What follows belongs to an exercise in optimizing a design on an open flow for small area and a short achievable clock period; a production flow would make more cautious choices.
The series may have gaps, and a smaller design here may also do less where the tests do not look.
Function was not checked in any run shown here: the RTL went through the layout flow alone.

==> flow/design.v <==
module MULTI_32bit(clk, rst, A, B, F);
  input clk, rst;
  input [31:0] A;
  input [31:0] B;
  output reg [31:0] F;
  reg r1_s;
  reg [7:0] r1_e;
  reg [22:0] r1_ma, r1_mb;
  always @(posedge clk) begin
    r1_s <= A[31] ^ B[31];
    r1_e <= A[30:23] + B[30:23] + 8'd129;
    r1_ma <= A[22:0];
    r1_mb <= B[22:0];
  end
  reg r2_s;
  reg [7:0] r2_e;
  reg r2_c0_0;
  reg r2_c0_1;
  reg r2_c1_0;
  reg r2_c2_0;
  reg r2_c2_1;
  reg r2_c2_2;
  reg r2_c3_0;
  reg r2_c3_1;
  reg r2_c4_0;
  reg r2_c4_1;
  reg r2_c4_2;
  reg r2_c4_3;
  reg r2_c5_0;
  reg r2_c5_1;
  reg r2_c5_2;
  reg r2_c6_0;
  reg r2_c6_1;
  reg r2_c6_2;
  reg r2_c6_3;
  reg r2_c7_0;
  reg r2_c7_1;
  reg r2_c7_2;
  reg r2_c7_3;
  reg r2_c8_0;
  reg r2_c8_1;
  reg r2_c8_2;
  reg r2_c8_3;
  reg r2_c9_0;
  reg r2_c9_1;
  reg r2_c9_2;
  reg r2_c9_3;
  reg r2_c10_0;
  reg r2_c10_1;
  reg r2_c10_2;
  reg r2_c10_3;
  reg r2_c11_0;
  reg r2_c11_1;
  reg r2_c11_2;
  reg r2_c11_3;
  reg r2_c12_0;
  reg r2_c12_1;
  reg r2_c12_2;
  reg r2_c12_3;
  reg r2_c13_0;
  reg r2_c13_1;
  reg r2_c13_2;
  reg r2_c13_3;
  reg r2_c14_0;
  reg r2_c14_1;
  reg r2_c14_2;
  reg r2_c14_3;
  reg r2_c15_0;
  reg r2_c15_1;
  reg r2_c15_2;
  reg r2_c15_3;
  reg r2_c16_0;
  reg r2_c16_1;
  reg r2_c16_2;
  reg r2_c16_3;
  reg r2_c17_0;
  reg r2_c17_1;
  reg r2_c17_2;
  reg r2_c17_3;
  reg r2_c18_0;
  reg r2_c18_1;
  reg r2_c18_2;
  reg r2_c18_3;
  reg r2_c19_0;
  reg r2_c19_1;
  reg r2_c19_2;
  reg r2_c19_3;
  reg r2_c20_0;
  reg r2_c20_1;
  reg r2_c20_2;
  reg r2_c20_3;
  reg r2_c21_0;
  reg r2_c21_1;
  reg r2_c21_2;
  reg r2_c21_3;
  reg r2_c22_0;
  reg r2_c22_1;
  reg r2_c22_2;
  reg r2_c22_3;
  reg r2_c23_0;
  reg r2_c23_1;
  reg r2_c23_2;
  reg r2_c23_3;
  reg r2_c24_0;
  reg r2_c24_1;
  reg r2_c24_2;
  reg r2_c24_3;
  reg r2_c25_0;
  reg r2_c25_1;
  reg r2_c25_2;
  reg r2_c25_3;
  reg r2_c26_0;
  reg r2_c26_1;
  reg r2_c26_2;
  reg r2_c26_3;
  reg r2_c27_0;
  reg r2_c27_1;
  reg r2_c27_2;
  reg r2_c27_3;
  reg r2_c28_0;
  reg r2_c28_1;
  reg r2_c28_2;
  reg r2_c28_3;
  reg r2_c29_0;
  reg r2_c29_1;
  reg r2_c29_2;
  reg r2_c29_3;
  reg r2_c30_0;
  reg r2_c30_1;
  reg r2_c30_2;
  reg r2_c30_3;
  reg r2_c31_0;
  reg r2_c31_1;
  reg r2_c31_2;
  reg r2_c31_3;
  reg r2_c32_0;
  reg r2_c32_1;
  reg r2_c32_2;
  reg r2_c32_3;
  reg r2_c33_0;
  reg r2_c33_1;
  reg r2_c33_2;
  reg r2_c33_3;
  reg r2_c34_0;
  reg r2_c34_1;
  reg r2_c34_2;
  reg r2_c34_3;
  reg r2_c35_0;
  reg r2_c35_1;
  reg r2_c35_2;
  reg r2_c35_3;
  reg r2_c36_0;
  reg r2_c36_1;
  reg r2_c36_2;
  reg r2_c36_3;
  reg r2_c37_0;
  reg r2_c37_1;
  reg r2_c37_2;
  reg r2_c37_3;
  reg r2_c38_0;
  reg r2_c38_1;
  reg r2_c38_2;
  reg r2_c38_3;
  reg r2_c39_0;
  reg r2_c39_1;
  reg r2_c39_2;
  reg r2_c39_3;
  reg r2_c40_0;
  reg r2_c40_1;
  reg r2_c40_2;
  reg r2_c40_3;
  reg r2_c41_0;
  reg r2_c41_1;
  reg r2_c41_2;
  reg r2_c41_3;
  reg r2_c42_0;
  reg r2_c42_1;
  reg r2_c42_2;
  reg r2_c42_3;
  reg r2_c43_0;
  reg r2_c43_1;
  reg r2_c43_2;
  reg r2_c43_3;
  reg r2_c44_0;
  reg r2_c44_1;
  reg r2_c44_2;
  reg r2_c44_3;
  reg r2_c45_0;
  reg r2_c45_1;
  reg r2_c45_2;
  reg r2_c45_3;
  reg r2_c46_1;
  reg r2_c46_2;
  reg r2_c47_1;
  always @(posedge clk) begin
    r2_s <= r1_s;
    r2_e <= r1_e;
    r2_c0_0 <= neg3;
    r2_c0_1 <= pp4;
    r2_c1_0 <= pp5;
    r2_c2_0 <= neg32;
    r2_c2_1 <= pp6;
    r2_c2_2 <= pp33;
    r2_c3_0 <= pp7;
    r2_c3_1 <= pp34;
    r2_c4_0 <= neg61;
    r2_c4_1 <= pp8;
    r2_c4_2 <= pp35;
    r2_c4_3 <= pp62;
    r2_c5_0 <= pp9;
    r2_c5_1 <= pp36;
    r2_c5_2 <= pp63;
    r2_c6_0 <= s619;
    r2_c6_1 <= pp37;
    r2_c6_2 <= pp64;
    r2_c6_3 <= pp91;
    r2_c7_0 <= c620;
    r2_c7_1 <= s621;
    r2_c7_2 <= pp65;
    r2_c7_3 <= pp92;
    r2_c8_0 <= c622;
    r2_c8_1 <= s623;
    r2_c8_2 <= s625;
    r2_c8_3 <= pp120;
    r2_c9_0 <= c624;
    r2_c9_1 <= c626;
    r2_c9_2 <= s627;
    r2_c9_3 <= s629;
    r2_c10_0 <= c628;
    r2_c10_1 <= c630;
    r2_c10_2 <= s631;
    r2_c10_3 <= s633;
    r2_c11_0 <= c632;
    r2_c11_1 <= c634;
    r2_c11_2 <= s635;
    r2_c11_3 <= s637;
    r2_c12_0 <= c636;
    r2_c12_1 <= c638;
    r2_c12_2 <= s639;
    r2_c12_3 <= s641;
    r2_c13_0 <= c640;
    r2_c13_1 <= c642;
    r2_c13_2 <= s643;
    r2_c13_3 <= s645;
    r2_c14_0 <= c644;
    r2_c14_1 <= c646;
    r2_c14_2 <= s647;
    r2_c14_3 <= s649;
    r2_c15_0 <= c648;
    r2_c15_1 <= c650;
    r2_c15_2 <= s651;
    r2_c15_3 <= s653;
    r2_c16_0 <= c652;
    r2_c16_1 <= c654;
    r2_c16_2 <= s655;
    r2_c16_3 <= s657;
    r2_c17_0 <= c656;
    r2_c17_1 <= c658;
    r2_c17_2 <= s659;
    r2_c17_3 <= s661;
    r2_c18_0 <= c660;
    r2_c18_1 <= c662;
    r2_c18_2 <= s663;
    r2_c18_3 <= s665;
    r2_c19_0 <= c664;
    r2_c19_1 <= c666;
    r2_c19_2 <= s667;
    r2_c19_3 <= s669;
    r2_c20_0 <= c668;
    r2_c20_1 <= c670;
    r2_c20_2 <= s671;
    r2_c20_3 <= s673;
    r2_c21_0 <= c672;
    r2_c21_1 <= c674;
    r2_c21_2 <= s675;
    r2_c21_3 <= s677;
    r2_c22_0 <= c676;
    r2_c22_1 <= c678;
    r2_c22_2 <= s679;
    r2_c22_3 <= s681;
    r2_c23_0 <= c680;
    r2_c23_1 <= c682;
    r2_c23_2 <= s683;
    r2_c23_3 <= s685;
    r2_c24_0 <= c684;
    r2_c24_1 <= c686;
    r2_c24_2 <= s687;
    r2_c24_3 <= s689;
    r2_c25_0 <= c688;
    r2_c25_1 <= c690;
    r2_c25_2 <= s691;
    r2_c25_3 <= s693;
    r2_c26_0 <= c692;
    r2_c26_1 <= c694;
    r2_c26_2 <= s695;
    r2_c26_3 <= s697;
    r2_c27_0 <= c696;
    r2_c27_1 <= c698;
    r2_c27_2 <= s699;
    r2_c27_3 <= s701;
    r2_c28_0 <= c700;
    r2_c28_1 <= c702;
    r2_c28_2 <= s703;
    r2_c28_3 <= s705;
    r2_c29_0 <= c704;
    r2_c29_1 <= c706;
    r2_c29_2 <= s707;
    r2_c29_3 <= s709;
    r2_c30_0 <= c708;
    r2_c30_1 <= c710;
    r2_c30_2 <= s711;
    r2_c30_3 <= s713;
    r2_c31_0 <= c712;
    r2_c31_1 <= c714;
    r2_c31_2 <= s715;
    r2_c31_3 <= s717;
    r2_c32_0 <= c716;
    r2_c32_1 <= c718;
    r2_c32_2 <= s719;
    r2_c32_3 <= s721;
    r2_c33_0 <= c720;
    r2_c33_1 <= c722;
    r2_c33_2 <= s723;
    r2_c33_3 <= s725;
    r2_c34_0 <= c724;
    r2_c34_1 <= c726;
    r2_c34_2 <= s727;
    r2_c34_3 <= s729;
    r2_c35_0 <= c728;
    r2_c35_1 <= c730;
    r2_c35_2 <= s731;
    r2_c35_3 <= s733;
    r2_c36_0 <= c732;
    r2_c36_1 <= c734;
    r2_c36_2 <= s735;
    r2_c36_3 <= s737;
    r2_c37_0 <= c736;
    r2_c37_1 <= c738;
    r2_c37_2 <= s739;
    r2_c37_3 <= s741;
    r2_c38_0 <= c740;
    r2_c38_1 <= c742;
    r2_c38_2 <= s743;
    r2_c38_3 <= s745;
    r2_c39_0 <= c744;
    r2_c39_1 <= c746;
    r2_c39_2 <= s747;
    r2_c39_3 <= s749;
    r2_c40_0 <= c748;
    r2_c40_1 <= c750;
    r2_c40_2 <= s751;
    r2_c40_3 <= s753;
    r2_c41_0 <= c752;
    r2_c41_1 <= c754;
    r2_c41_2 <= s755;
    r2_c41_3 <= s757;
    r2_c42_0 <= c756;
    r2_c42_1 <= c758;
    r2_c42_2 <= s759;
    r2_c42_3 <= s761;
    r2_c43_0 <= c760;
    r2_c43_1 <= c762;
    r2_c43_2 <= s763;
    r2_c43_3 <= pp344;
    r2_c44_0 <= c764;
    r2_c44_1 <= s765;
    r2_c44_2 <= pp318;
    r2_c44_3 <= pp345;
    r2_c45_0 <= c766;
    r2_c45_1 <= r1_ma[21];
    r2_c45_2 <= nn319;
    r2_c45_3 <= pp346;
    r2_c46_1 <= r1_ma[22];
    r2_c46_2 <= pp347;
    r2_c47_1 <= nn348;
  end
  wire one1;
  wire two2;
  wire neg3;
  wire pp4;
  wire pp5;
  wire pp6;
  wire pp7;
  wire pp8;
  wire pp9;
  wire pp10;
  wire pp11;
  wire pp12;
  wire pp13;
  wire pp14;
  wire pp15;
  wire pp16;
  wire pp17;
  wire pp18;
  wire pp19;
  wire pp20;
  wire pp21;
  wire pp22;
  wire pp23;
  wire pp24;
  wire pp25;
  wire pp26;
  wire pp27;
  wire pp28;
  wire nn29;
  wire one30;
  wire two31;
  wire neg32;
  wire pp33;
  wire pp34;
  wire pp35;
  wire pp36;
  wire pp37;
  wire pp38;
  wire pp39;
  wire pp40;
  wire pp41;
  wire pp42;
  wire pp43;
  wire pp44;
  wire pp45;
  wire pp46;
  wire pp47;
  wire pp48;
  wire pp49;
  wire pp50;
  wire pp51;
  wire pp52;
  wire pp53;
  wire pp54;
  wire pp55;
  wire pp56;
  wire pp57;
  wire nn58;
  wire one59;
  wire two60;
  wire neg61;
  wire pp62;
  wire pp63;
  wire pp64;
  wire pp65;
  wire pp66;
  wire pp67;
  wire pp68;
  wire pp69;
  wire pp70;
  wire pp71;
  wire pp72;
  wire pp73;
  wire pp74;
  wire pp75;
  wire pp76;
  wire pp77;
  wire pp78;
  wire pp79;
  wire pp80;
  wire pp81;
  wire pp82;
  wire pp83;
  wire pp84;
  wire pp85;
  wire pp86;
  wire nn87;
  wire one88;
  wire two89;
  wire neg90;
  wire pp91;
  wire pp92;
  wire pp93;
  wire pp94;
  wire pp95;
  wire pp96;
  wire pp97;
  wire pp98;
  wire pp99;
  wire pp100;
  wire pp101;
  wire pp102;
  wire pp103;
  wire pp104;
  wire pp105;
  wire pp106;
  wire pp107;
  wire pp108;
  wire pp109;
  wire pp110;
  wire pp111;
  wire pp112;
  wire pp113;
  wire pp114;
  wire pp115;
  wire nn116;
  wire one117;
  wire two118;
  wire neg119;
  wire pp120;
  wire pp121;
  wire pp122;
  wire pp123;
  wire pp124;
  wire pp125;
  wire pp126;
  wire pp127;
  wire pp128;
  wire pp129;
  wire pp130;
  wire pp131;
  wire pp132;
  wire pp133;
  wire pp134;
  wire pp135;
  wire pp136;
  wire pp137;
  wire pp138;
  wire pp139;
  wire pp140;
  wire pp141;
  wire pp142;
  wire pp143;
  wire pp144;
  wire nn145;
  wire one146;
  wire two147;
  wire neg148;
  wire pp149;
  wire pp150;
  wire pp151;
  wire pp152;
  wire pp153;
  wire pp154;
  wire pp155;
  wire pp156;
  wire pp157;
  wire pp158;
  wire pp159;
  wire pp160;
  wire pp161;
  wire pp162;
  wire pp163;
  wire pp164;
  wire pp165;
  wire pp166;
  wire pp167;
  wire pp168;
  wire pp169;
  wire pp170;
  wire pp171;
  wire pp172;
  wire pp173;
  wire nn174;
  wire one175;
  wire two176;
  wire neg177;
  wire pp178;
  wire pp179;
  wire pp180;
  wire pp181;
  wire pp182;
  wire pp183;
  wire pp184;
  wire pp185;
  wire pp186;
  wire pp187;
  wire pp188;
  wire pp189;
  wire pp190;
  wire pp191;
  wire pp192;
  wire pp193;
  wire pp194;
  wire pp195;
  wire pp196;
  wire pp197;
  wire pp198;
  wire pp199;
  wire pp200;
  wire pp201;
  wire pp202;
  wire nn203;
  wire one204;
  wire two205;
  wire neg206;
  wire pp207;
  wire pp208;
  wire pp209;
  wire pp210;
  wire pp211;
  wire pp212;
  wire pp213;
  wire pp214;
  wire pp215;
  wire pp216;
  wire pp217;
  wire pp218;
  wire pp219;
  wire pp220;
  wire pp221;
  wire pp222;
  wire pp223;
  wire pp224;
  wire pp225;
  wire pp226;
  wire pp227;
  wire pp228;
  wire pp229;
  wire pp230;
  wire pp231;
  wire nn232;
  wire one233;
  wire two234;
  wire neg235;
  wire pp236;
  wire pp237;
  wire pp238;
  wire pp239;
  wire pp240;
  wire pp241;
  wire pp242;
  wire pp243;
  wire pp244;
  wire pp245;
  wire pp246;
  wire pp247;
  wire pp248;
  wire pp249;
  wire pp250;
  wire pp251;
  wire pp252;
  wire pp253;
  wire pp254;
  wire pp255;
  wire pp256;
  wire pp257;
  wire pp258;
  wire pp259;
  wire pp260;
  wire nn261;
  wire one262;
  wire two263;
  wire neg264;
  wire pp265;
  wire pp266;
  wire pp267;
  wire pp268;
  wire pp269;
  wire pp270;
  wire pp271;
  wire pp272;
  wire pp273;
  wire pp274;
  wire pp275;
  wire pp276;
  wire pp277;
  wire pp278;
  wire pp279;
  wire pp280;
  wire pp281;
  wire pp282;
  wire pp283;
  wire pp284;
  wire pp285;
  wire pp286;
  wire pp287;
  wire pp288;
  wire pp289;
  wire nn290;
  wire one291;
  wire two292;
  wire neg293;
  wire pp294;
  wire pp295;
  wire pp296;
  wire pp297;
  wire pp298;
  wire pp299;
  wire pp300;
  wire pp301;
  wire pp302;
  wire pp303;
  wire pp304;
  wire pp305;
  wire pp306;
  wire pp307;
  wire pp308;
  wire pp309;
  wire pp310;
  wire pp311;
  wire pp312;
  wire pp313;
  wire pp314;
  wire pp315;
  wire pp316;
  wire pp317;
  wire pp318;
  wire nn319;
  wire one320;
  wire two321;
  wire neg322;
  wire pp323;
  wire pp324;
  wire pp325;
  wire pp326;
  wire pp327;
  wire pp328;
  wire pp329;
  wire pp330;
  wire pp331;
  wire pp332;
  wire pp333;
  wire pp334;
  wire pp335;
  wire pp336;
  wire pp337;
  wire pp338;
  wire pp339;
  wire pp340;
  wire pp341;
  wire pp342;
  wire pp343;
  wire pp344;
  wire pp345;
  wire pp346;
  wire pp347;
  wire nn348;
  wire s349;
  wire c350;
  wire s351;
  wire c352;
  wire s353;
  wire c354;
  wire s355;
  wire c356;
  wire s357;
  wire c358;
  wire s359;
  wire c360;
  wire s361;
  wire c362;
  wire s363;
  wire c364;
  wire s365;
  wire c366;
  wire s367;
  wire c368;
  wire s369;
  wire c370;
  wire s371;
  wire c372;
  wire s373;
  wire c374;
  wire s375;
  wire c376;
  wire s377;
  wire c378;
  wire s379;
  wire c380;
  wire s381;
  wire c382;
  wire s383;
  wire c384;
  wire s385;
  wire c386;
  wire s387;
  wire c388;
  wire s389;
  wire c390;
  wire s391;
  wire c392;
  wire s393;
  wire c394;
  wire s395;
  wire c396;
  wire s397;
  wire c398;
  wire s399;
  wire c400;
  wire s401;
  wire c402;
  wire s403;
  wire c404;
  wire s405;
  wire c406;
  wire s407;
  wire c408;
  wire s409;
  wire c410;
  wire s411;
  wire c412;
  wire s413;
  wire c414;
  wire s415;
  wire c416;
  wire s417;
  wire c418;
  wire s419;
  wire c420;
  wire s421;
  wire c422;
  wire s423;
  wire c424;
  wire s425;
  wire c426;
  wire s427;
  wire c428;
  wire s429;
  wire c430;
  wire s431;
  wire c432;
  wire s433;
  wire c434;
  wire s435;
  wire c436;
  wire s437;
  wire c438;
  wire s439;
  wire c440;
  wire s441;
  wire c442;
  wire s443;
  wire c444;
  wire s445;
  wire c446;
  wire s447;
  wire c448;
  wire s449;
  wire c450;
  wire s451;
  wire c452;
  wire s453;
  wire c454;
  wire s455;
  wire c456;
  wire s457;
  wire c458;
  wire s459;
  wire c460;
  wire s461;
  wire c462;
  wire s463;
  wire c464;
  wire s465;
  wire c466;
  wire s467;
  wire c468;
  wire s469;
  wire c470;
  wire s471;
  wire c472;
  wire s473;
  wire c474;
  wire s475;
  wire c476;
  wire s477;
  wire c478;
  wire s479;
  wire c480;
  wire s481;
  wire c482;
  wire s483;
  wire c484;
  wire s485;
  wire c486;
  wire s487;
  wire c488;
  wire s489;
  wire c490;
  wire s491;
  wire c492;
  wire s493;
  wire c494;
  wire s495;
  wire c496;
  wire s497;
  wire c498;
  wire s499;
  wire c500;
  wire s501;
  wire c502;
  wire s503;
  wire c504;
  wire s505;
  wire c506;
  wire s507;
  wire c508;
  wire s509;
  wire c510;
  wire s511;
  wire c512;
  wire s513;
  wire c514;
  wire s515;
  wire c516;
  wire s517;
  wire c518;
  wire s519;
  wire c520;
  wire s521;
  wire c522;
  wire s523;
  wire c524;
  wire s525;
  wire c526;
  wire s527;
  wire c528;
  wire s529;
  wire c530;
  wire s531;
  wire c532;
  wire s533;
  wire c534;
  wire s535;
  wire c536;
  wire s537;
  wire c538;
  wire s539;
  wire c540;
  wire s541;
  wire c542;
  wire s543;
  wire c544;
  wire s545;
  wire c546;
  wire s547;
  wire c548;
  wire s549;
  wire c550;
  wire s551;
  wire c552;
  wire s553;
  wire c554;
  wire s555;
  wire c556;
  wire s557;
  wire c558;
  wire s559;
  wire c560;
  wire s561;
  wire c562;
  wire s563;
  wire c564;
  wire s565;
  wire c566;
  wire s567;
  wire c568;
  wire s569;
  wire c570;
  wire s571;
  wire c572;
  wire s573;
  wire c574;
  wire s575;
  wire c576;
  wire s577;
  wire c578;
  wire s579;
  wire c580;
  wire s581;
  wire c582;
  wire s583;
  wire c584;
  wire s585;
  wire c586;
  wire s587;
  wire c588;
  wire s589;
  wire c590;
  wire s591;
  wire c592;
  wire s593;
  wire c594;
  wire s595;
  wire c596;
  wire s597;
  wire c598;
  wire s599;
  wire c600;
  wire s601;
  wire c602;
  wire s603;
  wire c604;
  wire s605;
  wire c606;
  wire s607;
  wire c608;
  wire s609;
  wire c610;
  wire s611;
  wire c612;
  wire s613;
  wire c614;
  wire s615;
  wire c616;
  wire s617;
  wire c618;
  wire s619;
  wire c620;
  wire s621;
  wire c622;
  wire s623;
  wire c624;
  wire s625;
  wire c626;
  wire s627;
  wire c628;
  wire s629;
  wire c630;
  wire s631;
  wire c632;
  wire s633;
  wire c634;
  wire s635;
  wire c636;
  wire s637;
  wire c638;
  wire s639;
  wire c640;
  wire s641;
  wire c642;
  wire s643;
  wire c644;
  wire s645;
  wire c646;
  wire s647;
  wire c648;
  wire s649;
  wire c650;
  wire s651;
  wire c652;
  wire s653;
  wire c654;
  wire s655;
  wire c656;
  wire s657;
  wire c658;
  wire s659;
  wire c660;
  wire s661;
  wire c662;
  wire s663;
  wire c664;
  wire s665;
  wire c666;
  wire s667;
  wire c668;
  wire s669;
  wire c670;
  wire s671;
  wire c672;
  wire s673;
  wire c674;
  wire s675;
  wire c676;
  wire s677;
  wire c678;
  wire s679;
  wire c680;
  wire s681;
  wire c682;
  wire s683;
  wire c684;
  wire s685;
  wire c686;
  wire s687;
  wire c688;
  wire s689;
  wire c690;
  wire s691;
  wire c692;
  wire s693;
  wire c694;
  wire s695;
  wire c696;
  wire s697;
  wire c698;
  wire s699;
  wire c700;
  wire s701;
  wire c702;
  wire s703;
  wire c704;
  wire s705;
  wire c706;
  wire s707;
  wire c708;
  wire s709;
  wire c710;
  wire s711;
  wire c712;
  wire s713;
  wire c714;
  wire s715;
  wire c716;
  wire s717;
  wire c718;
  wire s719;
  wire c720;
  wire s721;
  wire c722;
  wire s723;
  wire c724;
  wire s725;
  wire c726;
  wire s727;
  wire c728;
  wire s729;
  wire c730;
  wire s731;
  wire c732;
  wire s733;
  wire c734;
  wire s735;
  wire c736;
  wire s737;
  wire c738;
  wire s739;
  wire c740;
  wire s741;
  wire c742;
  wire s743;
  wire c744;
  wire s745;
  wire c746;
  wire s747;
  wire c748;
  wire s749;
  wire c750;
  wire s751;
  wire c752;
  wire s753;
  wire c754;
  wire s755;
  wire c756;
  wire s757;
  wire c758;
  wire s759;
  wire c760;
  wire s761;
  wire c762;
  wire s763;
  wire c764;
  wire s765;
  wire c766;
  wire s767;
  wire c768;
  wire s769;
  wire c770;
  wire s771;
  wire c772;
  wire s773;
  wire c774;
  wire s775;
  wire c776;
  wire s777;
  wire c778;
  wire s779;
  wire c780;
  wire s781;
  wire c782;
  wire s783;
  wire c784;
  wire s785;
  wire c786;
  wire s787;
  wire c788;
  wire s789;
  wire c790;
  wire s791;
  wire c792;
  wire s793;
  wire c794;
  wire s795;
  wire c796;
  wire s797;
  wire c798;
  wire s799;
  wire c800;
  wire s801;
  wire c802;
  wire s803;
  wire c804;
  wire s805;
  wire c806;
  wire s807;
  wire c808;
  wire s809;
  wire c810;
  wire s811;
  wire c812;
  wire s813;
  wire c814;
  wire s815;
  wire c816;
  wire s817;
  wire c818;
  wire s819;
  wire c820;
  wire s821;
  wire c822;
  wire s823;
  wire c824;
  wire s825;
  wire c826;
  wire s827;
  wire c828;
  wire s829;
  wire c830;
  wire s831;
  wire c832;
  wire s833;
  wire c834;
  wire s835;
  wire c836;
  wire s837;
  wire c838;
  wire s839;
  wire c840;
  wire s841;
  wire c842;
  wire s843;
  wire c844;
  wire s845;
  wire c846;
  wire s847;
  wire c848;
  wire s849;
  wire c850;
  wire s851;
  wire c852;
  wire s853;
  wire c854;
  wire s855;
  wire c856;
  wire s857;
  wire c858;
  wire s859;
  wire c860;
  wire s861;
  wire c862;
  wire s863;
  wire c864;
  wire s865;
  wire c866;
  wire s867;
  wire c868;
  wire s869;
  wire c870;
  wire s871;
  wire c872;
  wire s873;
  wire c874;
  wire s875;
  wire c876;
  wire s877;
  wire c878;
  wire s879;
  wire c880;
  wire s881;
  wire c882;
  wire s883;
  wire c884;
  wire s885;
  wire c886;
  wire s887;
  wire c888;
  wire s889;
  wire c890;
  wire s891;
  wire c892;
  wire s893;
  wire c894;
  wire s895;
  wire c896;
  wire s897;
  wire c898;
  wire s899;
  wire c900;
  wire s901;
  wire c902;
  wire s903;
  wire c904;
  wire s905;
  wire c906;
  wire s907;
  wire c908;
  wire s909;
  wire c910;
  wire s911;
  wire c912;
  wire s913;
  wire c914;
  wire s915;
  wire c916;
  wire s917;
  wire c918;
  wire s919;
  wire c920;
  wire s921;
  wire c922;
  wire s923;
  wire c924;
  wire s925;
  wire c926;
  wire s927;
  wire c928;
  wire s929;
  wire c930;
  wire s931;
  wire c932;
  wire s933;
  wire c934;
  wire s935;
  wire c936;
  wire s937;
  wire c938;
  wire s939;
  wire c940;
  wire s941;
  wire c942;
  wire s943;
  wire c944;
  assign one1 = r1_mb[0] ^ 1'b0;
  assign two2 = (r1_mb[1] & ~r1_mb[0] & ~1'b0) | (~r1_mb[1] & r1_mb[0] & 1'b0);
  assign neg3 = r1_mb[1] & ~(r1_mb[0] & 1'b0);
  assign pp4 = ((one1 & r1_ma[0])) ^ neg3;
  assign pp5 = ((one1 & r1_ma[1]) | (two2 & r1_ma[0])) ^ neg3;
  assign pp6 = ((one1 & r1_ma[2]) | (two2 & r1_ma[1])) ^ neg3;
  assign pp7 = ((one1 & r1_ma[3]) | (two2 & r1_ma[2])) ^ neg3;
  assign pp8 = ((one1 & r1_ma[4]) | (two2 & r1_ma[3])) ^ neg3;
  assign pp9 = ((one1 & r1_ma[5]) | (two2 & r1_ma[4])) ^ neg3;
  assign pp10 = ((one1 & r1_ma[6]) | (two2 & r1_ma[5])) ^ neg3;
  assign pp11 = ((one1 & r1_ma[7]) | (two2 & r1_ma[6])) ^ neg3;
  assign pp12 = ((one1 & r1_ma[8]) | (two2 & r1_ma[7])) ^ neg3;
  assign pp13 = ((one1 & r1_ma[9]) | (two2 & r1_ma[8])) ^ neg3;
  assign pp14 = ((one1 & r1_ma[10]) | (two2 & r1_ma[9])) ^ neg3;
  assign pp15 = ((one1 & r1_ma[11]) | (two2 & r1_ma[10])) ^ neg3;
  assign pp16 = ((one1 & r1_ma[12]) | (two2 & r1_ma[11])) ^ neg3;
  assign pp17 = ((one1 & r1_ma[13]) | (two2 & r1_ma[12])) ^ neg3;
  assign pp18 = ((one1 & r1_ma[14]) | (two2 & r1_ma[13])) ^ neg3;
  assign pp19 = ((one1 & r1_ma[15]) | (two2 & r1_ma[14])) ^ neg3;
  assign pp20 = ((one1 & r1_ma[16]) | (two2 & r1_ma[15])) ^ neg3;
  assign pp21 = ((one1 & r1_ma[17]) | (two2 & r1_ma[16])) ^ neg3;
  assign pp22 = ((one1 & r1_ma[18]) | (two2 & r1_ma[17])) ^ neg3;
  assign pp23 = ((one1 & r1_ma[19]) | (two2 & r1_ma[18])) ^ neg3;
  assign pp24 = ((one1 & r1_ma[20]) | (two2 & r1_ma[19])) ^ neg3;
  assign pp25 = ((one1 & r1_ma[21]) | (two2 & r1_ma[20])) ^ neg3;
  assign pp26 = ((one1 & r1_ma[22]) | (two2 & r1_ma[21])) ^ neg3;
  assign pp27 = (one1 | (two2 & r1_ma[22])) ^ neg3;
  assign pp28 = (two2) ^ neg3;
  assign nn29 = ~neg3;
  assign one30 = r1_mb[2] ^ r1_mb[1];
  assign two31 = (r1_mb[3] & ~r1_mb[2] & ~r1_mb[1]) | (~r1_mb[3] & r1_mb[2] & r1_mb[1]);
  assign neg32 = r1_mb[3] & ~(r1_mb[2] & r1_mb[1]);
  assign pp33 = ((one30 & r1_ma[0])) ^ neg32;
  assign pp34 = ((one30 & r1_ma[1]) | (two31 & r1_ma[0])) ^ neg32;
  assign pp35 = ((one30 & r1_ma[2]) | (two31 & r1_ma[1])) ^ neg32;
  assign pp36 = ((one30 & r1_ma[3]) | (two31 & r1_ma[2])) ^ neg32;
  assign pp37 = ((one30 & r1_ma[4]) | (two31 & r1_ma[3])) ^ neg32;
  assign pp38 = ((one30 & r1_ma[5]) | (two31 & r1_ma[4])) ^ neg32;
  assign pp39 = ((one30 & r1_ma[6]) | (two31 & r1_ma[5])) ^ neg32;
  assign pp40 = ((one30 & r1_ma[7]) | (two31 & r1_ma[6])) ^ neg32;
  assign pp41 = ((one30 & r1_ma[8]) | (two31 & r1_ma[7])) ^ neg32;
  assign pp42 = ((one30 & r1_ma[9]) | (two31 & r1_ma[8])) ^ neg32;
  assign pp43 = ((one30 & r1_ma[10]) | (two31 & r1_ma[9])) ^ neg32;
  assign pp44 = ((one30 & r1_ma[11]) | (two31 & r1_ma[10])) ^ neg32;
  assign pp45 = ((one30 & r1_ma[12]) | (two31 & r1_ma[11])) ^ neg32;
  assign pp46 = ((one30 & r1_ma[13]) | (two31 & r1_ma[12])) ^ neg32;
  assign pp47 = ((one30 & r1_ma[14]) | (two31 & r1_ma[13])) ^ neg32;
  assign pp48 = ((one30 & r1_ma[15]) | (two31 & r1_ma[14])) ^ neg32;
  assign pp49 = ((one30 & r1_ma[16]) | (two31 & r1_ma[15])) ^ neg32;
  assign pp50 = ((one30 & r1_ma[17]) | (two31 & r1_ma[16])) ^ neg32;
  assign pp51 = ((one30 & r1_ma[18]) | (two31 & r1_ma[17])) ^ neg32;
  assign pp52 = ((one30 & r1_ma[19]) | (two31 & r1_ma[18])) ^ neg32;
  assign pp53 = ((one30 & r1_ma[20]) | (two31 & r1_ma[19])) ^ neg32;
  assign pp54 = ((one30 & r1_ma[21]) | (two31 & r1_ma[20])) ^ neg32;
  assign pp55 = ((one30 & r1_ma[22]) | (two31 & r1_ma[21])) ^ neg32;
  assign pp56 = (one30 | (two31 & r1_ma[22])) ^ neg32;
  assign pp57 = (two31) ^ neg32;
  assign nn58 = ~neg32;
  assign one59 = r1_mb[4] ^ r1_mb[3];
  assign two60 = (r1_mb[5] & ~r1_mb[4] & ~r1_mb[3]) | (~r1_mb[5] & r1_mb[4] & r1_mb[3]);
  assign neg61 = r1_mb[5] & ~(r1_mb[4] & r1_mb[3]);
  assign pp62 = ((one59 & r1_ma[0])) ^ neg61;
  assign pp63 = ((one59 & r1_ma[1]) | (two60 & r1_ma[0])) ^ neg61;
  assign pp64 = ((one59 & r1_ma[2]) | (two60 & r1_ma[1])) ^ neg61;
  assign pp65 = ((one59 & r1_ma[3]) | (two60 & r1_ma[2])) ^ neg61;
  assign pp66 = ((one59 & r1_ma[4]) | (two60 & r1_ma[3])) ^ neg61;
  assign pp67 = ((one59 & r1_ma[5]) | (two60 & r1_ma[4])) ^ neg61;
  assign pp68 = ((one59 & r1_ma[6]) | (two60 & r1_ma[5])) ^ neg61;
  assign pp69 = ((one59 & r1_ma[7]) | (two60 & r1_ma[6])) ^ neg61;
  assign pp70 = ((one59 & r1_ma[8]) | (two60 & r1_ma[7])) ^ neg61;
  assign pp71 = ((one59 & r1_ma[9]) | (two60 & r1_ma[8])) ^ neg61;
  assign pp72 = ((one59 & r1_ma[10]) | (two60 & r1_ma[9])) ^ neg61;
  assign pp73 = ((one59 & r1_ma[11]) | (two60 & r1_ma[10])) ^ neg61;
  assign pp74 = ((one59 & r1_ma[12]) | (two60 & r1_ma[11])) ^ neg61;
  assign pp75 = ((one59 & r1_ma[13]) | (two60 & r1_ma[12])) ^ neg61;
  assign pp76 = ((one59 & r1_ma[14]) | (two60 & r1_ma[13])) ^ neg61;
  assign pp77 = ((one59 & r1_ma[15]) | (two60 & r1_ma[14])) ^ neg61;
  assign pp78 = ((one59 & r1_ma[16]) | (two60 & r1_ma[15])) ^ neg61;
  assign pp79 = ((one59 & r1_ma[17]) | (two60 & r1_ma[16])) ^ neg61;
  assign pp80 = ((one59 & r1_ma[18]) | (two60 & r1_ma[17])) ^ neg61;
  assign pp81 = ((one59 & r1_ma[19]) | (two60 & r1_ma[18])) ^ neg61;
  assign pp82 = ((one59 & r1_ma[20]) | (two60 & r1_ma[19])) ^ neg61;
  assign pp83 = ((one59 & r1_ma[21]) | (two60 & r1_ma[20])) ^ neg61;
  assign pp84 = ((one59 & r1_ma[22]) | (two60 & r1_ma[21])) ^ neg61;
  assign pp85 = (one59 | (two60 & r1_ma[22])) ^ neg61;
  assign pp86 = (two60) ^ neg61;
  assign nn87 = ~neg61;
  assign one88 = r1_mb[6] ^ r1_mb[5];
  assign two89 = (r1_mb[7] & ~r1_mb[6] & ~r1_mb[5]) | (~r1_mb[7] & r1_mb[6] & r1_mb[5]);
  assign neg90 = r1_mb[7] & ~(r1_mb[6] & r1_mb[5]);
  assign pp91 = ((one88 & r1_ma[0])) ^ neg90;
  assign pp92 = ((one88 & r1_ma[1]) | (two89 & r1_ma[0])) ^ neg90;
  assign pp93 = ((one88 & r1_ma[2]) | (two89 & r1_ma[1])) ^ neg90;
  assign pp94 = ((one88 & r1_ma[3]) | (two89 & r1_ma[2])) ^ neg90;
  assign pp95 = ((one88 & r1_ma[4]) | (two89 & r1_ma[3])) ^ neg90;
  assign pp96 = ((one88 & r1_ma[5]) | (two89 & r1_ma[4])) ^ neg90;
  assign pp97 = ((one88 & r1_ma[6]) | (two89 & r1_ma[5])) ^ neg90;
  assign pp98 = ((one88 & r1_ma[7]) | (two89 & r1_ma[6])) ^ neg90;
  assign pp99 = ((one88 & r1_ma[8]) | (two89 & r1_ma[7])) ^ neg90;
  assign pp100 = ((one88 & r1_ma[9]) | (two89 & r1_ma[8])) ^ neg90;
  assign pp101 = ((one88 & r1_ma[10]) | (two89 & r1_ma[9])) ^ neg90;
  assign pp102 = ((one88 & r1_ma[11]) | (two89 & r1_ma[10])) ^ neg90;
  assign pp103 = ((one88 & r1_ma[12]) | (two89 & r1_ma[11])) ^ neg90;
  assign pp104 = ((one88 & r1_ma[13]) | (two89 & r1_ma[12])) ^ neg90;
  assign pp105 = ((one88 & r1_ma[14]) | (two89 & r1_ma[13])) ^ neg90;
  assign pp106 = ((one88 & r1_ma[15]) | (two89 & r1_ma[14])) ^ neg90;
  assign pp107 = ((one88 & r1_ma[16]) | (two89 & r1_ma[15])) ^ neg90;
  assign pp108 = ((one88 & r1_ma[17]) | (two89 & r1_ma[16])) ^ neg90;
  assign pp109 = ((one88 & r1_ma[18]) | (two89 & r1_ma[17])) ^ neg90;
  assign pp110 = ((one88 & r1_ma[19]) | (two89 & r1_ma[18])) ^ neg90;
  assign pp111 = ((one88 & r1_ma[20]) | (two89 & r1_ma[19])) ^ neg90;
  assign pp112 = ((one88 & r1_ma[21]) | (two89 & r1_ma[20])) ^ neg90;
  assign pp113 = ((one88 & r1_ma[22]) | (two89 & r1_ma[21])) ^ neg90;
  assign pp114 = (one88 | (two89 & r1_ma[22])) ^ neg90;
  assign pp115 = (two89) ^ neg90;
  assign nn116 = ~neg90;
  assign one117 = r1_mb[8] ^ r1_mb[7];
  assign two118 = (r1_mb[9] & ~r1_mb[8] & ~r1_mb[7]) | (~r1_mb[9] & r1_mb[8] & r1_mb[7]);
  assign neg119 = r1_mb[9] & ~(r1_mb[8] & r1_mb[7]);
  assign pp120 = ((one117 & r1_ma[0])) ^ neg119;
  assign pp121 = ((one117 & r1_ma[1]) | (two118 & r1_ma[0])) ^ neg119;
  assign pp122 = ((one117 & r1_ma[2]) | (two118 & r1_ma[1])) ^ neg119;
  assign pp123 = ((one117 & r1_ma[3]) | (two118 & r1_ma[2])) ^ neg119;
  assign pp124 = ((one117 & r1_ma[4]) | (two118 & r1_ma[3])) ^ neg119;
  assign pp125 = ((one117 & r1_ma[5]) | (two118 & r1_ma[4])) ^ neg119;
  assign pp126 = ((one117 & r1_ma[6]) | (two118 & r1_ma[5])) ^ neg119;
  assign pp127 = ((one117 & r1_ma[7]) | (two118 & r1_ma[6])) ^ neg119;
  assign pp128 = ((one117 & r1_ma[8]) | (two118 & r1_ma[7])) ^ neg119;
  assign pp129 = ((one117 & r1_ma[9]) | (two118 & r1_ma[8])) ^ neg119;
  assign pp130 = ((one117 & r1_ma[10]) | (two118 & r1_ma[9])) ^ neg119;
  assign pp131 = ((one117 & r1_ma[11]) | (two118 & r1_ma[10])) ^ neg119;
  assign pp132 = ((one117 & r1_ma[12]) | (two118 & r1_ma[11])) ^ neg119;
  assign pp133 = ((one117 & r1_ma[13]) | (two118 & r1_ma[12])) ^ neg119;
  assign pp134 = ((one117 & r1_ma[14]) | (two118 & r1_ma[13])) ^ neg119;
  assign pp135 = ((one117 & r1_ma[15]) | (two118 & r1_ma[14])) ^ neg119;
  assign pp136 = ((one117 & r1_ma[16]) | (two118 & r1_ma[15])) ^ neg119;
  assign pp137 = ((one117 & r1_ma[17]) | (two118 & r1_ma[16])) ^ neg119;
  assign pp138 = ((one117 & r1_ma[18]) | (two118 & r1_ma[17])) ^ neg119;
  assign pp139 = ((one117 & r1_ma[19]) | (two118 & r1_ma[18])) ^ neg119;
  assign pp140 = ((one117 & r1_ma[20]) | (two118 & r1_ma[19])) ^ neg119;
  assign pp141 = ((one117 & r1_ma[21]) | (two118 & r1_ma[20])) ^ neg119;
  assign pp142 = ((one117 & r1_ma[22]) | (two118 & r1_ma[21])) ^ neg119;
  assign pp143 = (one117 | (two118 & r1_ma[22])) ^ neg119;
  assign pp144 = (two118) ^ neg119;
  assign nn145 = ~neg119;
  assign one146 = r1_mb[10] ^ r1_mb[9];
  assign two147 = (r1_mb[11] & ~r1_mb[10] & ~r1_mb[9]) | (~r1_mb[11] & r1_mb[10] & r1_mb[9]);
  assign neg148 = r1_mb[11] & ~(r1_mb[10] & r1_mb[9]);
  assign pp149 = ((one146 & r1_ma[0])) ^ neg148;
  assign pp150 = ((one146 & r1_ma[1]) | (two147 & r1_ma[0])) ^ neg148;
  assign pp151 = ((one146 & r1_ma[2]) | (two147 & r1_ma[1])) ^ neg148;
  assign pp152 = ((one146 & r1_ma[3]) | (two147 & r1_ma[2])) ^ neg148;
  assign pp153 = ((one146 & r1_ma[4]) | (two147 & r1_ma[3])) ^ neg148;
  assign pp154 = ((one146 & r1_ma[5]) | (two147 & r1_ma[4])) ^ neg148;
  assign pp155 = ((one146 & r1_ma[6]) | (two147 & r1_ma[5])) ^ neg148;
  assign pp156 = ((one146 & r1_ma[7]) | (two147 & r1_ma[6])) ^ neg148;
  assign pp157 = ((one146 & r1_ma[8]) | (two147 & r1_ma[7])) ^ neg148;
  assign pp158 = ((one146 & r1_ma[9]) | (two147 & r1_ma[8])) ^ neg148;
  assign pp159 = ((one146 & r1_ma[10]) | (two147 & r1_ma[9])) ^ neg148;
  assign pp160 = ((one146 & r1_ma[11]) | (two147 & r1_ma[10])) ^ neg148;
  assign pp161 = ((one146 & r1_ma[12]) | (two147 & r1_ma[11])) ^ neg148;
  assign pp162 = ((one146 & r1_ma[13]) | (two147 & r1_ma[12])) ^ neg148;
  assign pp163 = ((one146 & r1_ma[14]) | (two147 & r1_ma[13])) ^ neg148;
  assign pp164 = ((one146 & r1_ma[15]) | (two147 & r1_ma[14])) ^ neg148;
  assign pp165 = ((one146 & r1_ma[16]) | (two147 & r1_ma[15])) ^ neg148;
  assign pp166 = ((one146 & r1_ma[17]) | (two147 & r1_ma[16])) ^ neg148;
  assign pp167 = ((one146 & r1_ma[18]) | (two147 & r1_ma[17])) ^ neg148;
  assign pp168 = ((one146 & r1_ma[19]) | (two147 & r1_ma[18])) ^ neg148;
  assign pp169 = ((one146 & r1_ma[20]) | (two147 & r1_ma[19])) ^ neg148;
  assign pp170 = ((one146 & r1_ma[21]) | (two147 & r1_ma[20])) ^ neg148;
  assign pp171 = ((one146 & r1_ma[22]) | (two147 & r1_ma[21])) ^ neg148;
  assign pp172 = (one146 | (two147 & r1_ma[22])) ^ neg148;
  assign pp173 = (two147) ^ neg148;
  assign nn174 = ~neg148;
  assign one175 = r1_mb[12] ^ r1_mb[11];
  assign two176 = (r1_mb[13] & ~r1_mb[12] & ~r1_mb[11]) | (~r1_mb[13] & r1_mb[12] & r1_mb[11]);
  assign neg177 = r1_mb[13] & ~(r1_mb[12] & r1_mb[11]);
  assign pp178 = ((one175 & r1_ma[0])) ^ neg177;
  assign pp179 = ((one175 & r1_ma[1]) | (two176 & r1_ma[0])) ^ neg177;
  assign pp180 = ((one175 & r1_ma[2]) | (two176 & r1_ma[1])) ^ neg177;
  assign pp181 = ((one175 & r1_ma[3]) | (two176 & r1_ma[2])) ^ neg177;
  assign pp182 = ((one175 & r1_ma[4]) | (two176 & r1_ma[3])) ^ neg177;
  assign pp183 = ((one175 & r1_ma[5]) | (two176 & r1_ma[4])) ^ neg177;
  assign pp184 = ((one175 & r1_ma[6]) | (two176 & r1_ma[5])) ^ neg177;
  assign pp185 = ((one175 & r1_ma[7]) | (two176 & r1_ma[6])) ^ neg177;
  assign pp186 = ((one175 & r1_ma[8]) | (two176 & r1_ma[7])) ^ neg177;
  assign pp187 = ((one175 & r1_ma[9]) | (two176 & r1_ma[8])) ^ neg177;
  assign pp188 = ((one175 & r1_ma[10]) | (two176 & r1_ma[9])) ^ neg177;
  assign pp189 = ((one175 & r1_ma[11]) | (two176 & r1_ma[10])) ^ neg177;
  assign pp190 = ((one175 & r1_ma[12]) | (two176 & r1_ma[11])) ^ neg177;
  assign pp191 = ((one175 & r1_ma[13]) | (two176 & r1_ma[12])) ^ neg177;
  assign pp192 = ((one175 & r1_ma[14]) | (two176 & r1_ma[13])) ^ neg177;
  assign pp193 = ((one175 & r1_ma[15]) | (two176 & r1_ma[14])) ^ neg177;
  assign pp194 = ((one175 & r1_ma[16]) | (two176 & r1_ma[15])) ^ neg177;
  assign pp195 = ((one175 & r1_ma[17]) | (two176 & r1_ma[16])) ^ neg177;
  assign pp196 = ((one175 & r1_ma[18]) | (two176 & r1_ma[17])) ^ neg177;
  assign pp197 = ((one175 & r1_ma[19]) | (two176 & r1_ma[18])) ^ neg177;
  assign pp198 = ((one175 & r1_ma[20]) | (two176 & r1_ma[19])) ^ neg177;
  assign pp199 = ((one175 & r1_ma[21]) | (two176 & r1_ma[20])) ^ neg177;
  assign pp200 = ((one175 & r1_ma[22]) | (two176 & r1_ma[21])) ^ neg177;
  assign pp201 = (one175 | (two176 & r1_ma[22])) ^ neg177;
  assign pp202 = (two176) ^ neg177;
  assign nn203 = ~neg177;
  assign one204 = r1_mb[14] ^ r1_mb[13];
  assign two205 = (r1_mb[15] & ~r1_mb[14] & ~r1_mb[13]) | (~r1_mb[15] & r1_mb[14] & r1_mb[13]);
  assign neg206 = r1_mb[15] & ~(r1_mb[14] & r1_mb[13]);
  assign pp207 = ((one204 & r1_ma[0])) ^ neg206;
  assign pp208 = ((one204 & r1_ma[1]) | (two205 & r1_ma[0])) ^ neg206;
  assign pp209 = ((one204 & r1_ma[2]) | (two205 & r1_ma[1])) ^ neg206;
  assign pp210 = ((one204 & r1_ma[3]) | (two205 & r1_ma[2])) ^ neg206;
  assign pp211 = ((one204 & r1_ma[4]) | (two205 & r1_ma[3])) ^ neg206;
  assign pp212 = ((one204 & r1_ma[5]) | (two205 & r1_ma[4])) ^ neg206;
  assign pp213 = ((one204 & r1_ma[6]) | (two205 & r1_ma[5])) ^ neg206;
  assign pp214 = ((one204 & r1_ma[7]) | (two205 & r1_ma[6])) ^ neg206;
  assign pp215 = ((one204 & r1_ma[8]) | (two205 & r1_ma[7])) ^ neg206;
  assign pp216 = ((one204 & r1_ma[9]) | (two205 & r1_ma[8])) ^ neg206;
  assign pp217 = ((one204 & r1_ma[10]) | (two205 & r1_ma[9])) ^ neg206;
  assign pp218 = ((one204 & r1_ma[11]) | (two205 & r1_ma[10])) ^ neg206;
  assign pp219 = ((one204 & r1_ma[12]) | (two205 & r1_ma[11])) ^ neg206;
  assign pp220 = ((one204 & r1_ma[13]) | (two205 & r1_ma[12])) ^ neg206;
  assign pp221 = ((one204 & r1_ma[14]) | (two205 & r1_ma[13])) ^ neg206;
  assign pp222 = ((one204 & r1_ma[15]) | (two205 & r1_ma[14])) ^ neg206;
  assign pp223 = ((one204 & r1_ma[16]) | (two205 & r1_ma[15])) ^ neg206;
  assign pp224 = ((one204 & r1_ma[17]) | (two205 & r1_ma[16])) ^ neg206;
  assign pp225 = ((one204 & r1_ma[18]) | (two205 & r1_ma[17])) ^ neg206;
  assign pp226 = ((one204 & r1_ma[19]) | (two205 & r1_ma[18])) ^ neg206;
  assign pp227 = ((one204 & r1_ma[20]) | (two205 & r1_ma[19])) ^ neg206;
  assign pp228 = ((one204 & r1_ma[21]) | (two205 & r1_ma[20])) ^ neg206;
  assign pp229 = ((one204 & r1_ma[22]) | (two205 & r1_ma[21])) ^ neg206;
  assign pp230 = (one204 | (two205 & r1_ma[22])) ^ neg206;
  assign pp231 = (two205) ^ neg206;
  assign nn232 = ~neg206;
  assign one233 = r1_mb[16] ^ r1_mb[15];
  assign two234 = (r1_mb[17] & ~r1_mb[16] & ~r1_mb[15]) | (~r1_mb[17] & r1_mb[16] & r1_mb[15]);
  assign neg235 = r1_mb[17] & ~(r1_mb[16] & r1_mb[15]);
  assign pp236 = ((one233 & r1_ma[0])) ^ neg235;
  assign pp237 = ((one233 & r1_ma[1]) | (two234 & r1_ma[0])) ^ neg235;
  assign pp238 = ((one233 & r1_ma[2]) | (two234 & r1_ma[1])) ^ neg235;
  assign pp239 = ((one233 & r1_ma[3]) | (two234 & r1_ma[2])) ^ neg235;
  assign pp240 = ((one233 & r1_ma[4]) | (two234 & r1_ma[3])) ^ neg235;
  assign pp241 = ((one233 & r1_ma[5]) | (two234 & r1_ma[4])) ^ neg235;
  assign pp242 = ((one233 & r1_ma[6]) | (two234 & r1_ma[5])) ^ neg235;
  assign pp243 = ((one233 & r1_ma[7]) | (two234 & r1_ma[6])) ^ neg235;
  assign pp244 = ((one233 & r1_ma[8]) | (two234 & r1_ma[7])) ^ neg235;
  assign pp245 = ((one233 & r1_ma[9]) | (two234 & r1_ma[8])) ^ neg235;
  assign pp246 = ((one233 & r1_ma[10]) | (two234 & r1_ma[9])) ^ neg235;
  assign pp247 = ((one233 & r1_ma[11]) | (two234 & r1_ma[10])) ^ neg235;
  assign pp248 = ((one233 & r1_ma[12]) | (two234 & r1_ma[11])) ^ neg235;
  assign pp249 = ((one233 & r1_ma[13]) | (two234 & r1_ma[12])) ^ neg235;
  assign pp250 = ((one233 & r1_ma[14]) | (two234 & r1_ma[13])) ^ neg235;
  assign pp251 = ((one233 & r1_ma[15]) | (two234 & r1_ma[14])) ^ neg235;
  assign pp252 = ((one233 & r1_ma[16]) | (two234 & r1_ma[15])) ^ neg235;
  assign pp253 = ((one233 & r1_ma[17]) | (two234 & r1_ma[16])) ^ neg235;
  assign pp254 = ((one233 & r1_ma[18]) | (two234 & r1_ma[17])) ^ neg235;
  assign pp255 = ((one233 & r1_ma[19]) | (two234 & r1_ma[18])) ^ neg235;
  assign pp256 = ((one233 & r1_ma[20]) | (two234 & r1_ma[19])) ^ neg235;
  assign pp257 = ((one233 & r1_ma[21]) | (two234 & r1_ma[20])) ^ neg235;
  assign pp258 = ((one233 & r1_ma[22]) | (two234 & r1_ma[21])) ^ neg235;
  assign pp259 = (one233 | (two234 & r1_ma[22])) ^ neg235;
  assign pp260 = (two234) ^ neg235;
  assign nn261 = ~neg235;
  assign one262 = r1_mb[18] ^ r1_mb[17];
  assign two263 = (r1_mb[19] & ~r1_mb[18] & ~r1_mb[17]) | (~r1_mb[19] & r1_mb[18] & r1_mb[17]);
  assign neg264 = r1_mb[19] & ~(r1_mb[18] & r1_mb[17]);
  assign pp265 = ((one262 & r1_ma[0])) ^ neg264;
  assign pp266 = ((one262 & r1_ma[1]) | (two263 & r1_ma[0])) ^ neg264;
  assign pp267 = ((one262 & r1_ma[2]) | (two263 & r1_ma[1])) ^ neg264;
  assign pp268 = ((one262 & r1_ma[3]) | (two263 & r1_ma[2])) ^ neg264;
  assign pp269 = ((one262 & r1_ma[4]) | (two263 & r1_ma[3])) ^ neg264;
  assign pp270 = ((one262 & r1_ma[5]) | (two263 & r1_ma[4])) ^ neg264;
  assign pp271 = ((one262 & r1_ma[6]) | (two263 & r1_ma[5])) ^ neg264;
  assign pp272 = ((one262 & r1_ma[7]) | (two263 & r1_ma[6])) ^ neg264;
  assign pp273 = ((one262 & r1_ma[8]) | (two263 & r1_ma[7])) ^ neg264;
  assign pp274 = ((one262 & r1_ma[9]) | (two263 & r1_ma[8])) ^ neg264;
  assign pp275 = ((one262 & r1_ma[10]) | (two263 & r1_ma[9])) ^ neg264;
  assign pp276 = ((one262 & r1_ma[11]) | (two263 & r1_ma[10])) ^ neg264;
  assign pp277 = ((one262 & r1_ma[12]) | (two263 & r1_ma[11])) ^ neg264;
  assign pp278 = ((one262 & r1_ma[13]) | (two263 & r1_ma[12])) ^ neg264;
  assign pp279 = ((one262 & r1_ma[14]) | (two263 & r1_ma[13])) ^ neg264;
  assign pp280 = ((one262 & r1_ma[15]) | (two263 & r1_ma[14])) ^ neg264;
  assign pp281 = ((one262 & r1_ma[16]) | (two263 & r1_ma[15])) ^ neg264;
  assign pp282 = ((one262 & r1_ma[17]) | (two263 & r1_ma[16])) ^ neg264;
  assign pp283 = ((one262 & r1_ma[18]) | (two263 & r1_ma[17])) ^ neg264;
  assign pp284 = ((one262 & r1_ma[19]) | (two263 & r1_ma[18])) ^ neg264;
  assign pp285 = ((one262 & r1_ma[20]) | (two263 & r1_ma[19])) ^ neg264;
  assign pp286 = ((one262 & r1_ma[21]) | (two263 & r1_ma[20])) ^ neg264;
  assign pp287 = ((one262 & r1_ma[22]) | (two263 & r1_ma[21])) ^ neg264;
  assign pp288 = (one262 | (two263 & r1_ma[22])) ^ neg264;
  assign pp289 = (two263) ^ neg264;
  assign nn290 = ~neg264;
  assign one291 = r1_mb[20] ^ r1_mb[19];
  assign two292 = (r1_mb[21] & ~r1_mb[20] & ~r1_mb[19]) | (~r1_mb[21] & r1_mb[20] & r1_mb[19]);
  assign neg293 = r1_mb[21] & ~(r1_mb[20] & r1_mb[19]);
  assign pp294 = ((one291 & r1_ma[0])) ^ neg293;
  assign pp295 = ((one291 & r1_ma[1]) | (two292 & r1_ma[0])) ^ neg293;
  assign pp296 = ((one291 & r1_ma[2]) | (two292 & r1_ma[1])) ^ neg293;
  assign pp297 = ((one291 & r1_ma[3]) | (two292 & r1_ma[2])) ^ neg293;
  assign pp298 = ((one291 & r1_ma[4]) | (two292 & r1_ma[3])) ^ neg293;
  assign pp299 = ((one291 & r1_ma[5]) | (two292 & r1_ma[4])) ^ neg293;
  assign pp300 = ((one291 & r1_ma[6]) | (two292 & r1_ma[5])) ^ neg293;
  assign pp301 = ((one291 & r1_ma[7]) | (two292 & r1_ma[6])) ^ neg293;
  assign pp302 = ((one291 & r1_ma[8]) | (two292 & r1_ma[7])) ^ neg293;
  assign pp303 = ((one291 & r1_ma[9]) | (two292 & r1_ma[8])) ^ neg293;
  assign pp304 = ((one291 & r1_ma[10]) | (two292 & r1_ma[9])) ^ neg293;
  assign pp305 = ((one291 & r1_ma[11]) | (two292 & r1_ma[10])) ^ neg293;
  assign pp306 = ((one291 & r1_ma[12]) | (two292 & r1_ma[11])) ^ neg293;
  assign pp307 = ((one291 & r1_ma[13]) | (two292 & r1_ma[12])) ^ neg293;
  assign pp308 = ((one291 & r1_ma[14]) | (two292 & r1_ma[13])) ^ neg293;
  assign pp309 = ((one291 & r1_ma[15]) | (two292 & r1_ma[14])) ^ neg293;
  assign pp310 = ((one291 & r1_ma[16]) | (two292 & r1_ma[15])) ^ neg293;
  assign pp311 = ((one291 & r1_ma[17]) | (two292 & r1_ma[16])) ^ neg293;
  assign pp312 = ((one291 & r1_ma[18]) | (two292 & r1_ma[17])) ^ neg293;
  assign pp313 = ((one291 & r1_ma[19]) | (two292 & r1_ma[18])) ^ neg293;
  assign pp314 = ((one291 & r1_ma[20]) | (two292 & r1_ma[19])) ^ neg293;
  assign pp315 = ((one291 & r1_ma[21]) | (two292 & r1_ma[20])) ^ neg293;
  assign pp316 = ((one291 & r1_ma[22]) | (two292 & r1_ma[21])) ^ neg293;
  assign pp317 = (one291 | (two292 & r1_ma[22])) ^ neg293;
  assign pp318 = (two292) ^ neg293;
  assign nn319 = ~neg293;
  assign one320 = r1_mb[22] ^ r1_mb[21];
  assign two321 = (1'b1 & ~r1_mb[22] & ~r1_mb[21]) | (~1'b1 & r1_mb[22] & r1_mb[21]);
  assign neg322 = 1'b1 & ~(r1_mb[22] & r1_mb[21]);
  assign pp323 = ((one320 & r1_ma[0])) ^ neg322;
  assign pp324 = ((one320 & r1_ma[1]) | (two321 & r1_ma[0])) ^ neg322;
  assign pp325 = ((one320 & r1_ma[2]) | (two321 & r1_ma[1])) ^ neg322;
  assign pp326 = ((one320 & r1_ma[3]) | (two321 & r1_ma[2])) ^ neg322;
  assign pp327 = ((one320 & r1_ma[4]) | (two321 & r1_ma[3])) ^ neg322;
  assign pp328 = ((one320 & r1_ma[5]) | (two321 & r1_ma[4])) ^ neg322;
  assign pp329 = ((one320 & r1_ma[6]) | (two321 & r1_ma[5])) ^ neg322;
  assign pp330 = ((one320 & r1_ma[7]) | (two321 & r1_ma[6])) ^ neg322;
  assign pp331 = ((one320 & r1_ma[8]) | (two321 & r1_ma[7])) ^ neg322;
  assign pp332 = ((one320 & r1_ma[9]) | (two321 & r1_ma[8])) ^ neg322;
  assign pp333 = ((one320 & r1_ma[10]) | (two321 & r1_ma[9])) ^ neg322;
  assign pp334 = ((one320 & r1_ma[11]) | (two321 & r1_ma[10])) ^ neg322;
  assign pp335 = ((one320 & r1_ma[12]) | (two321 & r1_ma[11])) ^ neg322;
  assign pp336 = ((one320 & r1_ma[13]) | (two321 & r1_ma[12])) ^ neg322;
  assign pp337 = ((one320 & r1_ma[14]) | (two321 & r1_ma[13])) ^ neg322;
  assign pp338 = ((one320 & r1_ma[15]) | (two321 & r1_ma[14])) ^ neg322;
  assign pp339 = ((one320 & r1_ma[16]) | (two321 & r1_ma[15])) ^ neg322;
  assign pp340 = ((one320 & r1_ma[17]) | (two321 & r1_ma[16])) ^ neg322;
  assign pp341 = ((one320 & r1_ma[18]) | (two321 & r1_ma[17])) ^ neg322;
  assign pp342 = ((one320 & r1_ma[19]) | (two321 & r1_ma[18])) ^ neg322;
  assign pp343 = ((one320 & r1_ma[20]) | (two321 & r1_ma[19])) ^ neg322;
  assign pp344 = ((one320 & r1_ma[21]) | (two321 & r1_ma[20])) ^ neg322;
  assign pp345 = ((one320 & r1_ma[22]) | (two321 & r1_ma[21])) ^ neg322;
  assign pp346 = (one320 | (two321 & r1_ma[22])) ^ neg322;
  assign pp347 = (two321) ^ neg322;
  assign nn348 = ~neg322;
  assign s349 = 1'b1 ^ r1_ma[1];
  assign c350 = 1'b1 & r1_ma[1];
  assign s351 = 1'b1 ^ r1_ma[2];
  assign c352 = 1'b1 & r1_ma[2];
  assign s353 = neg235 ^ pp20;
  assign c354 = neg235 & pp20;
  assign s355 = pp21 ^ pp48;
  assign c356 = pp21 & pp48;
  assign s357 = neg264 ^ pp22 ^ pp49;
  assign c358 = (neg264 & pp22) | (neg264 & pp49) | (pp22 & pp49);
  assign s359 = pp76 ^ pp103;
  assign c360 = pp76 & pp103;
  assign s361 = pp23 ^ pp50 ^ pp77;
  assign c362 = (pp23 & pp50) | (pp23 & pp77) | (pp50 & pp77);
  assign s363 = pp104 ^ pp131;
  assign c364 = pp104 & pp131;
  assign s365 = neg293 ^ pp24 ^ pp51;
  assign c366 = (neg293 & pp24) | (neg293 & pp51) | (pp24 & pp51);
  assign s367 = pp78 ^ pp105 ^ pp132;
  assign c368 = (pp78 & pp105) | (pp78 & pp132) | (pp105 & pp132);
  assign s369 = pp159 ^ pp186;
  assign c370 = pp159 & pp186;
  assign s371 = pp25 ^ pp52 ^ pp79;
  assign c372 = (pp25 & pp52) | (pp25 & pp79) | (pp52 & pp79);
  assign s373 = pp106 ^ pp133 ^ pp160;
  assign c374 = (pp106 & pp133) | (pp106 & pp160) | (pp133 & pp160);
  assign s375 = pp187 ^ pp214;
  assign c376 = pp187 & pp214;
  assign s377 = neg322 ^ pp26 ^ pp53;
  assign c378 = (neg322 & pp26) | (neg322 & pp53) | (pp26 & pp53);
  assign s379 = pp80 ^ pp107 ^ pp134;
  assign c380 = (pp80 & pp107) | (pp80 & pp134) | (pp107 & pp134);
  assign s381 = pp161 ^ pp188 ^ pp215;
  assign c382 = (pp161 & pp188) | (pp161 & pp215) | (pp188 & pp215);
  assign s383 = pp242 ^ pp269;
  assign c384 = pp242 & pp269;
  assign s385 = pp27 ^ pp54 ^ pp81;
  assign c386 = (pp27 & pp54) | (pp27 & pp81) | (pp54 & pp81);
  assign s387 = pp108 ^ pp135 ^ pp162;
  assign c388 = (pp108 & pp135) | (pp108 & pp162) | (pp135 & pp162);
  assign s389 = pp189 ^ pp216 ^ pp243;
  assign c390 = (pp189 & pp216) | (pp189 & pp243) | (pp216 & pp243);
  assign s391 = pp270 ^ pp297;
  assign c392 = pp270 & pp297;
  assign s393 = r1_ma[0] ^ pp28 ^ pp55;
  assign c394 = (r1_ma[0] & pp28) | (r1_ma[0] & pp55) | (pp28 & pp55);
  assign s395 = pp82 ^ pp109 ^ pp136;
  assign c396 = (pp82 & pp109) | (pp82 & pp136) | (pp109 & pp136);
  assign s397 = pp163 ^ pp190 ^ pp217;
  assign c398 = (pp163 & pp190) | (pp163 & pp217) | (pp190 & pp217);
  assign s399 = pp244 ^ pp271 ^ pp298;
  assign c400 = (pp244 & pp271) | (pp244 & pp298) | (pp271 & pp298);
  assign s401 = s349 ^ nn29 ^ pp56;
  assign c402 = (s349 & nn29) | (s349 & pp56) | (nn29 & pp56);
  assign s403 = pp83 ^ pp110 ^ pp137;
  assign c404 = (pp83 & pp110) | (pp83 & pp137) | (pp110 & pp137);
  assign s405 = pp164 ^ pp191 ^ pp218;
  assign c406 = (pp164 & pp191) | (pp164 & pp218) | (pp191 & pp218);
  assign s407 = pp245 ^ pp272 ^ pp299;
  assign c408 = (pp245 & pp272) | (pp245 & pp299) | (pp272 & pp299);
  assign s409 = c350 ^ s351 ^ pp57;
  assign c410 = (c350 & s351) | (c350 & pp57) | (s351 & pp57);
  assign s411 = pp84 ^ pp111 ^ pp138;
  assign c412 = (pp84 & pp111) | (pp84 & pp138) | (pp111 & pp138);
  assign s413 = pp165 ^ pp192 ^ pp219;
  assign c414 = (pp165 & pp192) | (pp165 & pp219) | (pp192 & pp219);
  assign s415 = pp246 ^ pp273 ^ pp300;
  assign c416 = (pp246 & pp273) | (pp246 & pp300) | (pp273 & pp300);
  assign s417 = r1_ma[3] ^ c352 ^ nn58;
  assign c418 = (r1_ma[3] & c352) | (r1_ma[3] & nn58) | (c352 & nn58);
  assign s419 = pp85 ^ pp112 ^ pp139;
  assign c420 = (pp85 & pp112) | (pp85 & pp139) | (pp112 & pp139);
  assign s421 = pp166 ^ pp193 ^ pp220;
  assign c422 = (pp166 & pp193) | (pp166 & pp220) | (pp193 & pp220);
  assign s423 = pp247 ^ pp274 ^ pp301;
  assign c424 = (pp247 & pp274) | (pp247 & pp301) | (pp274 & pp301);
  assign s425 = 1'b1 ^ r1_ma[4] ^ pp86;
  assign c426 = (1'b1 & r1_ma[4]) | (1'b1 & pp86) | (r1_ma[4] & pp86);
  assign s427 = pp113 ^ pp140 ^ pp167;
  assign c428 = (pp113 & pp140) | (pp113 & pp167) | (pp140 & pp167);
  assign s429 = pp194 ^ pp221 ^ pp248;
  assign c430 = (pp194 & pp221) | (pp194 & pp248) | (pp221 & pp248);
  assign s431 = pp275 ^ pp302;
  assign c432 = pp275 & pp302;
  assign s433 = r1_ma[5] ^ nn87 ^ pp114;
  assign c434 = (r1_ma[5] & nn87) | (r1_ma[5] & pp114) | (nn87 & pp114);
  assign s435 = pp141 ^ pp168 ^ pp195;
  assign c436 = (pp141 & pp168) | (pp141 & pp195) | (pp168 & pp195);
  assign s437 = pp222 ^ pp249 ^ pp276;
  assign c438 = (pp222 & pp249) | (pp222 & pp276) | (pp249 & pp276);
  assign s439 = 1'b1 ^ r1_ma[6] ^ pp115;
  assign c440 = (1'b1 & r1_ma[6]) | (1'b1 & pp115) | (r1_ma[6] & pp115);
  assign s441 = pp142 ^ pp169 ^ pp196;
  assign c442 = (pp142 & pp169) | (pp142 & pp196) | (pp169 & pp196);
  assign s443 = pp223 ^ pp250;
  assign c444 = pp223 & pp250;
  assign s445 = r1_ma[7] ^ nn116 ^ pp143;
  assign c446 = (r1_ma[7] & nn116) | (r1_ma[7] & pp143) | (nn116 & pp143);
  assign s447 = pp170 ^ pp197 ^ pp224;
  assign c448 = (pp170 & pp197) | (pp170 & pp224) | (pp197 & pp224);
  assign s449 = 1'b1 ^ r1_ma[8] ^ pp144;
  assign c450 = (1'b1 & r1_ma[8]) | (1'b1 & pp144) | (r1_ma[8] & pp144);
  assign s451 = pp171 ^ pp198;
  assign c452 = pp171 & pp198;
  assign s453 = r1_ma[9] ^ nn145 ^ pp172;
  assign c454 = (r1_ma[9] & nn145) | (r1_ma[9] & pp172) | (nn145 & pp172);
  assign s455 = 1'b1 ^ r1_ma[10];
  assign c456 = 1'b1 & r1_ma[10];
  assign s457 = neg148 ^ pp14;
  assign c458 = neg148 & pp14;
  assign s459 = pp15 ^ pp42;
  assign c460 = pp15 & pp42;
  assign s461 = neg177 ^ pp16 ^ pp43;
  assign c462 = (neg177 & pp16) | (neg177 & pp43) | (pp16 & pp43);
  assign s463 = pp70 ^ pp97;
  assign c464 = pp70 & pp97;
  assign s465 = pp17 ^ pp44 ^ pp71;
  assign c466 = (pp17 & pp44) | (pp17 & pp71) | (pp44 & pp71);
  assign s467 = pp98 ^ pp125;
  assign c468 = pp98 & pp125;
  assign s469 = neg206 ^ pp18 ^ pp45;
  assign c470 = (neg206 & pp18) | (neg206 & pp45) | (pp18 & pp45);
  assign s471 = pp72 ^ pp99 ^ pp126;
  assign c472 = (pp72 & pp99) | (pp72 & pp126) | (pp99 & pp126);
  assign s473 = pp153 ^ pp180;
  assign c474 = pp153 & pp180;
  assign s475 = pp19 ^ pp46 ^ pp73;
  assign c476 = (pp19 & pp46) | (pp19 & pp73) | (pp46 & pp73);
  assign s477 = pp100 ^ pp127 ^ pp154;
  assign c478 = (pp100 & pp127) | (pp100 & pp154) | (pp127 & pp154);
  assign s479 = pp181 ^ pp208;
  assign c480 = pp181 & pp208;
  assign s481 = pp47 ^ pp74 ^ pp101;
  assign c482 = (pp47 & pp74) | (pp47 & pp101) | (pp74 & pp101);
  assign s483 = pp128 ^ pp155 ^ pp182;
  assign c484 = (pp128 & pp155) | (pp128 & pp182) | (pp155 & pp182);
  assign s485 = pp209 ^ pp236 ^ s353;
  assign c486 = (pp209 & pp236) | (pp209 & s353) | (pp236 & s353);
  assign s487 = pp75 ^ pp102 ^ pp129;
  assign c488 = (pp75 & pp102) | (pp75 & pp129) | (pp102 & pp129);
  assign s489 = pp156 ^ pp183 ^ pp210;
  assign c490 = (pp156 & pp183) | (pp156 & pp210) | (pp183 & pp210);
  assign s491 = pp237 ^ c354 ^ s355;
  assign c492 = (pp237 & c354) | (pp237 & s355) | (c354 & s355);
  assign s493 = pp130 ^ pp157 ^ pp184;
  assign c494 = (pp130 & pp157) | (pp130 & pp184) | (pp157 & pp184);
  assign s495 = pp211 ^ pp238 ^ pp265;
  assign c496 = (pp211 & pp238) | (pp211 & pp265) | (pp238 & pp265);
  assign s497 = c356 ^ s359 ^ s357;
  assign c498 = (c356 & s359) | (c356 & s357) | (s359 & s357);
  assign s499 = pp158 ^ pp185 ^ pp212;
  assign c500 = (pp158 & pp185) | (pp158 & pp212) | (pp185 & pp212);
  assign s501 = pp239 ^ pp266 ^ c360;
  assign c502 = (pp239 & pp266) | (pp239 & c360) | (pp266 & c360);
  assign s503 = s363 ^ c358 ^ s361;
  assign c504 = (s363 & c358) | (s363 & s361) | (c358 & s361);
  assign s505 = pp213 ^ pp240 ^ pp267;
  assign c506 = (pp213 & pp240) | (pp213 & pp267) | (pp240 & pp267);
  assign s507 = pp294 ^ c364 ^ s369;
  assign c508 = (pp294 & c364) | (pp294 & s369) | (c364 & s369);
  assign s509 = c362 ^ s365 ^ s367;
  assign c510 = (c362 & s365) | (c362 & s367) | (s365 & s367);
  assign s511 = pp241 ^ pp268 ^ pp295;
  assign c512 = (pp241 & pp268) | (pp241 & pp295) | (pp268 & pp295);
  assign s513 = c370 ^ s375 ^ c366;
  assign c514 = (c370 & s375) | (c370 & c366) | (s375 & c366);
  assign s515 = c368 ^ s371 ^ s373;
  assign c516 = (c368 & s371) | (c368 & s373) | (s371 & s373);
  assign s517 = pp296 ^ pp323 ^ c376;
  assign c518 = (pp296 & pp323) | (pp296 & c376) | (pp323 & c376);
  assign s519 = s383 ^ c372 ^ c374;
  assign c520 = (s383 & c372) | (s383 & c374) | (c372 & c374);
  assign s521 = s377 ^ s379 ^ s381;
  assign c522 = (s377 & s379) | (s377 & s381) | (s379 & s381);
  assign s523 = pp324 ^ c384 ^ s391;
  assign c524 = (pp324 & c384) | (pp324 & s391) | (c384 & s391);
  assign s525 = c378 ^ c380 ^ c382;
  assign c526 = (c378 & c380) | (c378 & c382) | (c380 & c382);
  assign s527 = s385 ^ s387 ^ s389;
  assign c528 = (s385 & s387) | (s385 & s389) | (s387 & s389);
  assign s529 = pp325 ^ c392 ^ c386;
  assign c530 = (pp325 & c392) | (pp325 & c386) | (c392 & c386);
  assign s531 = c388 ^ c390 ^ s393;
  assign c532 = (c388 & c390) | (c388 & s393) | (c390 & s393);
  assign s533 = s395 ^ s397 ^ s399;
  assign c534 = (s395 & s397) | (s395 & s399) | (s397 & s399);
  assign s535 = pp326 ^ c394 ^ c396;
  assign c536 = (pp326 & c394) | (pp326 & c396) | (c394 & c396);
  assign s537 = c398 ^ c400 ^ s401;
  assign c538 = (c398 & c400) | (c398 & s401) | (c400 & s401);
  assign s539 = s403 ^ s405 ^ s407;
  assign c540 = (s403 & s405) | (s403 & s407) | (s405 & s407);
  assign s541 = pp327 ^ c402 ^ c404;
  assign c542 = (pp327 & c402) | (pp327 & c404) | (c402 & c404);
  assign s543 = c406 ^ c408 ^ s409;
  assign c544 = (c406 & c408) | (c406 & s409) | (c408 & s409);
  assign s545 = s411 ^ s413 ^ s415;
  assign c546 = (s411 & s413) | (s411 & s415) | (s413 & s415);
  assign s547 = pp328 ^ s417 ^ c410;
  assign c548 = (pp328 & s417) | (pp328 & c410) | (s417 & c410);
  assign s549 = c412 ^ c414 ^ c416;
  assign c550 = (c412 & c414) | (c412 & c416) | (c414 & c416);
  assign s551 = s419 ^ s421 ^ s423;
  assign c552 = (s419 & s421) | (s419 & s423) | (s421 & s423);
  assign s553 = pp329 ^ c418 ^ s431;
  assign c554 = (pp329 & c418) | (pp329 & s431) | (c418 & s431);
  assign s555 = c420 ^ c422 ^ c424;
  assign c556 = (c420 & c422) | (c420 & c424) | (c422 & c424);
  assign s557 = s425 ^ s427 ^ s429;
  assign c558 = (s425 & s427) | (s425 & s429) | (s427 & s429);
  assign s559 = pp303 ^ pp330 ^ c432;
  assign c560 = (pp303 & pp330) | (pp303 & c432) | (pp330 & c432);
  assign s561 = c426 ^ c428 ^ c430;
  assign c562 = (c426 & c428) | (c426 & c430) | (c428 & c430);
  assign s563 = s433 ^ s435 ^ s437;
  assign c564 = (s433 & s435) | (s433 & s437) | (s435 & s437);
  assign s565 = pp277 ^ pp304 ^ pp331;
  assign c566 = (pp277 & pp304) | (pp277 & pp331) | (pp304 & pp331);
  assign s567 = s443 ^ c434 ^ c436;
  assign c568 = (s443 & c434) | (s443 & c436) | (c434 & c436);
  assign s569 = c438 ^ s439 ^ s441;
  assign c570 = (c438 & s439) | (c438 & s441) | (s439 & s441);
  assign s571 = pp251 ^ pp278 ^ pp305;
  assign c572 = (pp251 & pp278) | (pp251 & pp305) | (pp278 & pp305);
  assign s573 = pp332 ^ c444 ^ c440;
  assign c574 = (pp332 & c444) | (pp332 & c440) | (c444 & c440);
  assign s575 = c442 ^ s445 ^ s447;
  assign c576 = (c442 & s445) | (c442 & s447) | (s445 & s447);
  assign s577 = pp225 ^ pp252 ^ pp279;
  assign c578 = (pp225 & pp252) | (pp225 & pp279) | (pp252 & pp279);
  assign s579 = pp306 ^ pp333 ^ s451;
  assign c580 = (pp306 & pp333) | (pp306 & s451) | (pp333 & s451);
  assign s581 = c446 ^ c448 ^ s449;
  assign c582 = (c446 & c448) | (c446 & s449) | (c448 & s449);
  assign s583 = pp199 ^ pp226 ^ pp253;
  assign c584 = (pp199 & pp226) | (pp199 & pp253) | (pp226 & pp253);
  assign s585 = pp280 ^ pp307 ^ pp334;
  assign c586 = (pp280 & pp307) | (pp280 & pp334) | (pp307 & pp334);
  assign s587 = c452 ^ c450 ^ s453;
  assign c588 = (c452 & c450) | (c452 & s453) | (c450 & s453);
  assign s589 = s455 ^ pp173 ^ pp200;
  assign c590 = (s455 & pp173) | (s455 & pp200) | (pp173 & pp200);
  assign s591 = pp227 ^ pp254 ^ pp281;
  assign c592 = (pp227 & pp254) | (pp227 & pp281) | (pp254 & pp281);
  assign s593 = pp308 ^ pp335 ^ c454;
  assign c594 = (pp308 & pp335) | (pp308 & c454) | (pp335 & c454);
  assign s595 = r1_ma[11] ^ c456 ^ nn174;
  assign c596 = (r1_ma[11] & c456) | (r1_ma[11] & nn174) | (c456 & nn174);
  assign s597 = pp201 ^ pp228 ^ pp255;
  assign c598 = (pp201 & pp228) | (pp201 & pp255) | (pp228 & pp255);
  assign s599 = pp282 ^ pp309 ^ pp336;
  assign c600 = (pp282 & pp309) | (pp282 & pp336) | (pp309 & pp336);
  assign s601 = 1'b1 ^ r1_ma[12] ^ pp202;
  assign c602 = (1'b1 & r1_ma[12]) | (1'b1 & pp202) | (r1_ma[12] & pp202);
  assign s603 = pp229 ^ pp256 ^ pp283;
  assign c604 = (pp229 & pp256) | (pp229 & pp283) | (pp256 & pp283);
  assign s605 = pp310 ^ pp337;
  assign c606 = pp310 & pp337;
  assign s607 = r1_ma[13] ^ nn203 ^ pp230;
  assign c608 = (r1_ma[13] & nn203) | (r1_ma[13] & pp230) | (nn203 & pp230);
  assign s609 = pp257 ^ pp284 ^ pp311;
  assign c610 = (pp257 & pp284) | (pp257 & pp311) | (pp284 & pp311);
  assign s611 = 1'b1 ^ r1_ma[14] ^ pp231;
  assign c612 = (1'b1 & r1_ma[14]) | (1'b1 & pp231) | (r1_ma[14] & pp231);
  assign s613 = pp258 ^ pp285;
  assign c614 = pp258 & pp285;
  assign s615 = r1_ma[15] ^ nn232 ^ pp259;
  assign c616 = (r1_ma[15] & nn232) | (r1_ma[15] & pp259) | (nn232 & pp259);
  assign s617 = 1'b1 ^ r1_ma[16];
  assign c618 = 1'b1 & r1_ma[16];
  assign s619 = neg90 ^ pp10;
  assign c620 = neg90 & pp10;
  assign s621 = pp11 ^ pp38;
  assign c622 = pp11 & pp38;
  assign s623 = neg119 ^ pp12 ^ pp39;
  assign c624 = (neg119 & pp12) | (neg119 & pp39) | (pp12 & pp39);
  assign s625 = pp66 ^ pp93;
  assign c626 = pp66 & pp93;
  assign s627 = pp13 ^ pp40 ^ pp67;
  assign c628 = (pp13 & pp40) | (pp13 & pp67) | (pp40 & pp67);
  assign s629 = pp94 ^ pp121;
  assign c630 = pp94 & pp121;
  assign s631 = pp41 ^ pp68 ^ pp95;
  assign c632 = (pp41 & pp68) | (pp41 & pp95) | (pp68 & pp95);
  assign s633 = pp122 ^ pp149 ^ s457;
  assign c634 = (pp122 & pp149) | (pp122 & s457) | (pp149 & s457);
  assign s635 = pp69 ^ pp96 ^ pp123;
  assign c636 = (pp69 & pp96) | (pp69 & pp123) | (pp96 & pp123);
  assign s637 = pp150 ^ c458 ^ s459;
  assign c638 = (pp150 & c458) | (pp150 & s459) | (c458 & s459);
  assign s639 = pp124 ^ pp151 ^ pp178;
  assign c640 = (pp124 & pp151) | (pp124 & pp178) | (pp151 & pp178);
  assign s641 = c460 ^ s463 ^ s461;
  assign c642 = (c460 & s463) | (c460 & s461) | (s463 & s461);
  assign s643 = pp152 ^ pp179 ^ c464;
  assign c644 = (pp152 & pp179) | (pp152 & c464) | (pp179 & c464);
  assign s645 = s467 ^ c462 ^ s465;
  assign c646 = (s467 & c462) | (s467 & s465) | (c462 & s465);
  assign s647 = pp207 ^ c468 ^ s473;
  assign c648 = (pp207 & c468) | (pp207 & s473) | (c468 & s473);
  assign s649 = c466 ^ s469 ^ s471;
  assign c650 = (c466 & s469) | (c466 & s471) | (s469 & s471);
  assign s651 = c474 ^ s479 ^ c470;
  assign c652 = (c474 & s479) | (c474 & c470) | (s479 & c470);
  assign s653 = c472 ^ s475 ^ s477;
  assign c654 = (c472 & s475) | (c472 & s477) | (s475 & s477);
  assign s655 = c480 ^ c476 ^ c478;
  assign c656 = (c480 & c476) | (c480 & c478) | (c476 & c478);
  assign s657 = s481 ^ s483 ^ s485;
  assign c658 = (s481 & s483) | (s481 & s485) | (s483 & s485);
  assign s659 = c482 ^ c484 ^ s487;
  assign c660 = (c482 & c484) | (c482 & s487) | (c484 & s487);
  assign s661 = s489 ^ c486 ^ s491;
  assign c662 = (s489 & c486) | (s489 & s491) | (c486 & s491);
  assign s663 = c488 ^ c490 ^ s493;
  assign c664 = (c488 & c490) | (c488 & s493) | (c490 & s493);
  assign s665 = s495 ^ c492 ^ s497;
  assign c666 = (s495 & c492) | (s495 & s497) | (c492 & s497);
  assign s667 = c494 ^ c496 ^ s499;
  assign c668 = (c494 & c496) | (c494 & s499) | (c496 & s499);
  assign s669 = s501 ^ c498 ^ s503;
  assign c670 = (s501 & c498) | (s501 & s503) | (c498 & s503);
  assign s671 = c500 ^ s505 ^ c502;
  assign c672 = (c500 & s505) | (c500 & c502) | (s505 & c502);
  assign s673 = s507 ^ c504 ^ s509;
  assign c674 = (s507 & c504) | (s507 & s509) | (c504 & s509);
  assign s675 = c506 ^ s511 ^ c508;
  assign c676 = (c506 & s511) | (c506 & c508) | (s511 & c508);
  assign s677 = c510 ^ s513 ^ s515;
  assign c678 = (c510 & s513) | (c510 & s515) | (s513 & s515);
  assign s679 = c512 ^ s517 ^ c514;
  assign c680 = (c512 & s517) | (c512 & c514) | (s517 & c514);
  assign s681 = c516 ^ s519 ^ s521;
  assign c682 = (c516 & s519) | (c516 & s521) | (s519 & s521);
  assign s683 = c518 ^ s523 ^ c520;
  assign c684 = (c518 & s523) | (c518 & c520) | (s523 & c520);
  assign s685 = c522 ^ s525 ^ s527;
  assign c686 = (c522 & s525) | (c522 & s527) | (s525 & s527);
  assign s687 = c524 ^ c526 ^ c528;
  assign c688 = (c524 & c526) | (c524 & c528) | (c526 & c528);
  assign s689 = s529 ^ s531 ^ s533;
  assign c690 = (s529 & s531) | (s529 & s533) | (s531 & s533);
  assign s691 = c530 ^ c532 ^ c534;
  assign c692 = (c530 & c532) | (c530 & c534) | (c532 & c534);
  assign s693 = s535 ^ s537 ^ s539;
  assign c694 = (s535 & s537) | (s535 & s539) | (s537 & s539);
  assign s695 = c536 ^ c538 ^ c540;
  assign c696 = (c536 & c538) | (c536 & c540) | (c538 & c540);
  assign s697 = s541 ^ s543 ^ s545;
  assign c698 = (s541 & s543) | (s541 & s545) | (s543 & s545);
  assign s699 = c542 ^ c544 ^ c546;
  assign c700 = (c542 & c544) | (c542 & c546) | (c544 & c546);
  assign s701 = s547 ^ s549 ^ s551;
  assign c702 = (s547 & s549) | (s547 & s551) | (s549 & s551);
  assign s703 = s553 ^ c548 ^ c550;
  assign c704 = (s553 & c548) | (s553 & c550) | (c548 & c550);
  assign s705 = c552 ^ s555 ^ s557;
  assign c706 = (c552 & s555) | (c552 & s557) | (s555 & s557);
  assign s707 = s559 ^ c554 ^ c556;
  assign c708 = (s559 & c554) | (s559 & c556) | (c554 & c556);
  assign s709 = c558 ^ s561 ^ s563;
  assign c710 = (c558 & s561) | (c558 & s563) | (s561 & s563);
  assign s711 = s565 ^ c560 ^ c562;
  assign c712 = (s565 & c560) | (s565 & c562) | (c560 & c562);
  assign s713 = c564 ^ s567 ^ s569;
  assign c714 = (c564 & s567) | (c564 & s569) | (s567 & s569);
  assign s715 = c566 ^ s571 ^ c568;
  assign c716 = (c566 & s571) | (c566 & c568) | (s571 & c568);
  assign s717 = c570 ^ s573 ^ s575;
  assign c718 = (c570 & s573) | (c570 & s575) | (s573 & s575);
  assign s719 = c572 ^ s577 ^ s579;
  assign c720 = (c572 & s577) | (c572 & s579) | (s577 & s579);
  assign s721 = c574 ^ c576 ^ s581;
  assign c722 = (c574 & c576) | (c574 & s581) | (c576 & s581);
  assign s723 = c578 ^ s583 ^ s585;
  assign c724 = (c578 & s583) | (c578 & s585) | (s583 & s585);
  assign s725 = c580 ^ c582 ^ s587;
  assign c726 = (c580 & c582) | (c580 & s587) | (c582 & s587);
  assign s727 = c584 ^ c586 ^ s589;
  assign c728 = (c584 & c586) | (c584 & s589) | (c586 & s589);
  assign s729 = s591 ^ c588 ^ s593;
  assign c730 = (s591 & c588) | (s591 & s593) | (c588 & s593);
  assign s731 = s595 ^ c590 ^ c592;
  assign c732 = (s595 & c590) | (s595 & c592) | (c590 & c592);
  assign s733 = s597 ^ s599 ^ c594;
  assign c734 = (s597 & s599) | (s597 & c594) | (s599 & c594);
  assign s735 = c596 ^ s605 ^ c598;
  assign c736 = (c596 & s605) | (c596 & c598) | (s605 & c598);
  assign s737 = c600 ^ s601 ^ s603;
  assign c738 = (c600 & s601) | (c600 & s603) | (s601 & s603);
  assign s739 = pp338 ^ c606 ^ c602;
  assign c740 = (pp338 & c606) | (pp338 & c602) | (c606 & c602);
  assign s741 = c604 ^ s607 ^ s609;
  assign c742 = (c604 & s607) | (c604 & s609) | (s607 & s609);
  assign s743 = pp312 ^ pp339 ^ s613;
  assign c744 = (pp312 & pp339) | (pp312 & s613) | (pp339 & s613);
  assign s745 = c608 ^ c610 ^ s611;
  assign c746 = (c608 & c610) | (c608 & s611) | (c610 & s611);
  assign s747 = pp286 ^ pp313 ^ pp340;
  assign c748 = (pp286 & pp313) | (pp286 & pp340) | (pp313 & pp340);
  assign s749 = c614 ^ c612 ^ s615;
  assign c750 = (c614 & c612) | (c614 & s615) | (c612 & s615);
  assign s751 = s617 ^ pp260 ^ pp287;
  assign c752 = (s617 & pp260) | (s617 & pp287) | (pp260 & pp287);
  assign s753 = pp314 ^ pp341 ^ c616;
  assign c754 = (pp314 & pp341) | (pp314 & c616) | (pp341 & c616);
  assign s755 = r1_ma[17] ^ c618 ^ nn261;
  assign c756 = (r1_ma[17] & c618) | (r1_ma[17] & nn261) | (c618 & nn261);
  assign s757 = pp288 ^ pp315 ^ pp342;
  assign c758 = (pp288 & pp315) | (pp288 & pp342) | (pp315 & pp342);
  assign s759 = 1'b1 ^ r1_ma[18] ^ pp289;
  assign c760 = (1'b1 & r1_ma[18]) | (1'b1 & pp289) | (r1_ma[18] & pp289);
  assign s761 = pp316 ^ pp343;
  assign c762 = pp316 & pp343;
  assign s763 = r1_ma[19] ^ nn290 ^ pp317;
  assign c764 = (r1_ma[19] & nn290) | (r1_ma[19] & pp317) | (nn290 & pp317);
  assign s765 = 1'b1 ^ r1_ma[20];
  assign c766 = 1'b1 & r1_ma[20];
  assign s767 = r2_c4_0 ^ r2_c4_1;
  assign c768 = r2_c4_0 & r2_c4_1;
  assign s769 = r2_c5_0 ^ r2_c5_1;
  assign c770 = r2_c5_0 & r2_c5_1;
  assign s771 = r2_c6_0 ^ r2_c6_1 ^ r2_c6_2;
  assign c772 = (r2_c6_0 & r2_c6_1) | (r2_c6_0 & r2_c6_2) | (r2_c6_1 & r2_c6_2);
  assign s773 = r2_c7_0 ^ r2_c7_1 ^ r2_c7_2;
  assign c774 = (r2_c7_0 & r2_c7_1) | (r2_c7_0 & r2_c7_2) | (r2_c7_1 & r2_c7_2);
  assign s775 = r2_c8_0 ^ r2_c8_1 ^ r2_c8_2;
  assign c776 = (r2_c8_0 & r2_c8_1) | (r2_c8_0 & r2_c8_2) | (r2_c8_1 & r2_c8_2);
  assign s777 = r2_c9_0 ^ r2_c9_1 ^ r2_c9_2;
  assign c778 = (r2_c9_0 & r2_c9_1) | (r2_c9_0 & r2_c9_2) | (r2_c9_1 & r2_c9_2);
  assign s779 = r2_c10_0 ^ r2_c10_1 ^ r2_c10_2;
  assign c780 = (r2_c10_0 & r2_c10_1) | (r2_c10_0 & r2_c10_2) | (r2_c10_1 & r2_c10_2);
  assign s781 = r2_c11_0 ^ r2_c11_1 ^ r2_c11_2;
  assign c782 = (r2_c11_0 & r2_c11_1) | (r2_c11_0 & r2_c11_2) | (r2_c11_1 & r2_c11_2);
  assign s783 = r2_c12_0 ^ r2_c12_1 ^ r2_c12_2;
  assign c784 = (r2_c12_0 & r2_c12_1) | (r2_c12_0 & r2_c12_2) | (r2_c12_1 & r2_c12_2);
  assign s785 = r2_c13_0 ^ r2_c13_1 ^ r2_c13_2;
  assign c786 = (r2_c13_0 & r2_c13_1) | (r2_c13_0 & r2_c13_2) | (r2_c13_1 & r2_c13_2);
  assign s787 = r2_c14_0 ^ r2_c14_1 ^ r2_c14_2;
  assign c788 = (r2_c14_0 & r2_c14_1) | (r2_c14_0 & r2_c14_2) | (r2_c14_1 & r2_c14_2);
  assign s789 = r2_c15_0 ^ r2_c15_1 ^ r2_c15_2;
  assign c790 = (r2_c15_0 & r2_c15_1) | (r2_c15_0 & r2_c15_2) | (r2_c15_1 & r2_c15_2);
  assign s791 = r2_c16_0 ^ r2_c16_1 ^ r2_c16_2;
  assign c792 = (r2_c16_0 & r2_c16_1) | (r2_c16_0 & r2_c16_2) | (r2_c16_1 & r2_c16_2);
  assign s793 = r2_c17_0 ^ r2_c17_1 ^ r2_c17_2;
  assign c794 = (r2_c17_0 & r2_c17_1) | (r2_c17_0 & r2_c17_2) | (r2_c17_1 & r2_c17_2);
  assign s795 = r2_c18_0 ^ r2_c18_1 ^ r2_c18_2;
  assign c796 = (r2_c18_0 & r2_c18_1) | (r2_c18_0 & r2_c18_2) | (r2_c18_1 & r2_c18_2);
  assign s797 = r2_c19_0 ^ r2_c19_1 ^ r2_c19_2;
  assign c798 = (r2_c19_0 & r2_c19_1) | (r2_c19_0 & r2_c19_2) | (r2_c19_1 & r2_c19_2);
  assign s799 = r2_c20_0 ^ r2_c20_1 ^ r2_c20_2;
  assign c800 = (r2_c20_0 & r2_c20_1) | (r2_c20_0 & r2_c20_2) | (r2_c20_1 & r2_c20_2);
  assign s801 = r2_c21_0 ^ r2_c21_1 ^ r2_c21_2;
  assign c802 = (r2_c21_0 & r2_c21_1) | (r2_c21_0 & r2_c21_2) | (r2_c21_1 & r2_c21_2);
  assign s803 = r2_c22_0 ^ r2_c22_1 ^ r2_c22_2;
  assign c804 = (r2_c22_0 & r2_c22_1) | (r2_c22_0 & r2_c22_2) | (r2_c22_1 & r2_c22_2);
  assign s805 = r2_c23_0 ^ r2_c23_1 ^ r2_c23_2;
  assign c806 = (r2_c23_0 & r2_c23_1) | (r2_c23_0 & r2_c23_2) | (r2_c23_1 & r2_c23_2);
  assign s807 = r2_c24_0 ^ r2_c24_1 ^ r2_c24_2;
  assign c808 = (r2_c24_0 & r2_c24_1) | (r2_c24_0 & r2_c24_2) | (r2_c24_1 & r2_c24_2);
  assign s809 = r2_c25_0 ^ r2_c25_1 ^ r2_c25_2;
  assign c810 = (r2_c25_0 & r2_c25_1) | (r2_c25_0 & r2_c25_2) | (r2_c25_1 & r2_c25_2);
  assign s811 = r2_c26_0 ^ r2_c26_1 ^ r2_c26_2;
  assign c812 = (r2_c26_0 & r2_c26_1) | (r2_c26_0 & r2_c26_2) | (r2_c26_1 & r2_c26_2);
  assign s813 = r2_c27_0 ^ r2_c27_1 ^ r2_c27_2;
  assign c814 = (r2_c27_0 & r2_c27_1) | (r2_c27_0 & r2_c27_2) | (r2_c27_1 & r2_c27_2);
  assign s815 = r2_c28_0 ^ r2_c28_1 ^ r2_c28_2;
  assign c816 = (r2_c28_0 & r2_c28_1) | (r2_c28_0 & r2_c28_2) | (r2_c28_1 & r2_c28_2);
  assign s817 = r2_c29_0 ^ r2_c29_1 ^ r2_c29_2;
  assign c818 = (r2_c29_0 & r2_c29_1) | (r2_c29_0 & r2_c29_2) | (r2_c29_1 & r2_c29_2);
  assign s819 = r2_c30_0 ^ r2_c30_1 ^ r2_c30_2;
  assign c820 = (r2_c30_0 & r2_c30_1) | (r2_c30_0 & r2_c30_2) | (r2_c30_1 & r2_c30_2);
  assign s821 = r2_c31_0 ^ r2_c31_1 ^ r2_c31_2;
  assign c822 = (r2_c31_0 & r2_c31_1) | (r2_c31_0 & r2_c31_2) | (r2_c31_1 & r2_c31_2);
  assign s823 = r2_c32_0 ^ r2_c32_1 ^ r2_c32_2;
  assign c824 = (r2_c32_0 & r2_c32_1) | (r2_c32_0 & r2_c32_2) | (r2_c32_1 & r2_c32_2);
  assign s825 = r2_c33_0 ^ r2_c33_1 ^ r2_c33_2;
  assign c826 = (r2_c33_0 & r2_c33_1) | (r2_c33_0 & r2_c33_2) | (r2_c33_1 & r2_c33_2);
  assign s827 = r2_c34_0 ^ r2_c34_1 ^ r2_c34_2;
  assign c828 = (r2_c34_0 & r2_c34_1) | (r2_c34_0 & r2_c34_2) | (r2_c34_1 & r2_c34_2);
  assign s829 = r2_c35_0 ^ r2_c35_1 ^ r2_c35_2;
  assign c830 = (r2_c35_0 & r2_c35_1) | (r2_c35_0 & r2_c35_2) | (r2_c35_1 & r2_c35_2);
  assign s831 = r2_c36_0 ^ r2_c36_1 ^ r2_c36_2;
  assign c832 = (r2_c36_0 & r2_c36_1) | (r2_c36_0 & r2_c36_2) | (r2_c36_1 & r2_c36_2);
  assign s833 = r2_c37_0 ^ r2_c37_1 ^ r2_c37_2;
  assign c834 = (r2_c37_0 & r2_c37_1) | (r2_c37_0 & r2_c37_2) | (r2_c37_1 & r2_c37_2);
  assign s835 = r2_c38_0 ^ r2_c38_1 ^ r2_c38_2;
  assign c836 = (r2_c38_0 & r2_c38_1) | (r2_c38_0 & r2_c38_2) | (r2_c38_1 & r2_c38_2);
  assign s837 = r2_c39_0 ^ r2_c39_1 ^ r2_c39_2;
  assign c838 = (r2_c39_0 & r2_c39_1) | (r2_c39_0 & r2_c39_2) | (r2_c39_1 & r2_c39_2);
  assign s839 = r2_c40_0 ^ r2_c40_1 ^ r2_c40_2;
  assign c840 = (r2_c40_0 & r2_c40_1) | (r2_c40_0 & r2_c40_2) | (r2_c40_1 & r2_c40_2);
  assign s841 = r2_c41_0 ^ r2_c41_1 ^ r2_c41_2;
  assign c842 = (r2_c41_0 & r2_c41_1) | (r2_c41_0 & r2_c41_2) | (r2_c41_1 & r2_c41_2);
  assign s843 = r2_c42_0 ^ r2_c42_1 ^ r2_c42_2;
  assign c844 = (r2_c42_0 & r2_c42_1) | (r2_c42_0 & r2_c42_2) | (r2_c42_1 & r2_c42_2);
  assign s845 = r2_c43_0 ^ r2_c43_1 ^ r2_c43_2;
  assign c846 = (r2_c43_0 & r2_c43_1) | (r2_c43_0 & r2_c43_2) | (r2_c43_1 & r2_c43_2);
  assign s847 = r2_c44_0 ^ r2_c44_1 ^ r2_c44_2;
  assign c848 = (r2_c44_0 & r2_c44_1) | (r2_c44_0 & r2_c44_2) | (r2_c44_1 & r2_c44_2);
  assign s849 = r2_c45_0 ^ r2_c45_1 ^ r2_c45_2;
  assign c850 = (r2_c45_0 & r2_c45_1) | (r2_c45_0 & r2_c45_2) | (r2_c45_1 & r2_c45_2);
  assign s851 = 1'b1 ^ r2_c46_1;
  assign c852 = 1'b1 & r2_c46_1;
  assign s853 = r2_c2_0 ^ r2_c2_1;
  assign c854 = r2_c2_0 & r2_c2_1;
  assign s855 = r2_c3_0 ^ r2_c3_1;
  assign c856 = r2_c3_0 & r2_c3_1;
  assign s857 = r2_c4_2 ^ r2_c4_3 ^ s767;
  assign c858 = (r2_c4_2 & r2_c4_3) | (r2_c4_2 & s767) | (r2_c4_3 & s767);
  assign s859 = r2_c5_2 ^ c768 ^ s769;
  assign c860 = (r2_c5_2 & c768) | (r2_c5_2 & s769) | (c768 & s769);
  assign s861 = r2_c6_3 ^ c770 ^ s771;
  assign c862 = (r2_c6_3 & c770) | (r2_c6_3 & s771) | (c770 & s771);
  assign s863 = r2_c7_3 ^ c772 ^ s773;
  assign c864 = (r2_c7_3 & c772) | (r2_c7_3 & s773) | (c772 & s773);
  assign s865 = r2_c8_3 ^ c774 ^ s775;
  assign c866 = (r2_c8_3 & c774) | (r2_c8_3 & s775) | (c774 & s775);
  assign s867 = r2_c9_3 ^ c776 ^ s777;
  assign c868 = (r2_c9_3 & c776) | (r2_c9_3 & s777) | (c776 & s777);
  assign s869 = r2_c10_3 ^ c778 ^ s779;
  assign c870 = (r2_c10_3 & c778) | (r2_c10_3 & s779) | (c778 & s779);
  assign s871 = r2_c11_3 ^ c780 ^ s781;
  assign c872 = (r2_c11_3 & c780) | (r2_c11_3 & s781) | (c780 & s781);
  assign s873 = r2_c12_3 ^ c782 ^ s783;
  assign c874 = (r2_c12_3 & c782) | (r2_c12_3 & s783) | (c782 & s783);
  assign s875 = r2_c13_3 ^ c784 ^ s785;
  assign c876 = (r2_c13_3 & c784) | (r2_c13_3 & s785) | (c784 & s785);
  assign s877 = r2_c14_3 ^ c786 ^ s787;
  assign c878 = (r2_c14_3 & c786) | (r2_c14_3 & s787) | (c786 & s787);
  assign s879 = r2_c15_3 ^ c788 ^ s789;
  assign c880 = (r2_c15_3 & c788) | (r2_c15_3 & s789) | (c788 & s789);
  assign s881 = r2_c16_3 ^ c790 ^ s791;
  assign c882 = (r2_c16_3 & c790) | (r2_c16_3 & s791) | (c790 & s791);
  assign s883 = r2_c17_3 ^ c792 ^ s793;
  assign c884 = (r2_c17_3 & c792) | (r2_c17_3 & s793) | (c792 & s793);
  assign s885 = r2_c18_3 ^ c794 ^ s795;
  assign c886 = (r2_c18_3 & c794) | (r2_c18_3 & s795) | (c794 & s795);
  assign s887 = r2_c19_3 ^ c796 ^ s797;
  assign c888 = (r2_c19_3 & c796) | (r2_c19_3 & s797) | (c796 & s797);
  assign s889 = r2_c20_3 ^ c798 ^ s799;
  assign c890 = (r2_c20_3 & c798) | (r2_c20_3 & s799) | (c798 & s799);
  assign s891 = r2_c21_3 ^ c800 ^ s801;
  assign c892 = (r2_c21_3 & c800) | (r2_c21_3 & s801) | (c800 & s801);
  assign s893 = r2_c22_3 ^ c802 ^ s803;
  assign c894 = (r2_c22_3 & c802) | (r2_c22_3 & s803) | (c802 & s803);
  assign s895 = r2_c23_3 ^ c804 ^ s805;
  assign c896 = (r2_c23_3 & c804) | (r2_c23_3 & s805) | (c804 & s805);
  assign s897 = r2_c24_3 ^ c806 ^ s807;
  assign c898 = (r2_c24_3 & c806) | (r2_c24_3 & s807) | (c806 & s807);
  assign s899 = r2_c25_3 ^ c808 ^ s809;
  assign c900 = (r2_c25_3 & c808) | (r2_c25_3 & s809) | (c808 & s809);
  assign s901 = r2_c26_3 ^ c810 ^ s811;
  assign c902 = (r2_c26_3 & c810) | (r2_c26_3 & s811) | (c810 & s811);
  assign s903 = r2_c27_3 ^ c812 ^ s813;
  assign c904 = (r2_c27_3 & c812) | (r2_c27_3 & s813) | (c812 & s813);
  assign s905 = r2_c28_3 ^ c814 ^ s815;
  assign c906 = (r2_c28_3 & c814) | (r2_c28_3 & s815) | (c814 & s815);
  assign s907 = r2_c29_3 ^ c816 ^ s817;
  assign c908 = (r2_c29_3 & c816) | (r2_c29_3 & s817) | (c816 & s817);
  assign s909 = r2_c30_3 ^ c818 ^ s819;
  assign c910 = (r2_c30_3 & c818) | (r2_c30_3 & s819) | (c818 & s819);
  assign s911 = r2_c31_3 ^ c820 ^ s821;
  assign c912 = (r2_c31_3 & c820) | (r2_c31_3 & s821) | (c820 & s821);
  assign s913 = r2_c32_3 ^ c822 ^ s823;
  assign c914 = (r2_c32_3 & c822) | (r2_c32_3 & s823) | (c822 & s823);
  assign s915 = r2_c33_3 ^ c824 ^ s825;
  assign c916 = (r2_c33_3 & c824) | (r2_c33_3 & s825) | (c824 & s825);
  assign s917 = r2_c34_3 ^ c826 ^ s827;
  assign c918 = (r2_c34_3 & c826) | (r2_c34_3 & s827) | (c826 & s827);
  assign s919 = r2_c35_3 ^ c828 ^ s829;
  assign c920 = (r2_c35_3 & c828) | (r2_c35_3 & s829) | (c828 & s829);
  assign s921 = r2_c36_3 ^ c830 ^ s831;
  assign c922 = (r2_c36_3 & c830) | (r2_c36_3 & s831) | (c830 & s831);
  assign s923 = r2_c37_3 ^ c832 ^ s833;
  assign c924 = (r2_c37_3 & c832) | (r2_c37_3 & s833) | (c832 & s833);
  assign s925 = r2_c38_3 ^ c834 ^ s835;
  assign c926 = (r2_c38_3 & c834) | (r2_c38_3 & s835) | (c834 & s835);
  assign s927 = r2_c39_3 ^ c836 ^ s837;
  assign c928 = (r2_c39_3 & c836) | (r2_c39_3 & s837) | (c836 & s837);
  assign s929 = r2_c40_3 ^ c838 ^ s839;
  assign c930 = (r2_c40_3 & c838) | (r2_c40_3 & s839) | (c838 & s839);
  assign s931 = r2_c41_3 ^ c840 ^ s841;
  assign c932 = (r2_c41_3 & c840) | (r2_c41_3 & s841) | (c840 & s841);
  assign s933 = r2_c42_3 ^ c842 ^ s843;
  assign c934 = (r2_c42_3 & c842) | (r2_c42_3 & s843) | (c842 & s843);
  assign s935 = r2_c43_3 ^ c844 ^ s845;
  assign c936 = (r2_c43_3 & c844) | (r2_c43_3 & s845) | (c844 & s845);
  assign s937 = r2_c44_3 ^ c846 ^ s847;
  assign c938 = (r2_c44_3 & c846) | (r2_c44_3 & s847) | (c846 & s847);
  assign s939 = r2_c45_3 ^ c848 ^ s849;
  assign c940 = (r2_c45_3 & c848) | (r2_c45_3 & s849) | (c848 & s849);
  assign s941 = r2_c46_2 ^ s851 ^ c850;
  assign c942 = (r2_c46_2 & s851) | (r2_c46_2 & c850) | (s851 & c850);
  assign s943 = 1'b1 ^ r2_c47_1 ^ c852;
  assign c944 = (1'b1 & r2_c47_1) | (1'b1 & c852) | (r2_c47_1 & c852);
  wire [47:0] row_a = {c942, c940, c938, c936, c934, c932, c930, c928, c926, c924, c922, c920, c918, c916, c914, c912, c910, c908, c906, c904, c902, c900, c898, c896, c894, c892, c890, c888, c886, c884, c882, c880, c878, c876, c874, c872, c870, c868, c866, c864, c862, c860, c858, c856, c854, s853, r2_c1_0, r2_c0_0};
  wire [47:0] row_b = {s943, s941, s939, s937, s935, s933, s931, s929, s927, s925, s923, s921, s919, s917, s915, s913, s911, s909, s907, s905, s903, s901, s899, s897, s895, s893, s891, s889, s887, s885, s883, s881, s879, s877, s875, s873, s871, s869, s867, s865, s863, s861, s859, s857, s855, r2_c2_2, 1'b0, r2_c0_1};
  wire [47:0] p = row_a + row_b;
  wire [7:0] e1 = r2_e + 8'd1;
  always @(posedge clk)
    F <= p[47] ? {r2_s, e1, p[46:24]} : {r2_s, r2_e, p[45:23]};
endmodule
==> flow/run.sh <==
#!/bin/bash
# synth_recipe.tcl (not shown) runs the flow's synth.tcl, then flattens the netlist and writes it again
# the make line also repeats each setting of config.mk as NAME=value (left out here)
make -C /OpenROAD-flow-scripts/flow DESIGN_CONFIG=/design/flow/config.mk WORK_HOME=/design/flow/orfs CLKGATE_MAP_FILE= SYNTH_SCRIPT=/design/flow/synth_recipe.tcl finish
==> flow/config.mk <==
export PLATFORM = sky130hd
export DESIGN_NAME = MULTI_32bit
export DESIGN_NICKNAME = MULTI_32bit
export VERILOG_FILES = /design/flow/design.v
export SDC_FILE = /design/flow/constraint.sdc
export NUM_CORES = 4
export LEC_CHECK = 0
export ABC_CLOCK_PERIOD_IN_PS = 2500
export CAP_MARGIN = 20
export CORE_MARGIN = 2
export CORE_UTILIZATION = 40
export SETUP_SLACK_MARGIN = 4.5
export SLEW_MARGIN = 20
==> flow/constraint.sdc <==
create_clock -name core_clock -period 7.0 [get_ports {clk}]
set_input_delay 1.4000 -clock core_clock [delete_from_list [all_inputs] [get_ports {clk}]]
set_output_delay 1.4000 -clock core_clock [all_outputs]
set_load 0.01 [all_outputs]
### M1 wires, run 1

Scale: 3 px per um.
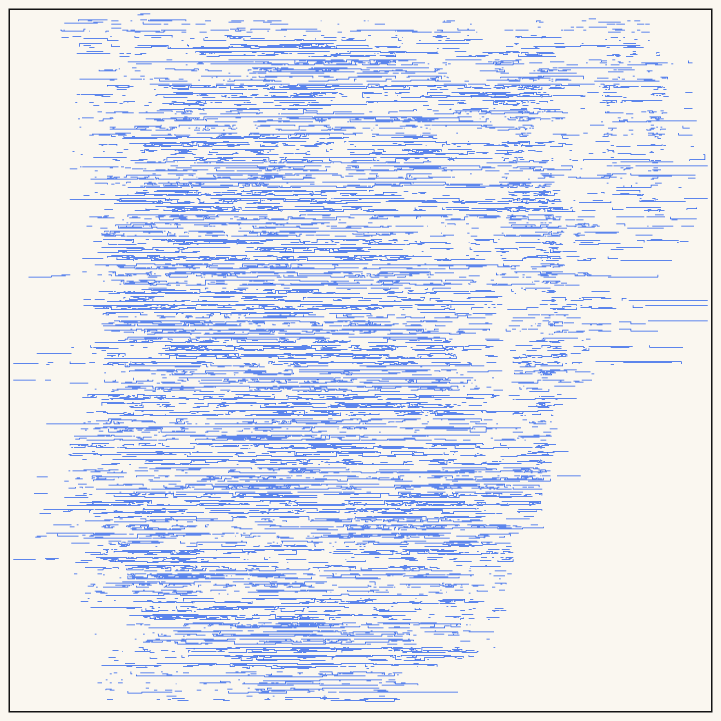
longest straight run: 58.9 um
wire length on this layer: 28.2 mm
nets with wire on the layer: 2608
share of all routed wire: 39%
main direction: horizontal

### The clock tree on the layout, run 1

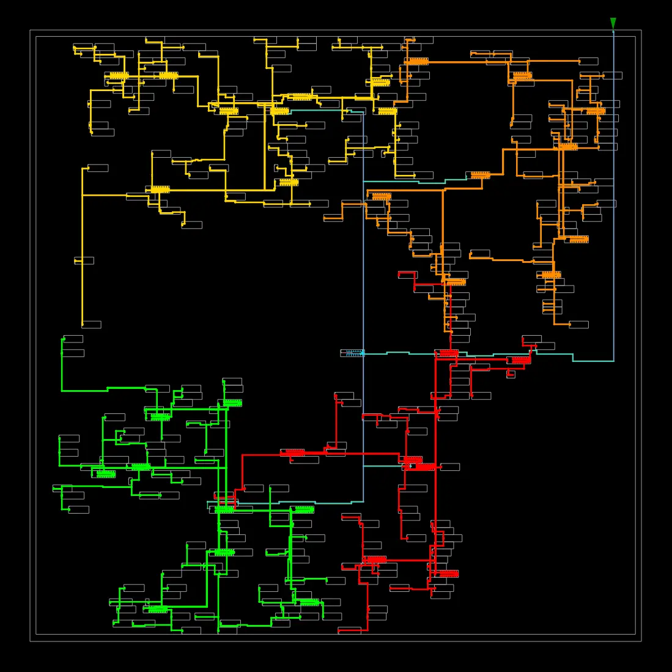
number of buffers added by the clock tree synthesis step: 35
clock root buffer: sky130_fd_sc_hd__clkbuf_16
sink count of the clock tree: 274

### I/O pins on the die edge, run 1

Scale: 2 px per um. Pins as bars across the die edge, other pins in gray.
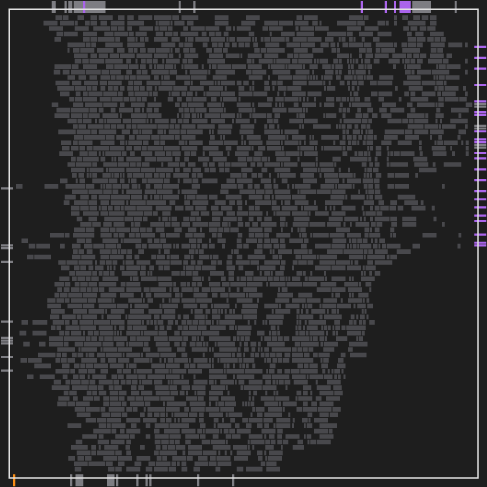
legend:
  F:
    color: purple
    pins: 32
    direction: output
    edge: 22 right, 10 top
  rst:
    color: orange
    pins: 1
    direction: input
    edge: bottom

### Gate-type map, run 1

Scale: 2 px per um.
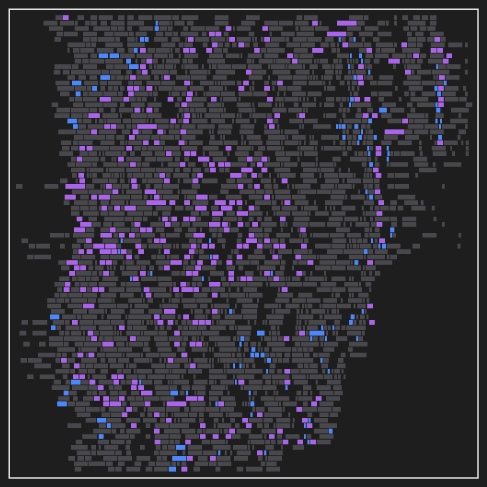
legend:
  xor and xnor cells:
    color: purple
    cells: 338
    most_used: xnor2_1
  nand cells:
    color: blue
    cells: 119
    most_used: nand2_1
    where: spread over the die

==> reports/qor.yml, run 1 <==
finish:
  largest_register_ff_count: 32
  fillCellCount: 4310
  layout_top_registers: "F x32, r1_ma x23, r1_mb x23"
  ff_latch_area_um2: 5550
  nNonClkBuffers: 366
  finalNonFillerCells: 3128
  finalInstanceArea_um2: 29190
  register_with_the_most_flip_flops: "F"
  proportion_of_cell_area_occupied_by_multi_input_gates_pct: 55.01
  syn2layout_area_growth_pct: 38.32
  dominant_cells: "multi-input combinational cells"
  multi_input_gate_area_um2: 16050
  antenna_cells_inserted: 0
  multi_input_gates: 1346
  layout.cells.most_common: "sky130_fd_sc_hd__inv_1"
  numSequentialCells: 274
  bufAreaShareNonClock_pct: 13.56
  final_core_utilization_pct: 55.76
  finish.net_count: 2846
  layout.clock_buffers: 47
  seq_area_share_pct: 19.02
  clock_cell_area_share_pct: 4.081
  post_route_cells_drive_above_1_share_pct: 35.57
  final.signal_inverter_count: 394
  final_cell_mix: "sky130_fd_sc_hd__inv_1 (322), sky130_fd_sc_hd__xnor2_1 (249), sky130_fd_sc_hd__dfxtp_1 (246), sky130_fd_sc_hd__fa_1 (152), sky130_fd_sc_hd__a22oi_1 (147)"
sta:
  worst-slew-pin-transition_ns: 0.6591
  min_period_over_period_pct: 59.93
  final_hold_viol_count: 0
  fin_worst_hold_slack_ns: 0.3240
  grt_setup_unrepaired: "true"
  setup_violations: 0
  fin_setup_tns_ns: 0
  max_freq_mhz: 238.4
  finalWorstPathRequiredPeriod_ns: 4.195
  maxSlewHeadroom_pct: 55.89
  final_critical_path_setup_slack_ns: 2.805
  clock-skew-final_ns: 0.02560
  final-max-slew-violation-count: 0
synth:
  synth-edff-count: 0
  synth-compound-area-share_pct: 15.04
  netlist_top_cells_area: "sky130_fd_sc_hd__dfxtp_1 (26%), sky130_fd_sc_hd__fa_1 (24%), sky130_fd_sc_hd__xnor2_1 (12%)"
  synthMuxAreaShare_pct: 0.6345
  synthFlopType: "sky130_fd_sc_hd__dfxtp_1"
  ys_ff_latch: 274
  ys_async_sr_fraction_pct: 0
  synth_xor_area_share_pct: 14.02
  netlist-cell-type-count: 63
  syn-instance-count: 2144
  register_area_share_after_synthesis_pct: 26.00
  leading_cell_type_by_number_of_instances_after_synthesis: "sky130_fd_sc_hd__inv_1"
  combinational_family_with_the_most_area_after_synthesis: "adder cells"
  syn_area_um2: 21100
  synth_largest_area_cell: "sky130_fd_sc_hd__dfxtp_1"
  synth_top_cells_by_count: "sky130_fd_sc_hd__inv_1 (384), sky130_fd_sc_hd__xnor2_1 (283), sky130_fd_sc_hd__dfxtp_1 (274)"
  yosysTopAreaCellShare_pct: 26.00
  synthAdderAreaFrac_pct: 30.70
  syn_area_per_cell_um2: 9.842
  yosys_warnings: 1
  fraction_of_the_mapped_netlist_area_in_simple_logic_gates_pct: 3.872
global_routing:
  grt_use_total_pct: 26.68
  global_route.usage.met3_pct: 6.299
  grtUsageMet2_pct: 41.97
  grt_start_max_net_pins: 49
  groute.layer.met1.usage_pct: 33.55
  grt.overflow.total: 0
  antenna_found_initial: 0
  gr-max-usage-layer: "met2"
  wire_length_of_the_first_global_routing_pass_um: 108800
  first_global_vias: 18150
drt:
  wl_met1_um: 28240
  post-route-drc-count: 0
  detail_route.wl_per_cell_um: 23.30
  detail_route.iter0.violations: 1479
  route.met2.wl_um: 32660
  top_layer: "met4"
  drt_wl_total_um: 72880
  drt_first_pass_iters: 5
  vias: 17290
  drtAntennaViolNets: 0
  dr_wl_met3_um: 7419
  vias_per_cell: 5.529
placement:
  place_worst_setup_slack_ns: 2.028
  dpl.hpwl_um: 41200
  post-place-cells: 2816
  finalWeightedCongestion: 0.8661
  placement.cell_area_um2: 23320
  port-buffer-count: 96
clock_network:
  cts_hold_buf: 0
  total_setup_buffers_inserted_after_cts: 168
  clock_insertion_delay_worst_skew_ns: 0.55
  cts_tree: "done"
  cts_max_level: 2
  post_cts_resize_count: 547
  clk_path_buf_depth: 3
  path_clk_slew_ns: 0.06
worst_setup_path:
  cp_data_arrival_time_ns: 4.63
  critical_path.endpoint: "F[12]$_DFF_P_"
  critical_path.top_delay_family: "adder cells"
  critical_path.max_fanout: 5
  worst_r2r_endpoint: "F[12]$_DFF_P_"
  timing.critical_path.depth: 16
  critical_path_class: "reg2reg"
  path_cells: "inv_2 -> fa_1 -> fa_1 -> inv_2 -> ha_4 -> nand4_4 -> a2111oi_4 -> o21ai_4 -> a2111oi_4 -> buf_4 -> o41ai_4 -> a21oi_2 -> o31a_4 -> buf_12 -> xnor2_4 -> mux2_4"
  critPathBufInv: 4
  setup.worst_path.start: "r2_c19_2$_DFF_P_"
  critPathRequiredTime_ns: 7.43
  cp-end-kind: "flip-flop"
  worst_path_cell_with_the_longest_stage_delay: "sky130_fd_sc_hd__fa_1"
  worst-r2r-setup-slack_ns: 2.80
  startpoint_type: "flip-flop"
  critical_path.reg2reg.startpoint: "r2_c19_2$_DFF_P_"
  cp_slowest_stage_delay_ns: 0.58
  worstRegToRegCells: 16
hold_path:
  min_path_type: "reg2reg"
  holdPathStages: 0
  timing.hold.worst_endpoint: "F[31]$_DFF_P_"
  hold_path_startpoint: "r2_s$_DFF_P_"
floorplan:
  placement_rows: 84
  die_y_um: 233.7
  design.die.area_um2: 54600
  pin_count: 98
  horizontal_extent_of_the_die_um: 233.7
  fp.coreArea_um2: 52340
  initial_core_util_pct: 40.31
  num_tap_cells: 688
run:
  timing.max_cap.violations: 0
outcome:
  status: "finished clean"
### I/O nets highlighted, run 1

Scale: 2 px per um.
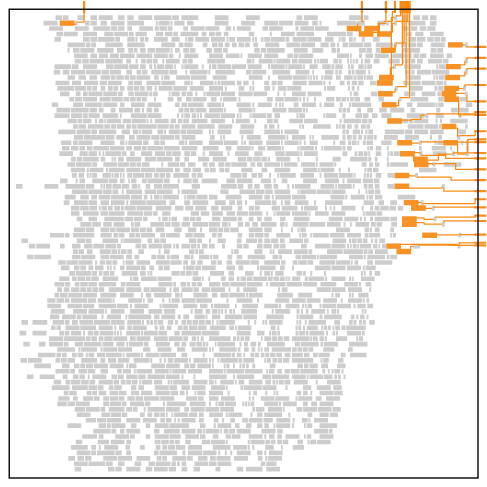

## Run 2: large edit since run 1, in outline
flow/design.v: 2271 -> 4116 lines; modules unchanged: 0
  MULTI_32bit: edited, 2271 -> 4075 lines
  MULTI_32bit_fa: new, 6 lines
  MULTI_32bit_enc: new, 7 lines
  MULTI_32bit_c42: new, 9 lines
  MULTI_32bit_c42n: new, 8 lines
  MULTI_32bit_pp: new, 5 lines
  MULTI_32bit_ha: new, 6 lines
==> module MULTI_32bit_enc as of run 2 <==
module MULTI_32bit_enc(y2, y1, y0, one, two, neg);
  input y2, y1, y0;
  output one, two, neg;
  assign one = y1 ^ y0;
  assign two = (y2 & ~y1 & ~y0) | (~y2 & y1 & y0);
  assign neg = y2 & ~(y1 & y0);
endmodule
==> module MULTI_32bit_pp as of run 2 <==
module MULTI_32bit_pp(one, two, t0, t1, pp);
  input one, two, t0, t1;
  output pp;
  assign pp = (one & t0) | (two & t1);
endmodule
==> module MULTI_32bit_c42n as of run 2 <==
module MULTI_32bit_c42n(x1, x2, x3, x4, s, carry, cout);
  input x1, x2, x3, x4;
  output s, carry, cout;
  wire t = x1 ^ x2;
  assign s = t ^ x3 ^ x4;
  assign cout = t ? x3 : x1;
  assign carry = ~s & x4;
endmodule
==> module MULTI_32bit_c42 as of run 2 <==
module MULTI_32bit_c42(x1, x2, x3, x4, cin, s, carry, cout);
  input x1, x2, x3, x4, cin;
  output s, carry, cout;
  wire t = x1 ^ x2;
  wire v = t ^ x3 ^ x4;
  assign cout = t ? x3 : x1;
  assign s = v ^ cin;
  assign carry = v ? cin : x4;
endmodule
==> module MULTI_32bit_ha as of run 2 <==
module MULTI_32bit_ha(a, b, s, co);
  input a, b;
  output s, co;
  assign s = a ^ b;
  assign co = a & b;
endmodule
==> module MULTI_32bit_fa as of run 2 <==
module MULTI_32bit_fa(a, b, c, s, co);
  input a, b, c;
  output s, co;
  assign s = a ^ b ^ c;
  assign co = (a & b) | (a & c) | (b & c);
endmodule
==> flow/flow/run.sh (new file) <==
#!/bin/bash
# The standard layout, but with port buffers of a plain buffer cell
# (buffer_ports otherwise picks a delay cell, clkdlybuf4s50_1).
set -euo pipefail
export BUFFER_PORTS_ARGS="-buffer_cell sky130_fd_sc_hd__buf_4"
bash standard.sh > make_finish.log 2>&1
==> flow/standard.sh (new file) <==
#!/bin/bash
# synth_recipe.tcl (not shown) runs the flow's synth.tcl, then flattens the netlist and writes it again
# the make line also repeats each setting of config.mk as NAME=value (left out here)
make -C /OpenROAD-flow-scripts/flow DESIGN_CONFIG=/design/flow/config.mk WORK_HOME=/design/flow/orfs CLKGATE_MAP_FILE= SYNTH_SCRIPT=/design/flow/synth_recipe.tcl "${@:-finish}"
--- a/flow/config.mk
+++ b/flow/config.mk
@@ -10,4 +10,7 @@
 export CORE_MARGIN = 2
 export CORE_UTILIZATION = 40
-export SETUP_SLACK_MARGIN = 4.5
+export CTS_BUF_LIST = sky130_fd_sc_hd__clkbuf_8
+export SETUP_SLACK_MARGIN = 4.3
 export SLEW_MARGIN = 20
+export SYNTH_HIERARCHICAL = 1
+export SYNTH_MINIMUM_KEEP_SIZE = 0
removed: flow/run.sh
### I/O nets highlighted, run 2

Scale: 2 px per um.
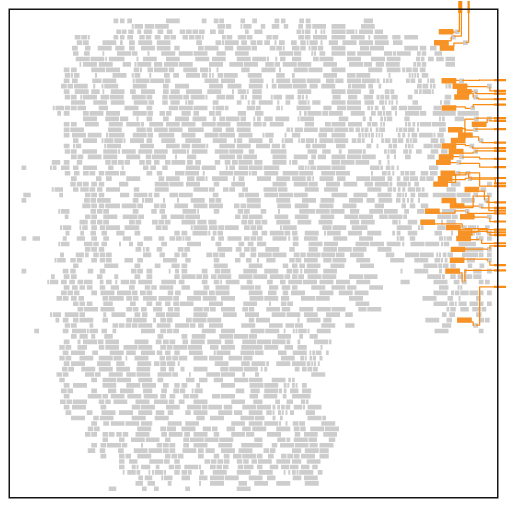
legend:
  F:
    color: orange
    bits: 32
    direction: output
    edge: 29 right, 3 top
    end_cells: 32
    buffers: 32
    wire: 638 um

### Gate-type map, run 2

Scale: 2 px per um.
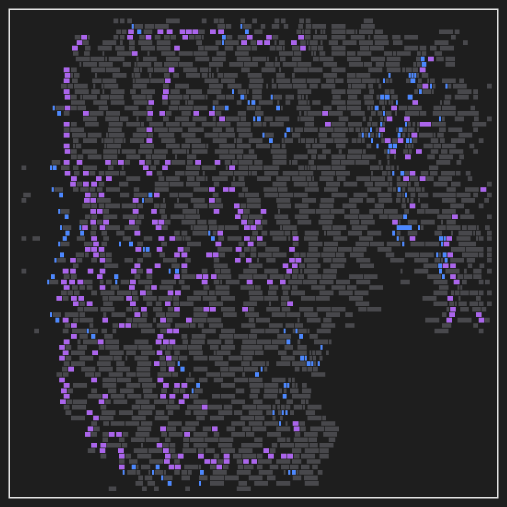
legend:
  nand cells:
    color: blue
    cells: 139
    most_used: nand2_1
    where: spread over the die
  xor and xnor cells:
    color: purple
    cells: 291
    most_used: xor2_1
    where: spread over the die

### The clock tree on the layout, run 2

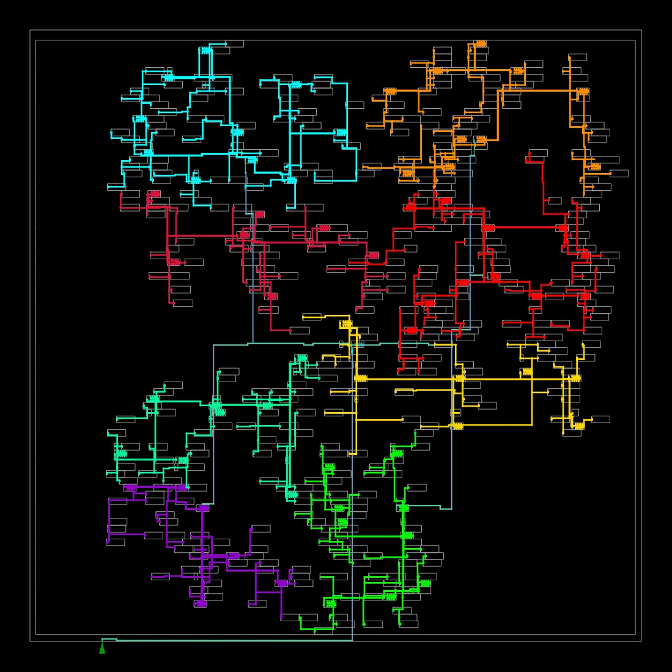
clock root buffer: sky130_fd_sc_hd__clkbuf_8
H-tree depth reported by CTS: 3

==> run 2 against run 1 <==
Against the previous run: final cell count decreased by 9.3%; first-iteration DRC count decreased by 33%; via count decreased by 14%; global-route usage decreased by 6.2 points; clock skew increased by 0.0073 ns; flip-flop and latch count increased by 123; critical endpoint is now r2_h30$_DFF_P_; sequential share of layout area increased by 11 points.
==> reports/qor.yml, run 2 <==
outcome:
  status: "finished clean"
drt:
  detail_route.iter0.violations: 991  # -33%
  wl_met1_um: 28870  # +2.2%
  route.met2.wl_um: 26030  # -20%
  vias_per_cell: 5.266  # -4.8%
  drt_wl_total_um: 60120  # -18%
  dr_wl_met3_um: 3700  # -50%
  vias: 14940  # -14%
  top_layer: "met4"
  post-route-drc-count: 0  # unchanged
finish:
  finish.net_count: 2485  # -13%
  dominant_cells: "multi-input combinational cells"
  numSequentialCells: 397  # +45%
  proportion_of_cell_area_occupied_by_multi_input_gates_pct: 55.76  # +0.75 points
  finalInstanceArea_um2: 26150  # -10%
  final_cell_mix: "sky130_fd_sc_hd__dfxtp_1 (386), sky130_fd_sc_hd__a22o_1 (297), sky130_fd_sc_hd__xor2_1 (268), sky130_fd_sc_hd__fa_1 (237), sky130_fd_sc_hd__ha_1 (133)"
  finalNonFillerCells: 2837  # -9.3%
  layout_top_registers: "F x32, r1_e x8, r2_e x8"
  layout.cells.most_common: "sky130_fd_sc_hd__dfxtp_1"
  clock_cell_area_share_pct: 5.522  # +1.4 points
  largest_register_ff_count: 32  # unchanged
  register_with_the_most_flip_flops: "F"
  ff_latch_area_um2: 7961  # +43%
  syn2layout_area_growth_pct: 14.01
sta:
  final_hold_viol_count: 0  # unchanged
  fin_worst_hold_slack_ns: 0.3188  # -0.005244 ns
  final-max-slew-violation-count: 0  # unchanged
  fin_setup_tns_ns: 0  # unchanged
  max_freq_mhz: 369.8  # +55%
  setup_violations: 0  # unchanged
  finalWorstPathRequiredPeriod_ns: 2.704  # -1.492 ns
  clock-skew-final_ns: 0.03294  # +0.007339 ns
  grt_setup_unrepaired: "true"
  worst-slew-pin-transition_ns: 0.7924  # +0.1333 ns
  final_critical_path_setup_slack_ns: 4.296  # +1.492 ns
clock_network:
  path_clk_slew_ns: 0.06  # about the same
  clkSinkCount: 397  # +45%
  cts_tree: "done"
  clk_path_buf_depth: 3  # unchanged
  post_cts_resize_count: 10  # -98%
  clock_insertion_delay_worst_skew_ns: 0.65  # +0.10 ns
  numCtsBuffers: 69  # +97%
worst_setup_path:
  worst_r2r_endpoint: "r2_h30$_DFF_P_"
  worst-r2r-setup-slack_ns: 4.30  # +1.49 ns
  worst_path_cell_with_the_longest_stage_delay: "sky130_fd_sc_hd__fa_1"
  setup.worst_path.start: "r1_c29_5$_DFF_P_"
  critical_path.reg2reg.startpoint: "r1_c29_5$_DFF_P_"
  worstRegToRegCells: 5  # -11
  critical_path.max_fanout: 1  # -4
  path_cells: "fa_2 -> fa_1 -> fa_1 -> fa_2 -> ha_1"
  cp_data_arrival_time_ns: 3.22  # -1.41 ns
  critical_path.top_delay_family: "adder cells"
  critPathRequiredTime_ns: 7.52  # +0.09 ns
  critical_path_class: "reg2reg"
  critPathBufInv: 0  # -4
  startpoint_type: "flip-flop"
  timing.critical_path.depth: 5  # -11
placement:
  dpl.hpwl_um: 45810  # +11%
  placement.cell_area_um2: 24450  # +4.8%
  finalWeightedCongestion: 0.8790  # +1.5%
synth:
  syn_area_um2: 22940  # +8.7%
  yosys_warnings: 7  # +6
  syn-instance-count: 1908  # -11%
global_routing:
  antenna_found_initial: 2  # +2
  grtUsageMet2_pct: 31.07  # -11 points
  groute.layer.met1.usage_pct: 29.50  # -4.1 points
floorplan:
  initial_core_util_pct: 40.60  # +0.28 points
  pin_count: 98  # unchanged
  horizontal_extent_of_the_die_um: 243.5  # +4.2%
run:
  timing.max_cap.violations: 0  # unchanged
hold_path:
  timing.hold.worst_endpoint: "r2_e[7]$_DFF_P_"
  hold_path_startpoint: "r1_e[7]$_DFF_P_"
  min_path_type: "reg2reg"
  holdPathStages: 0  # unchanged

-- port drivers added, routing unchanged --
The flow's constraints put no driver on any port. The routed layouts listed below were extracted and timed again, unchanged, in two steps. Step 1, drivers: a clkbuf_16 drives clk and a buf_2 each remaining input, both assumed. Step 2, shift: input delay + t, output delay - t, t = (earliest + latest rising clock arrival at the registers) / 2. This alone moves slack from input paths to output paths. Slacks: ideal / step 1 / step 2; pairs: ideal / step 1.
run	t, ns	setup WS [ns]	cell pins on the clock port's net
run 1	0.595	2.805 / 2.805 / 2.805	1
run 2	0.678	4.296 / 4.296 / 3.654	1
After both steps setup and hold are still met in every run listed. The setup slack of run 2, which loses most, moves by 0.000 ns with the drivers and by -0.642 ns with both steps.
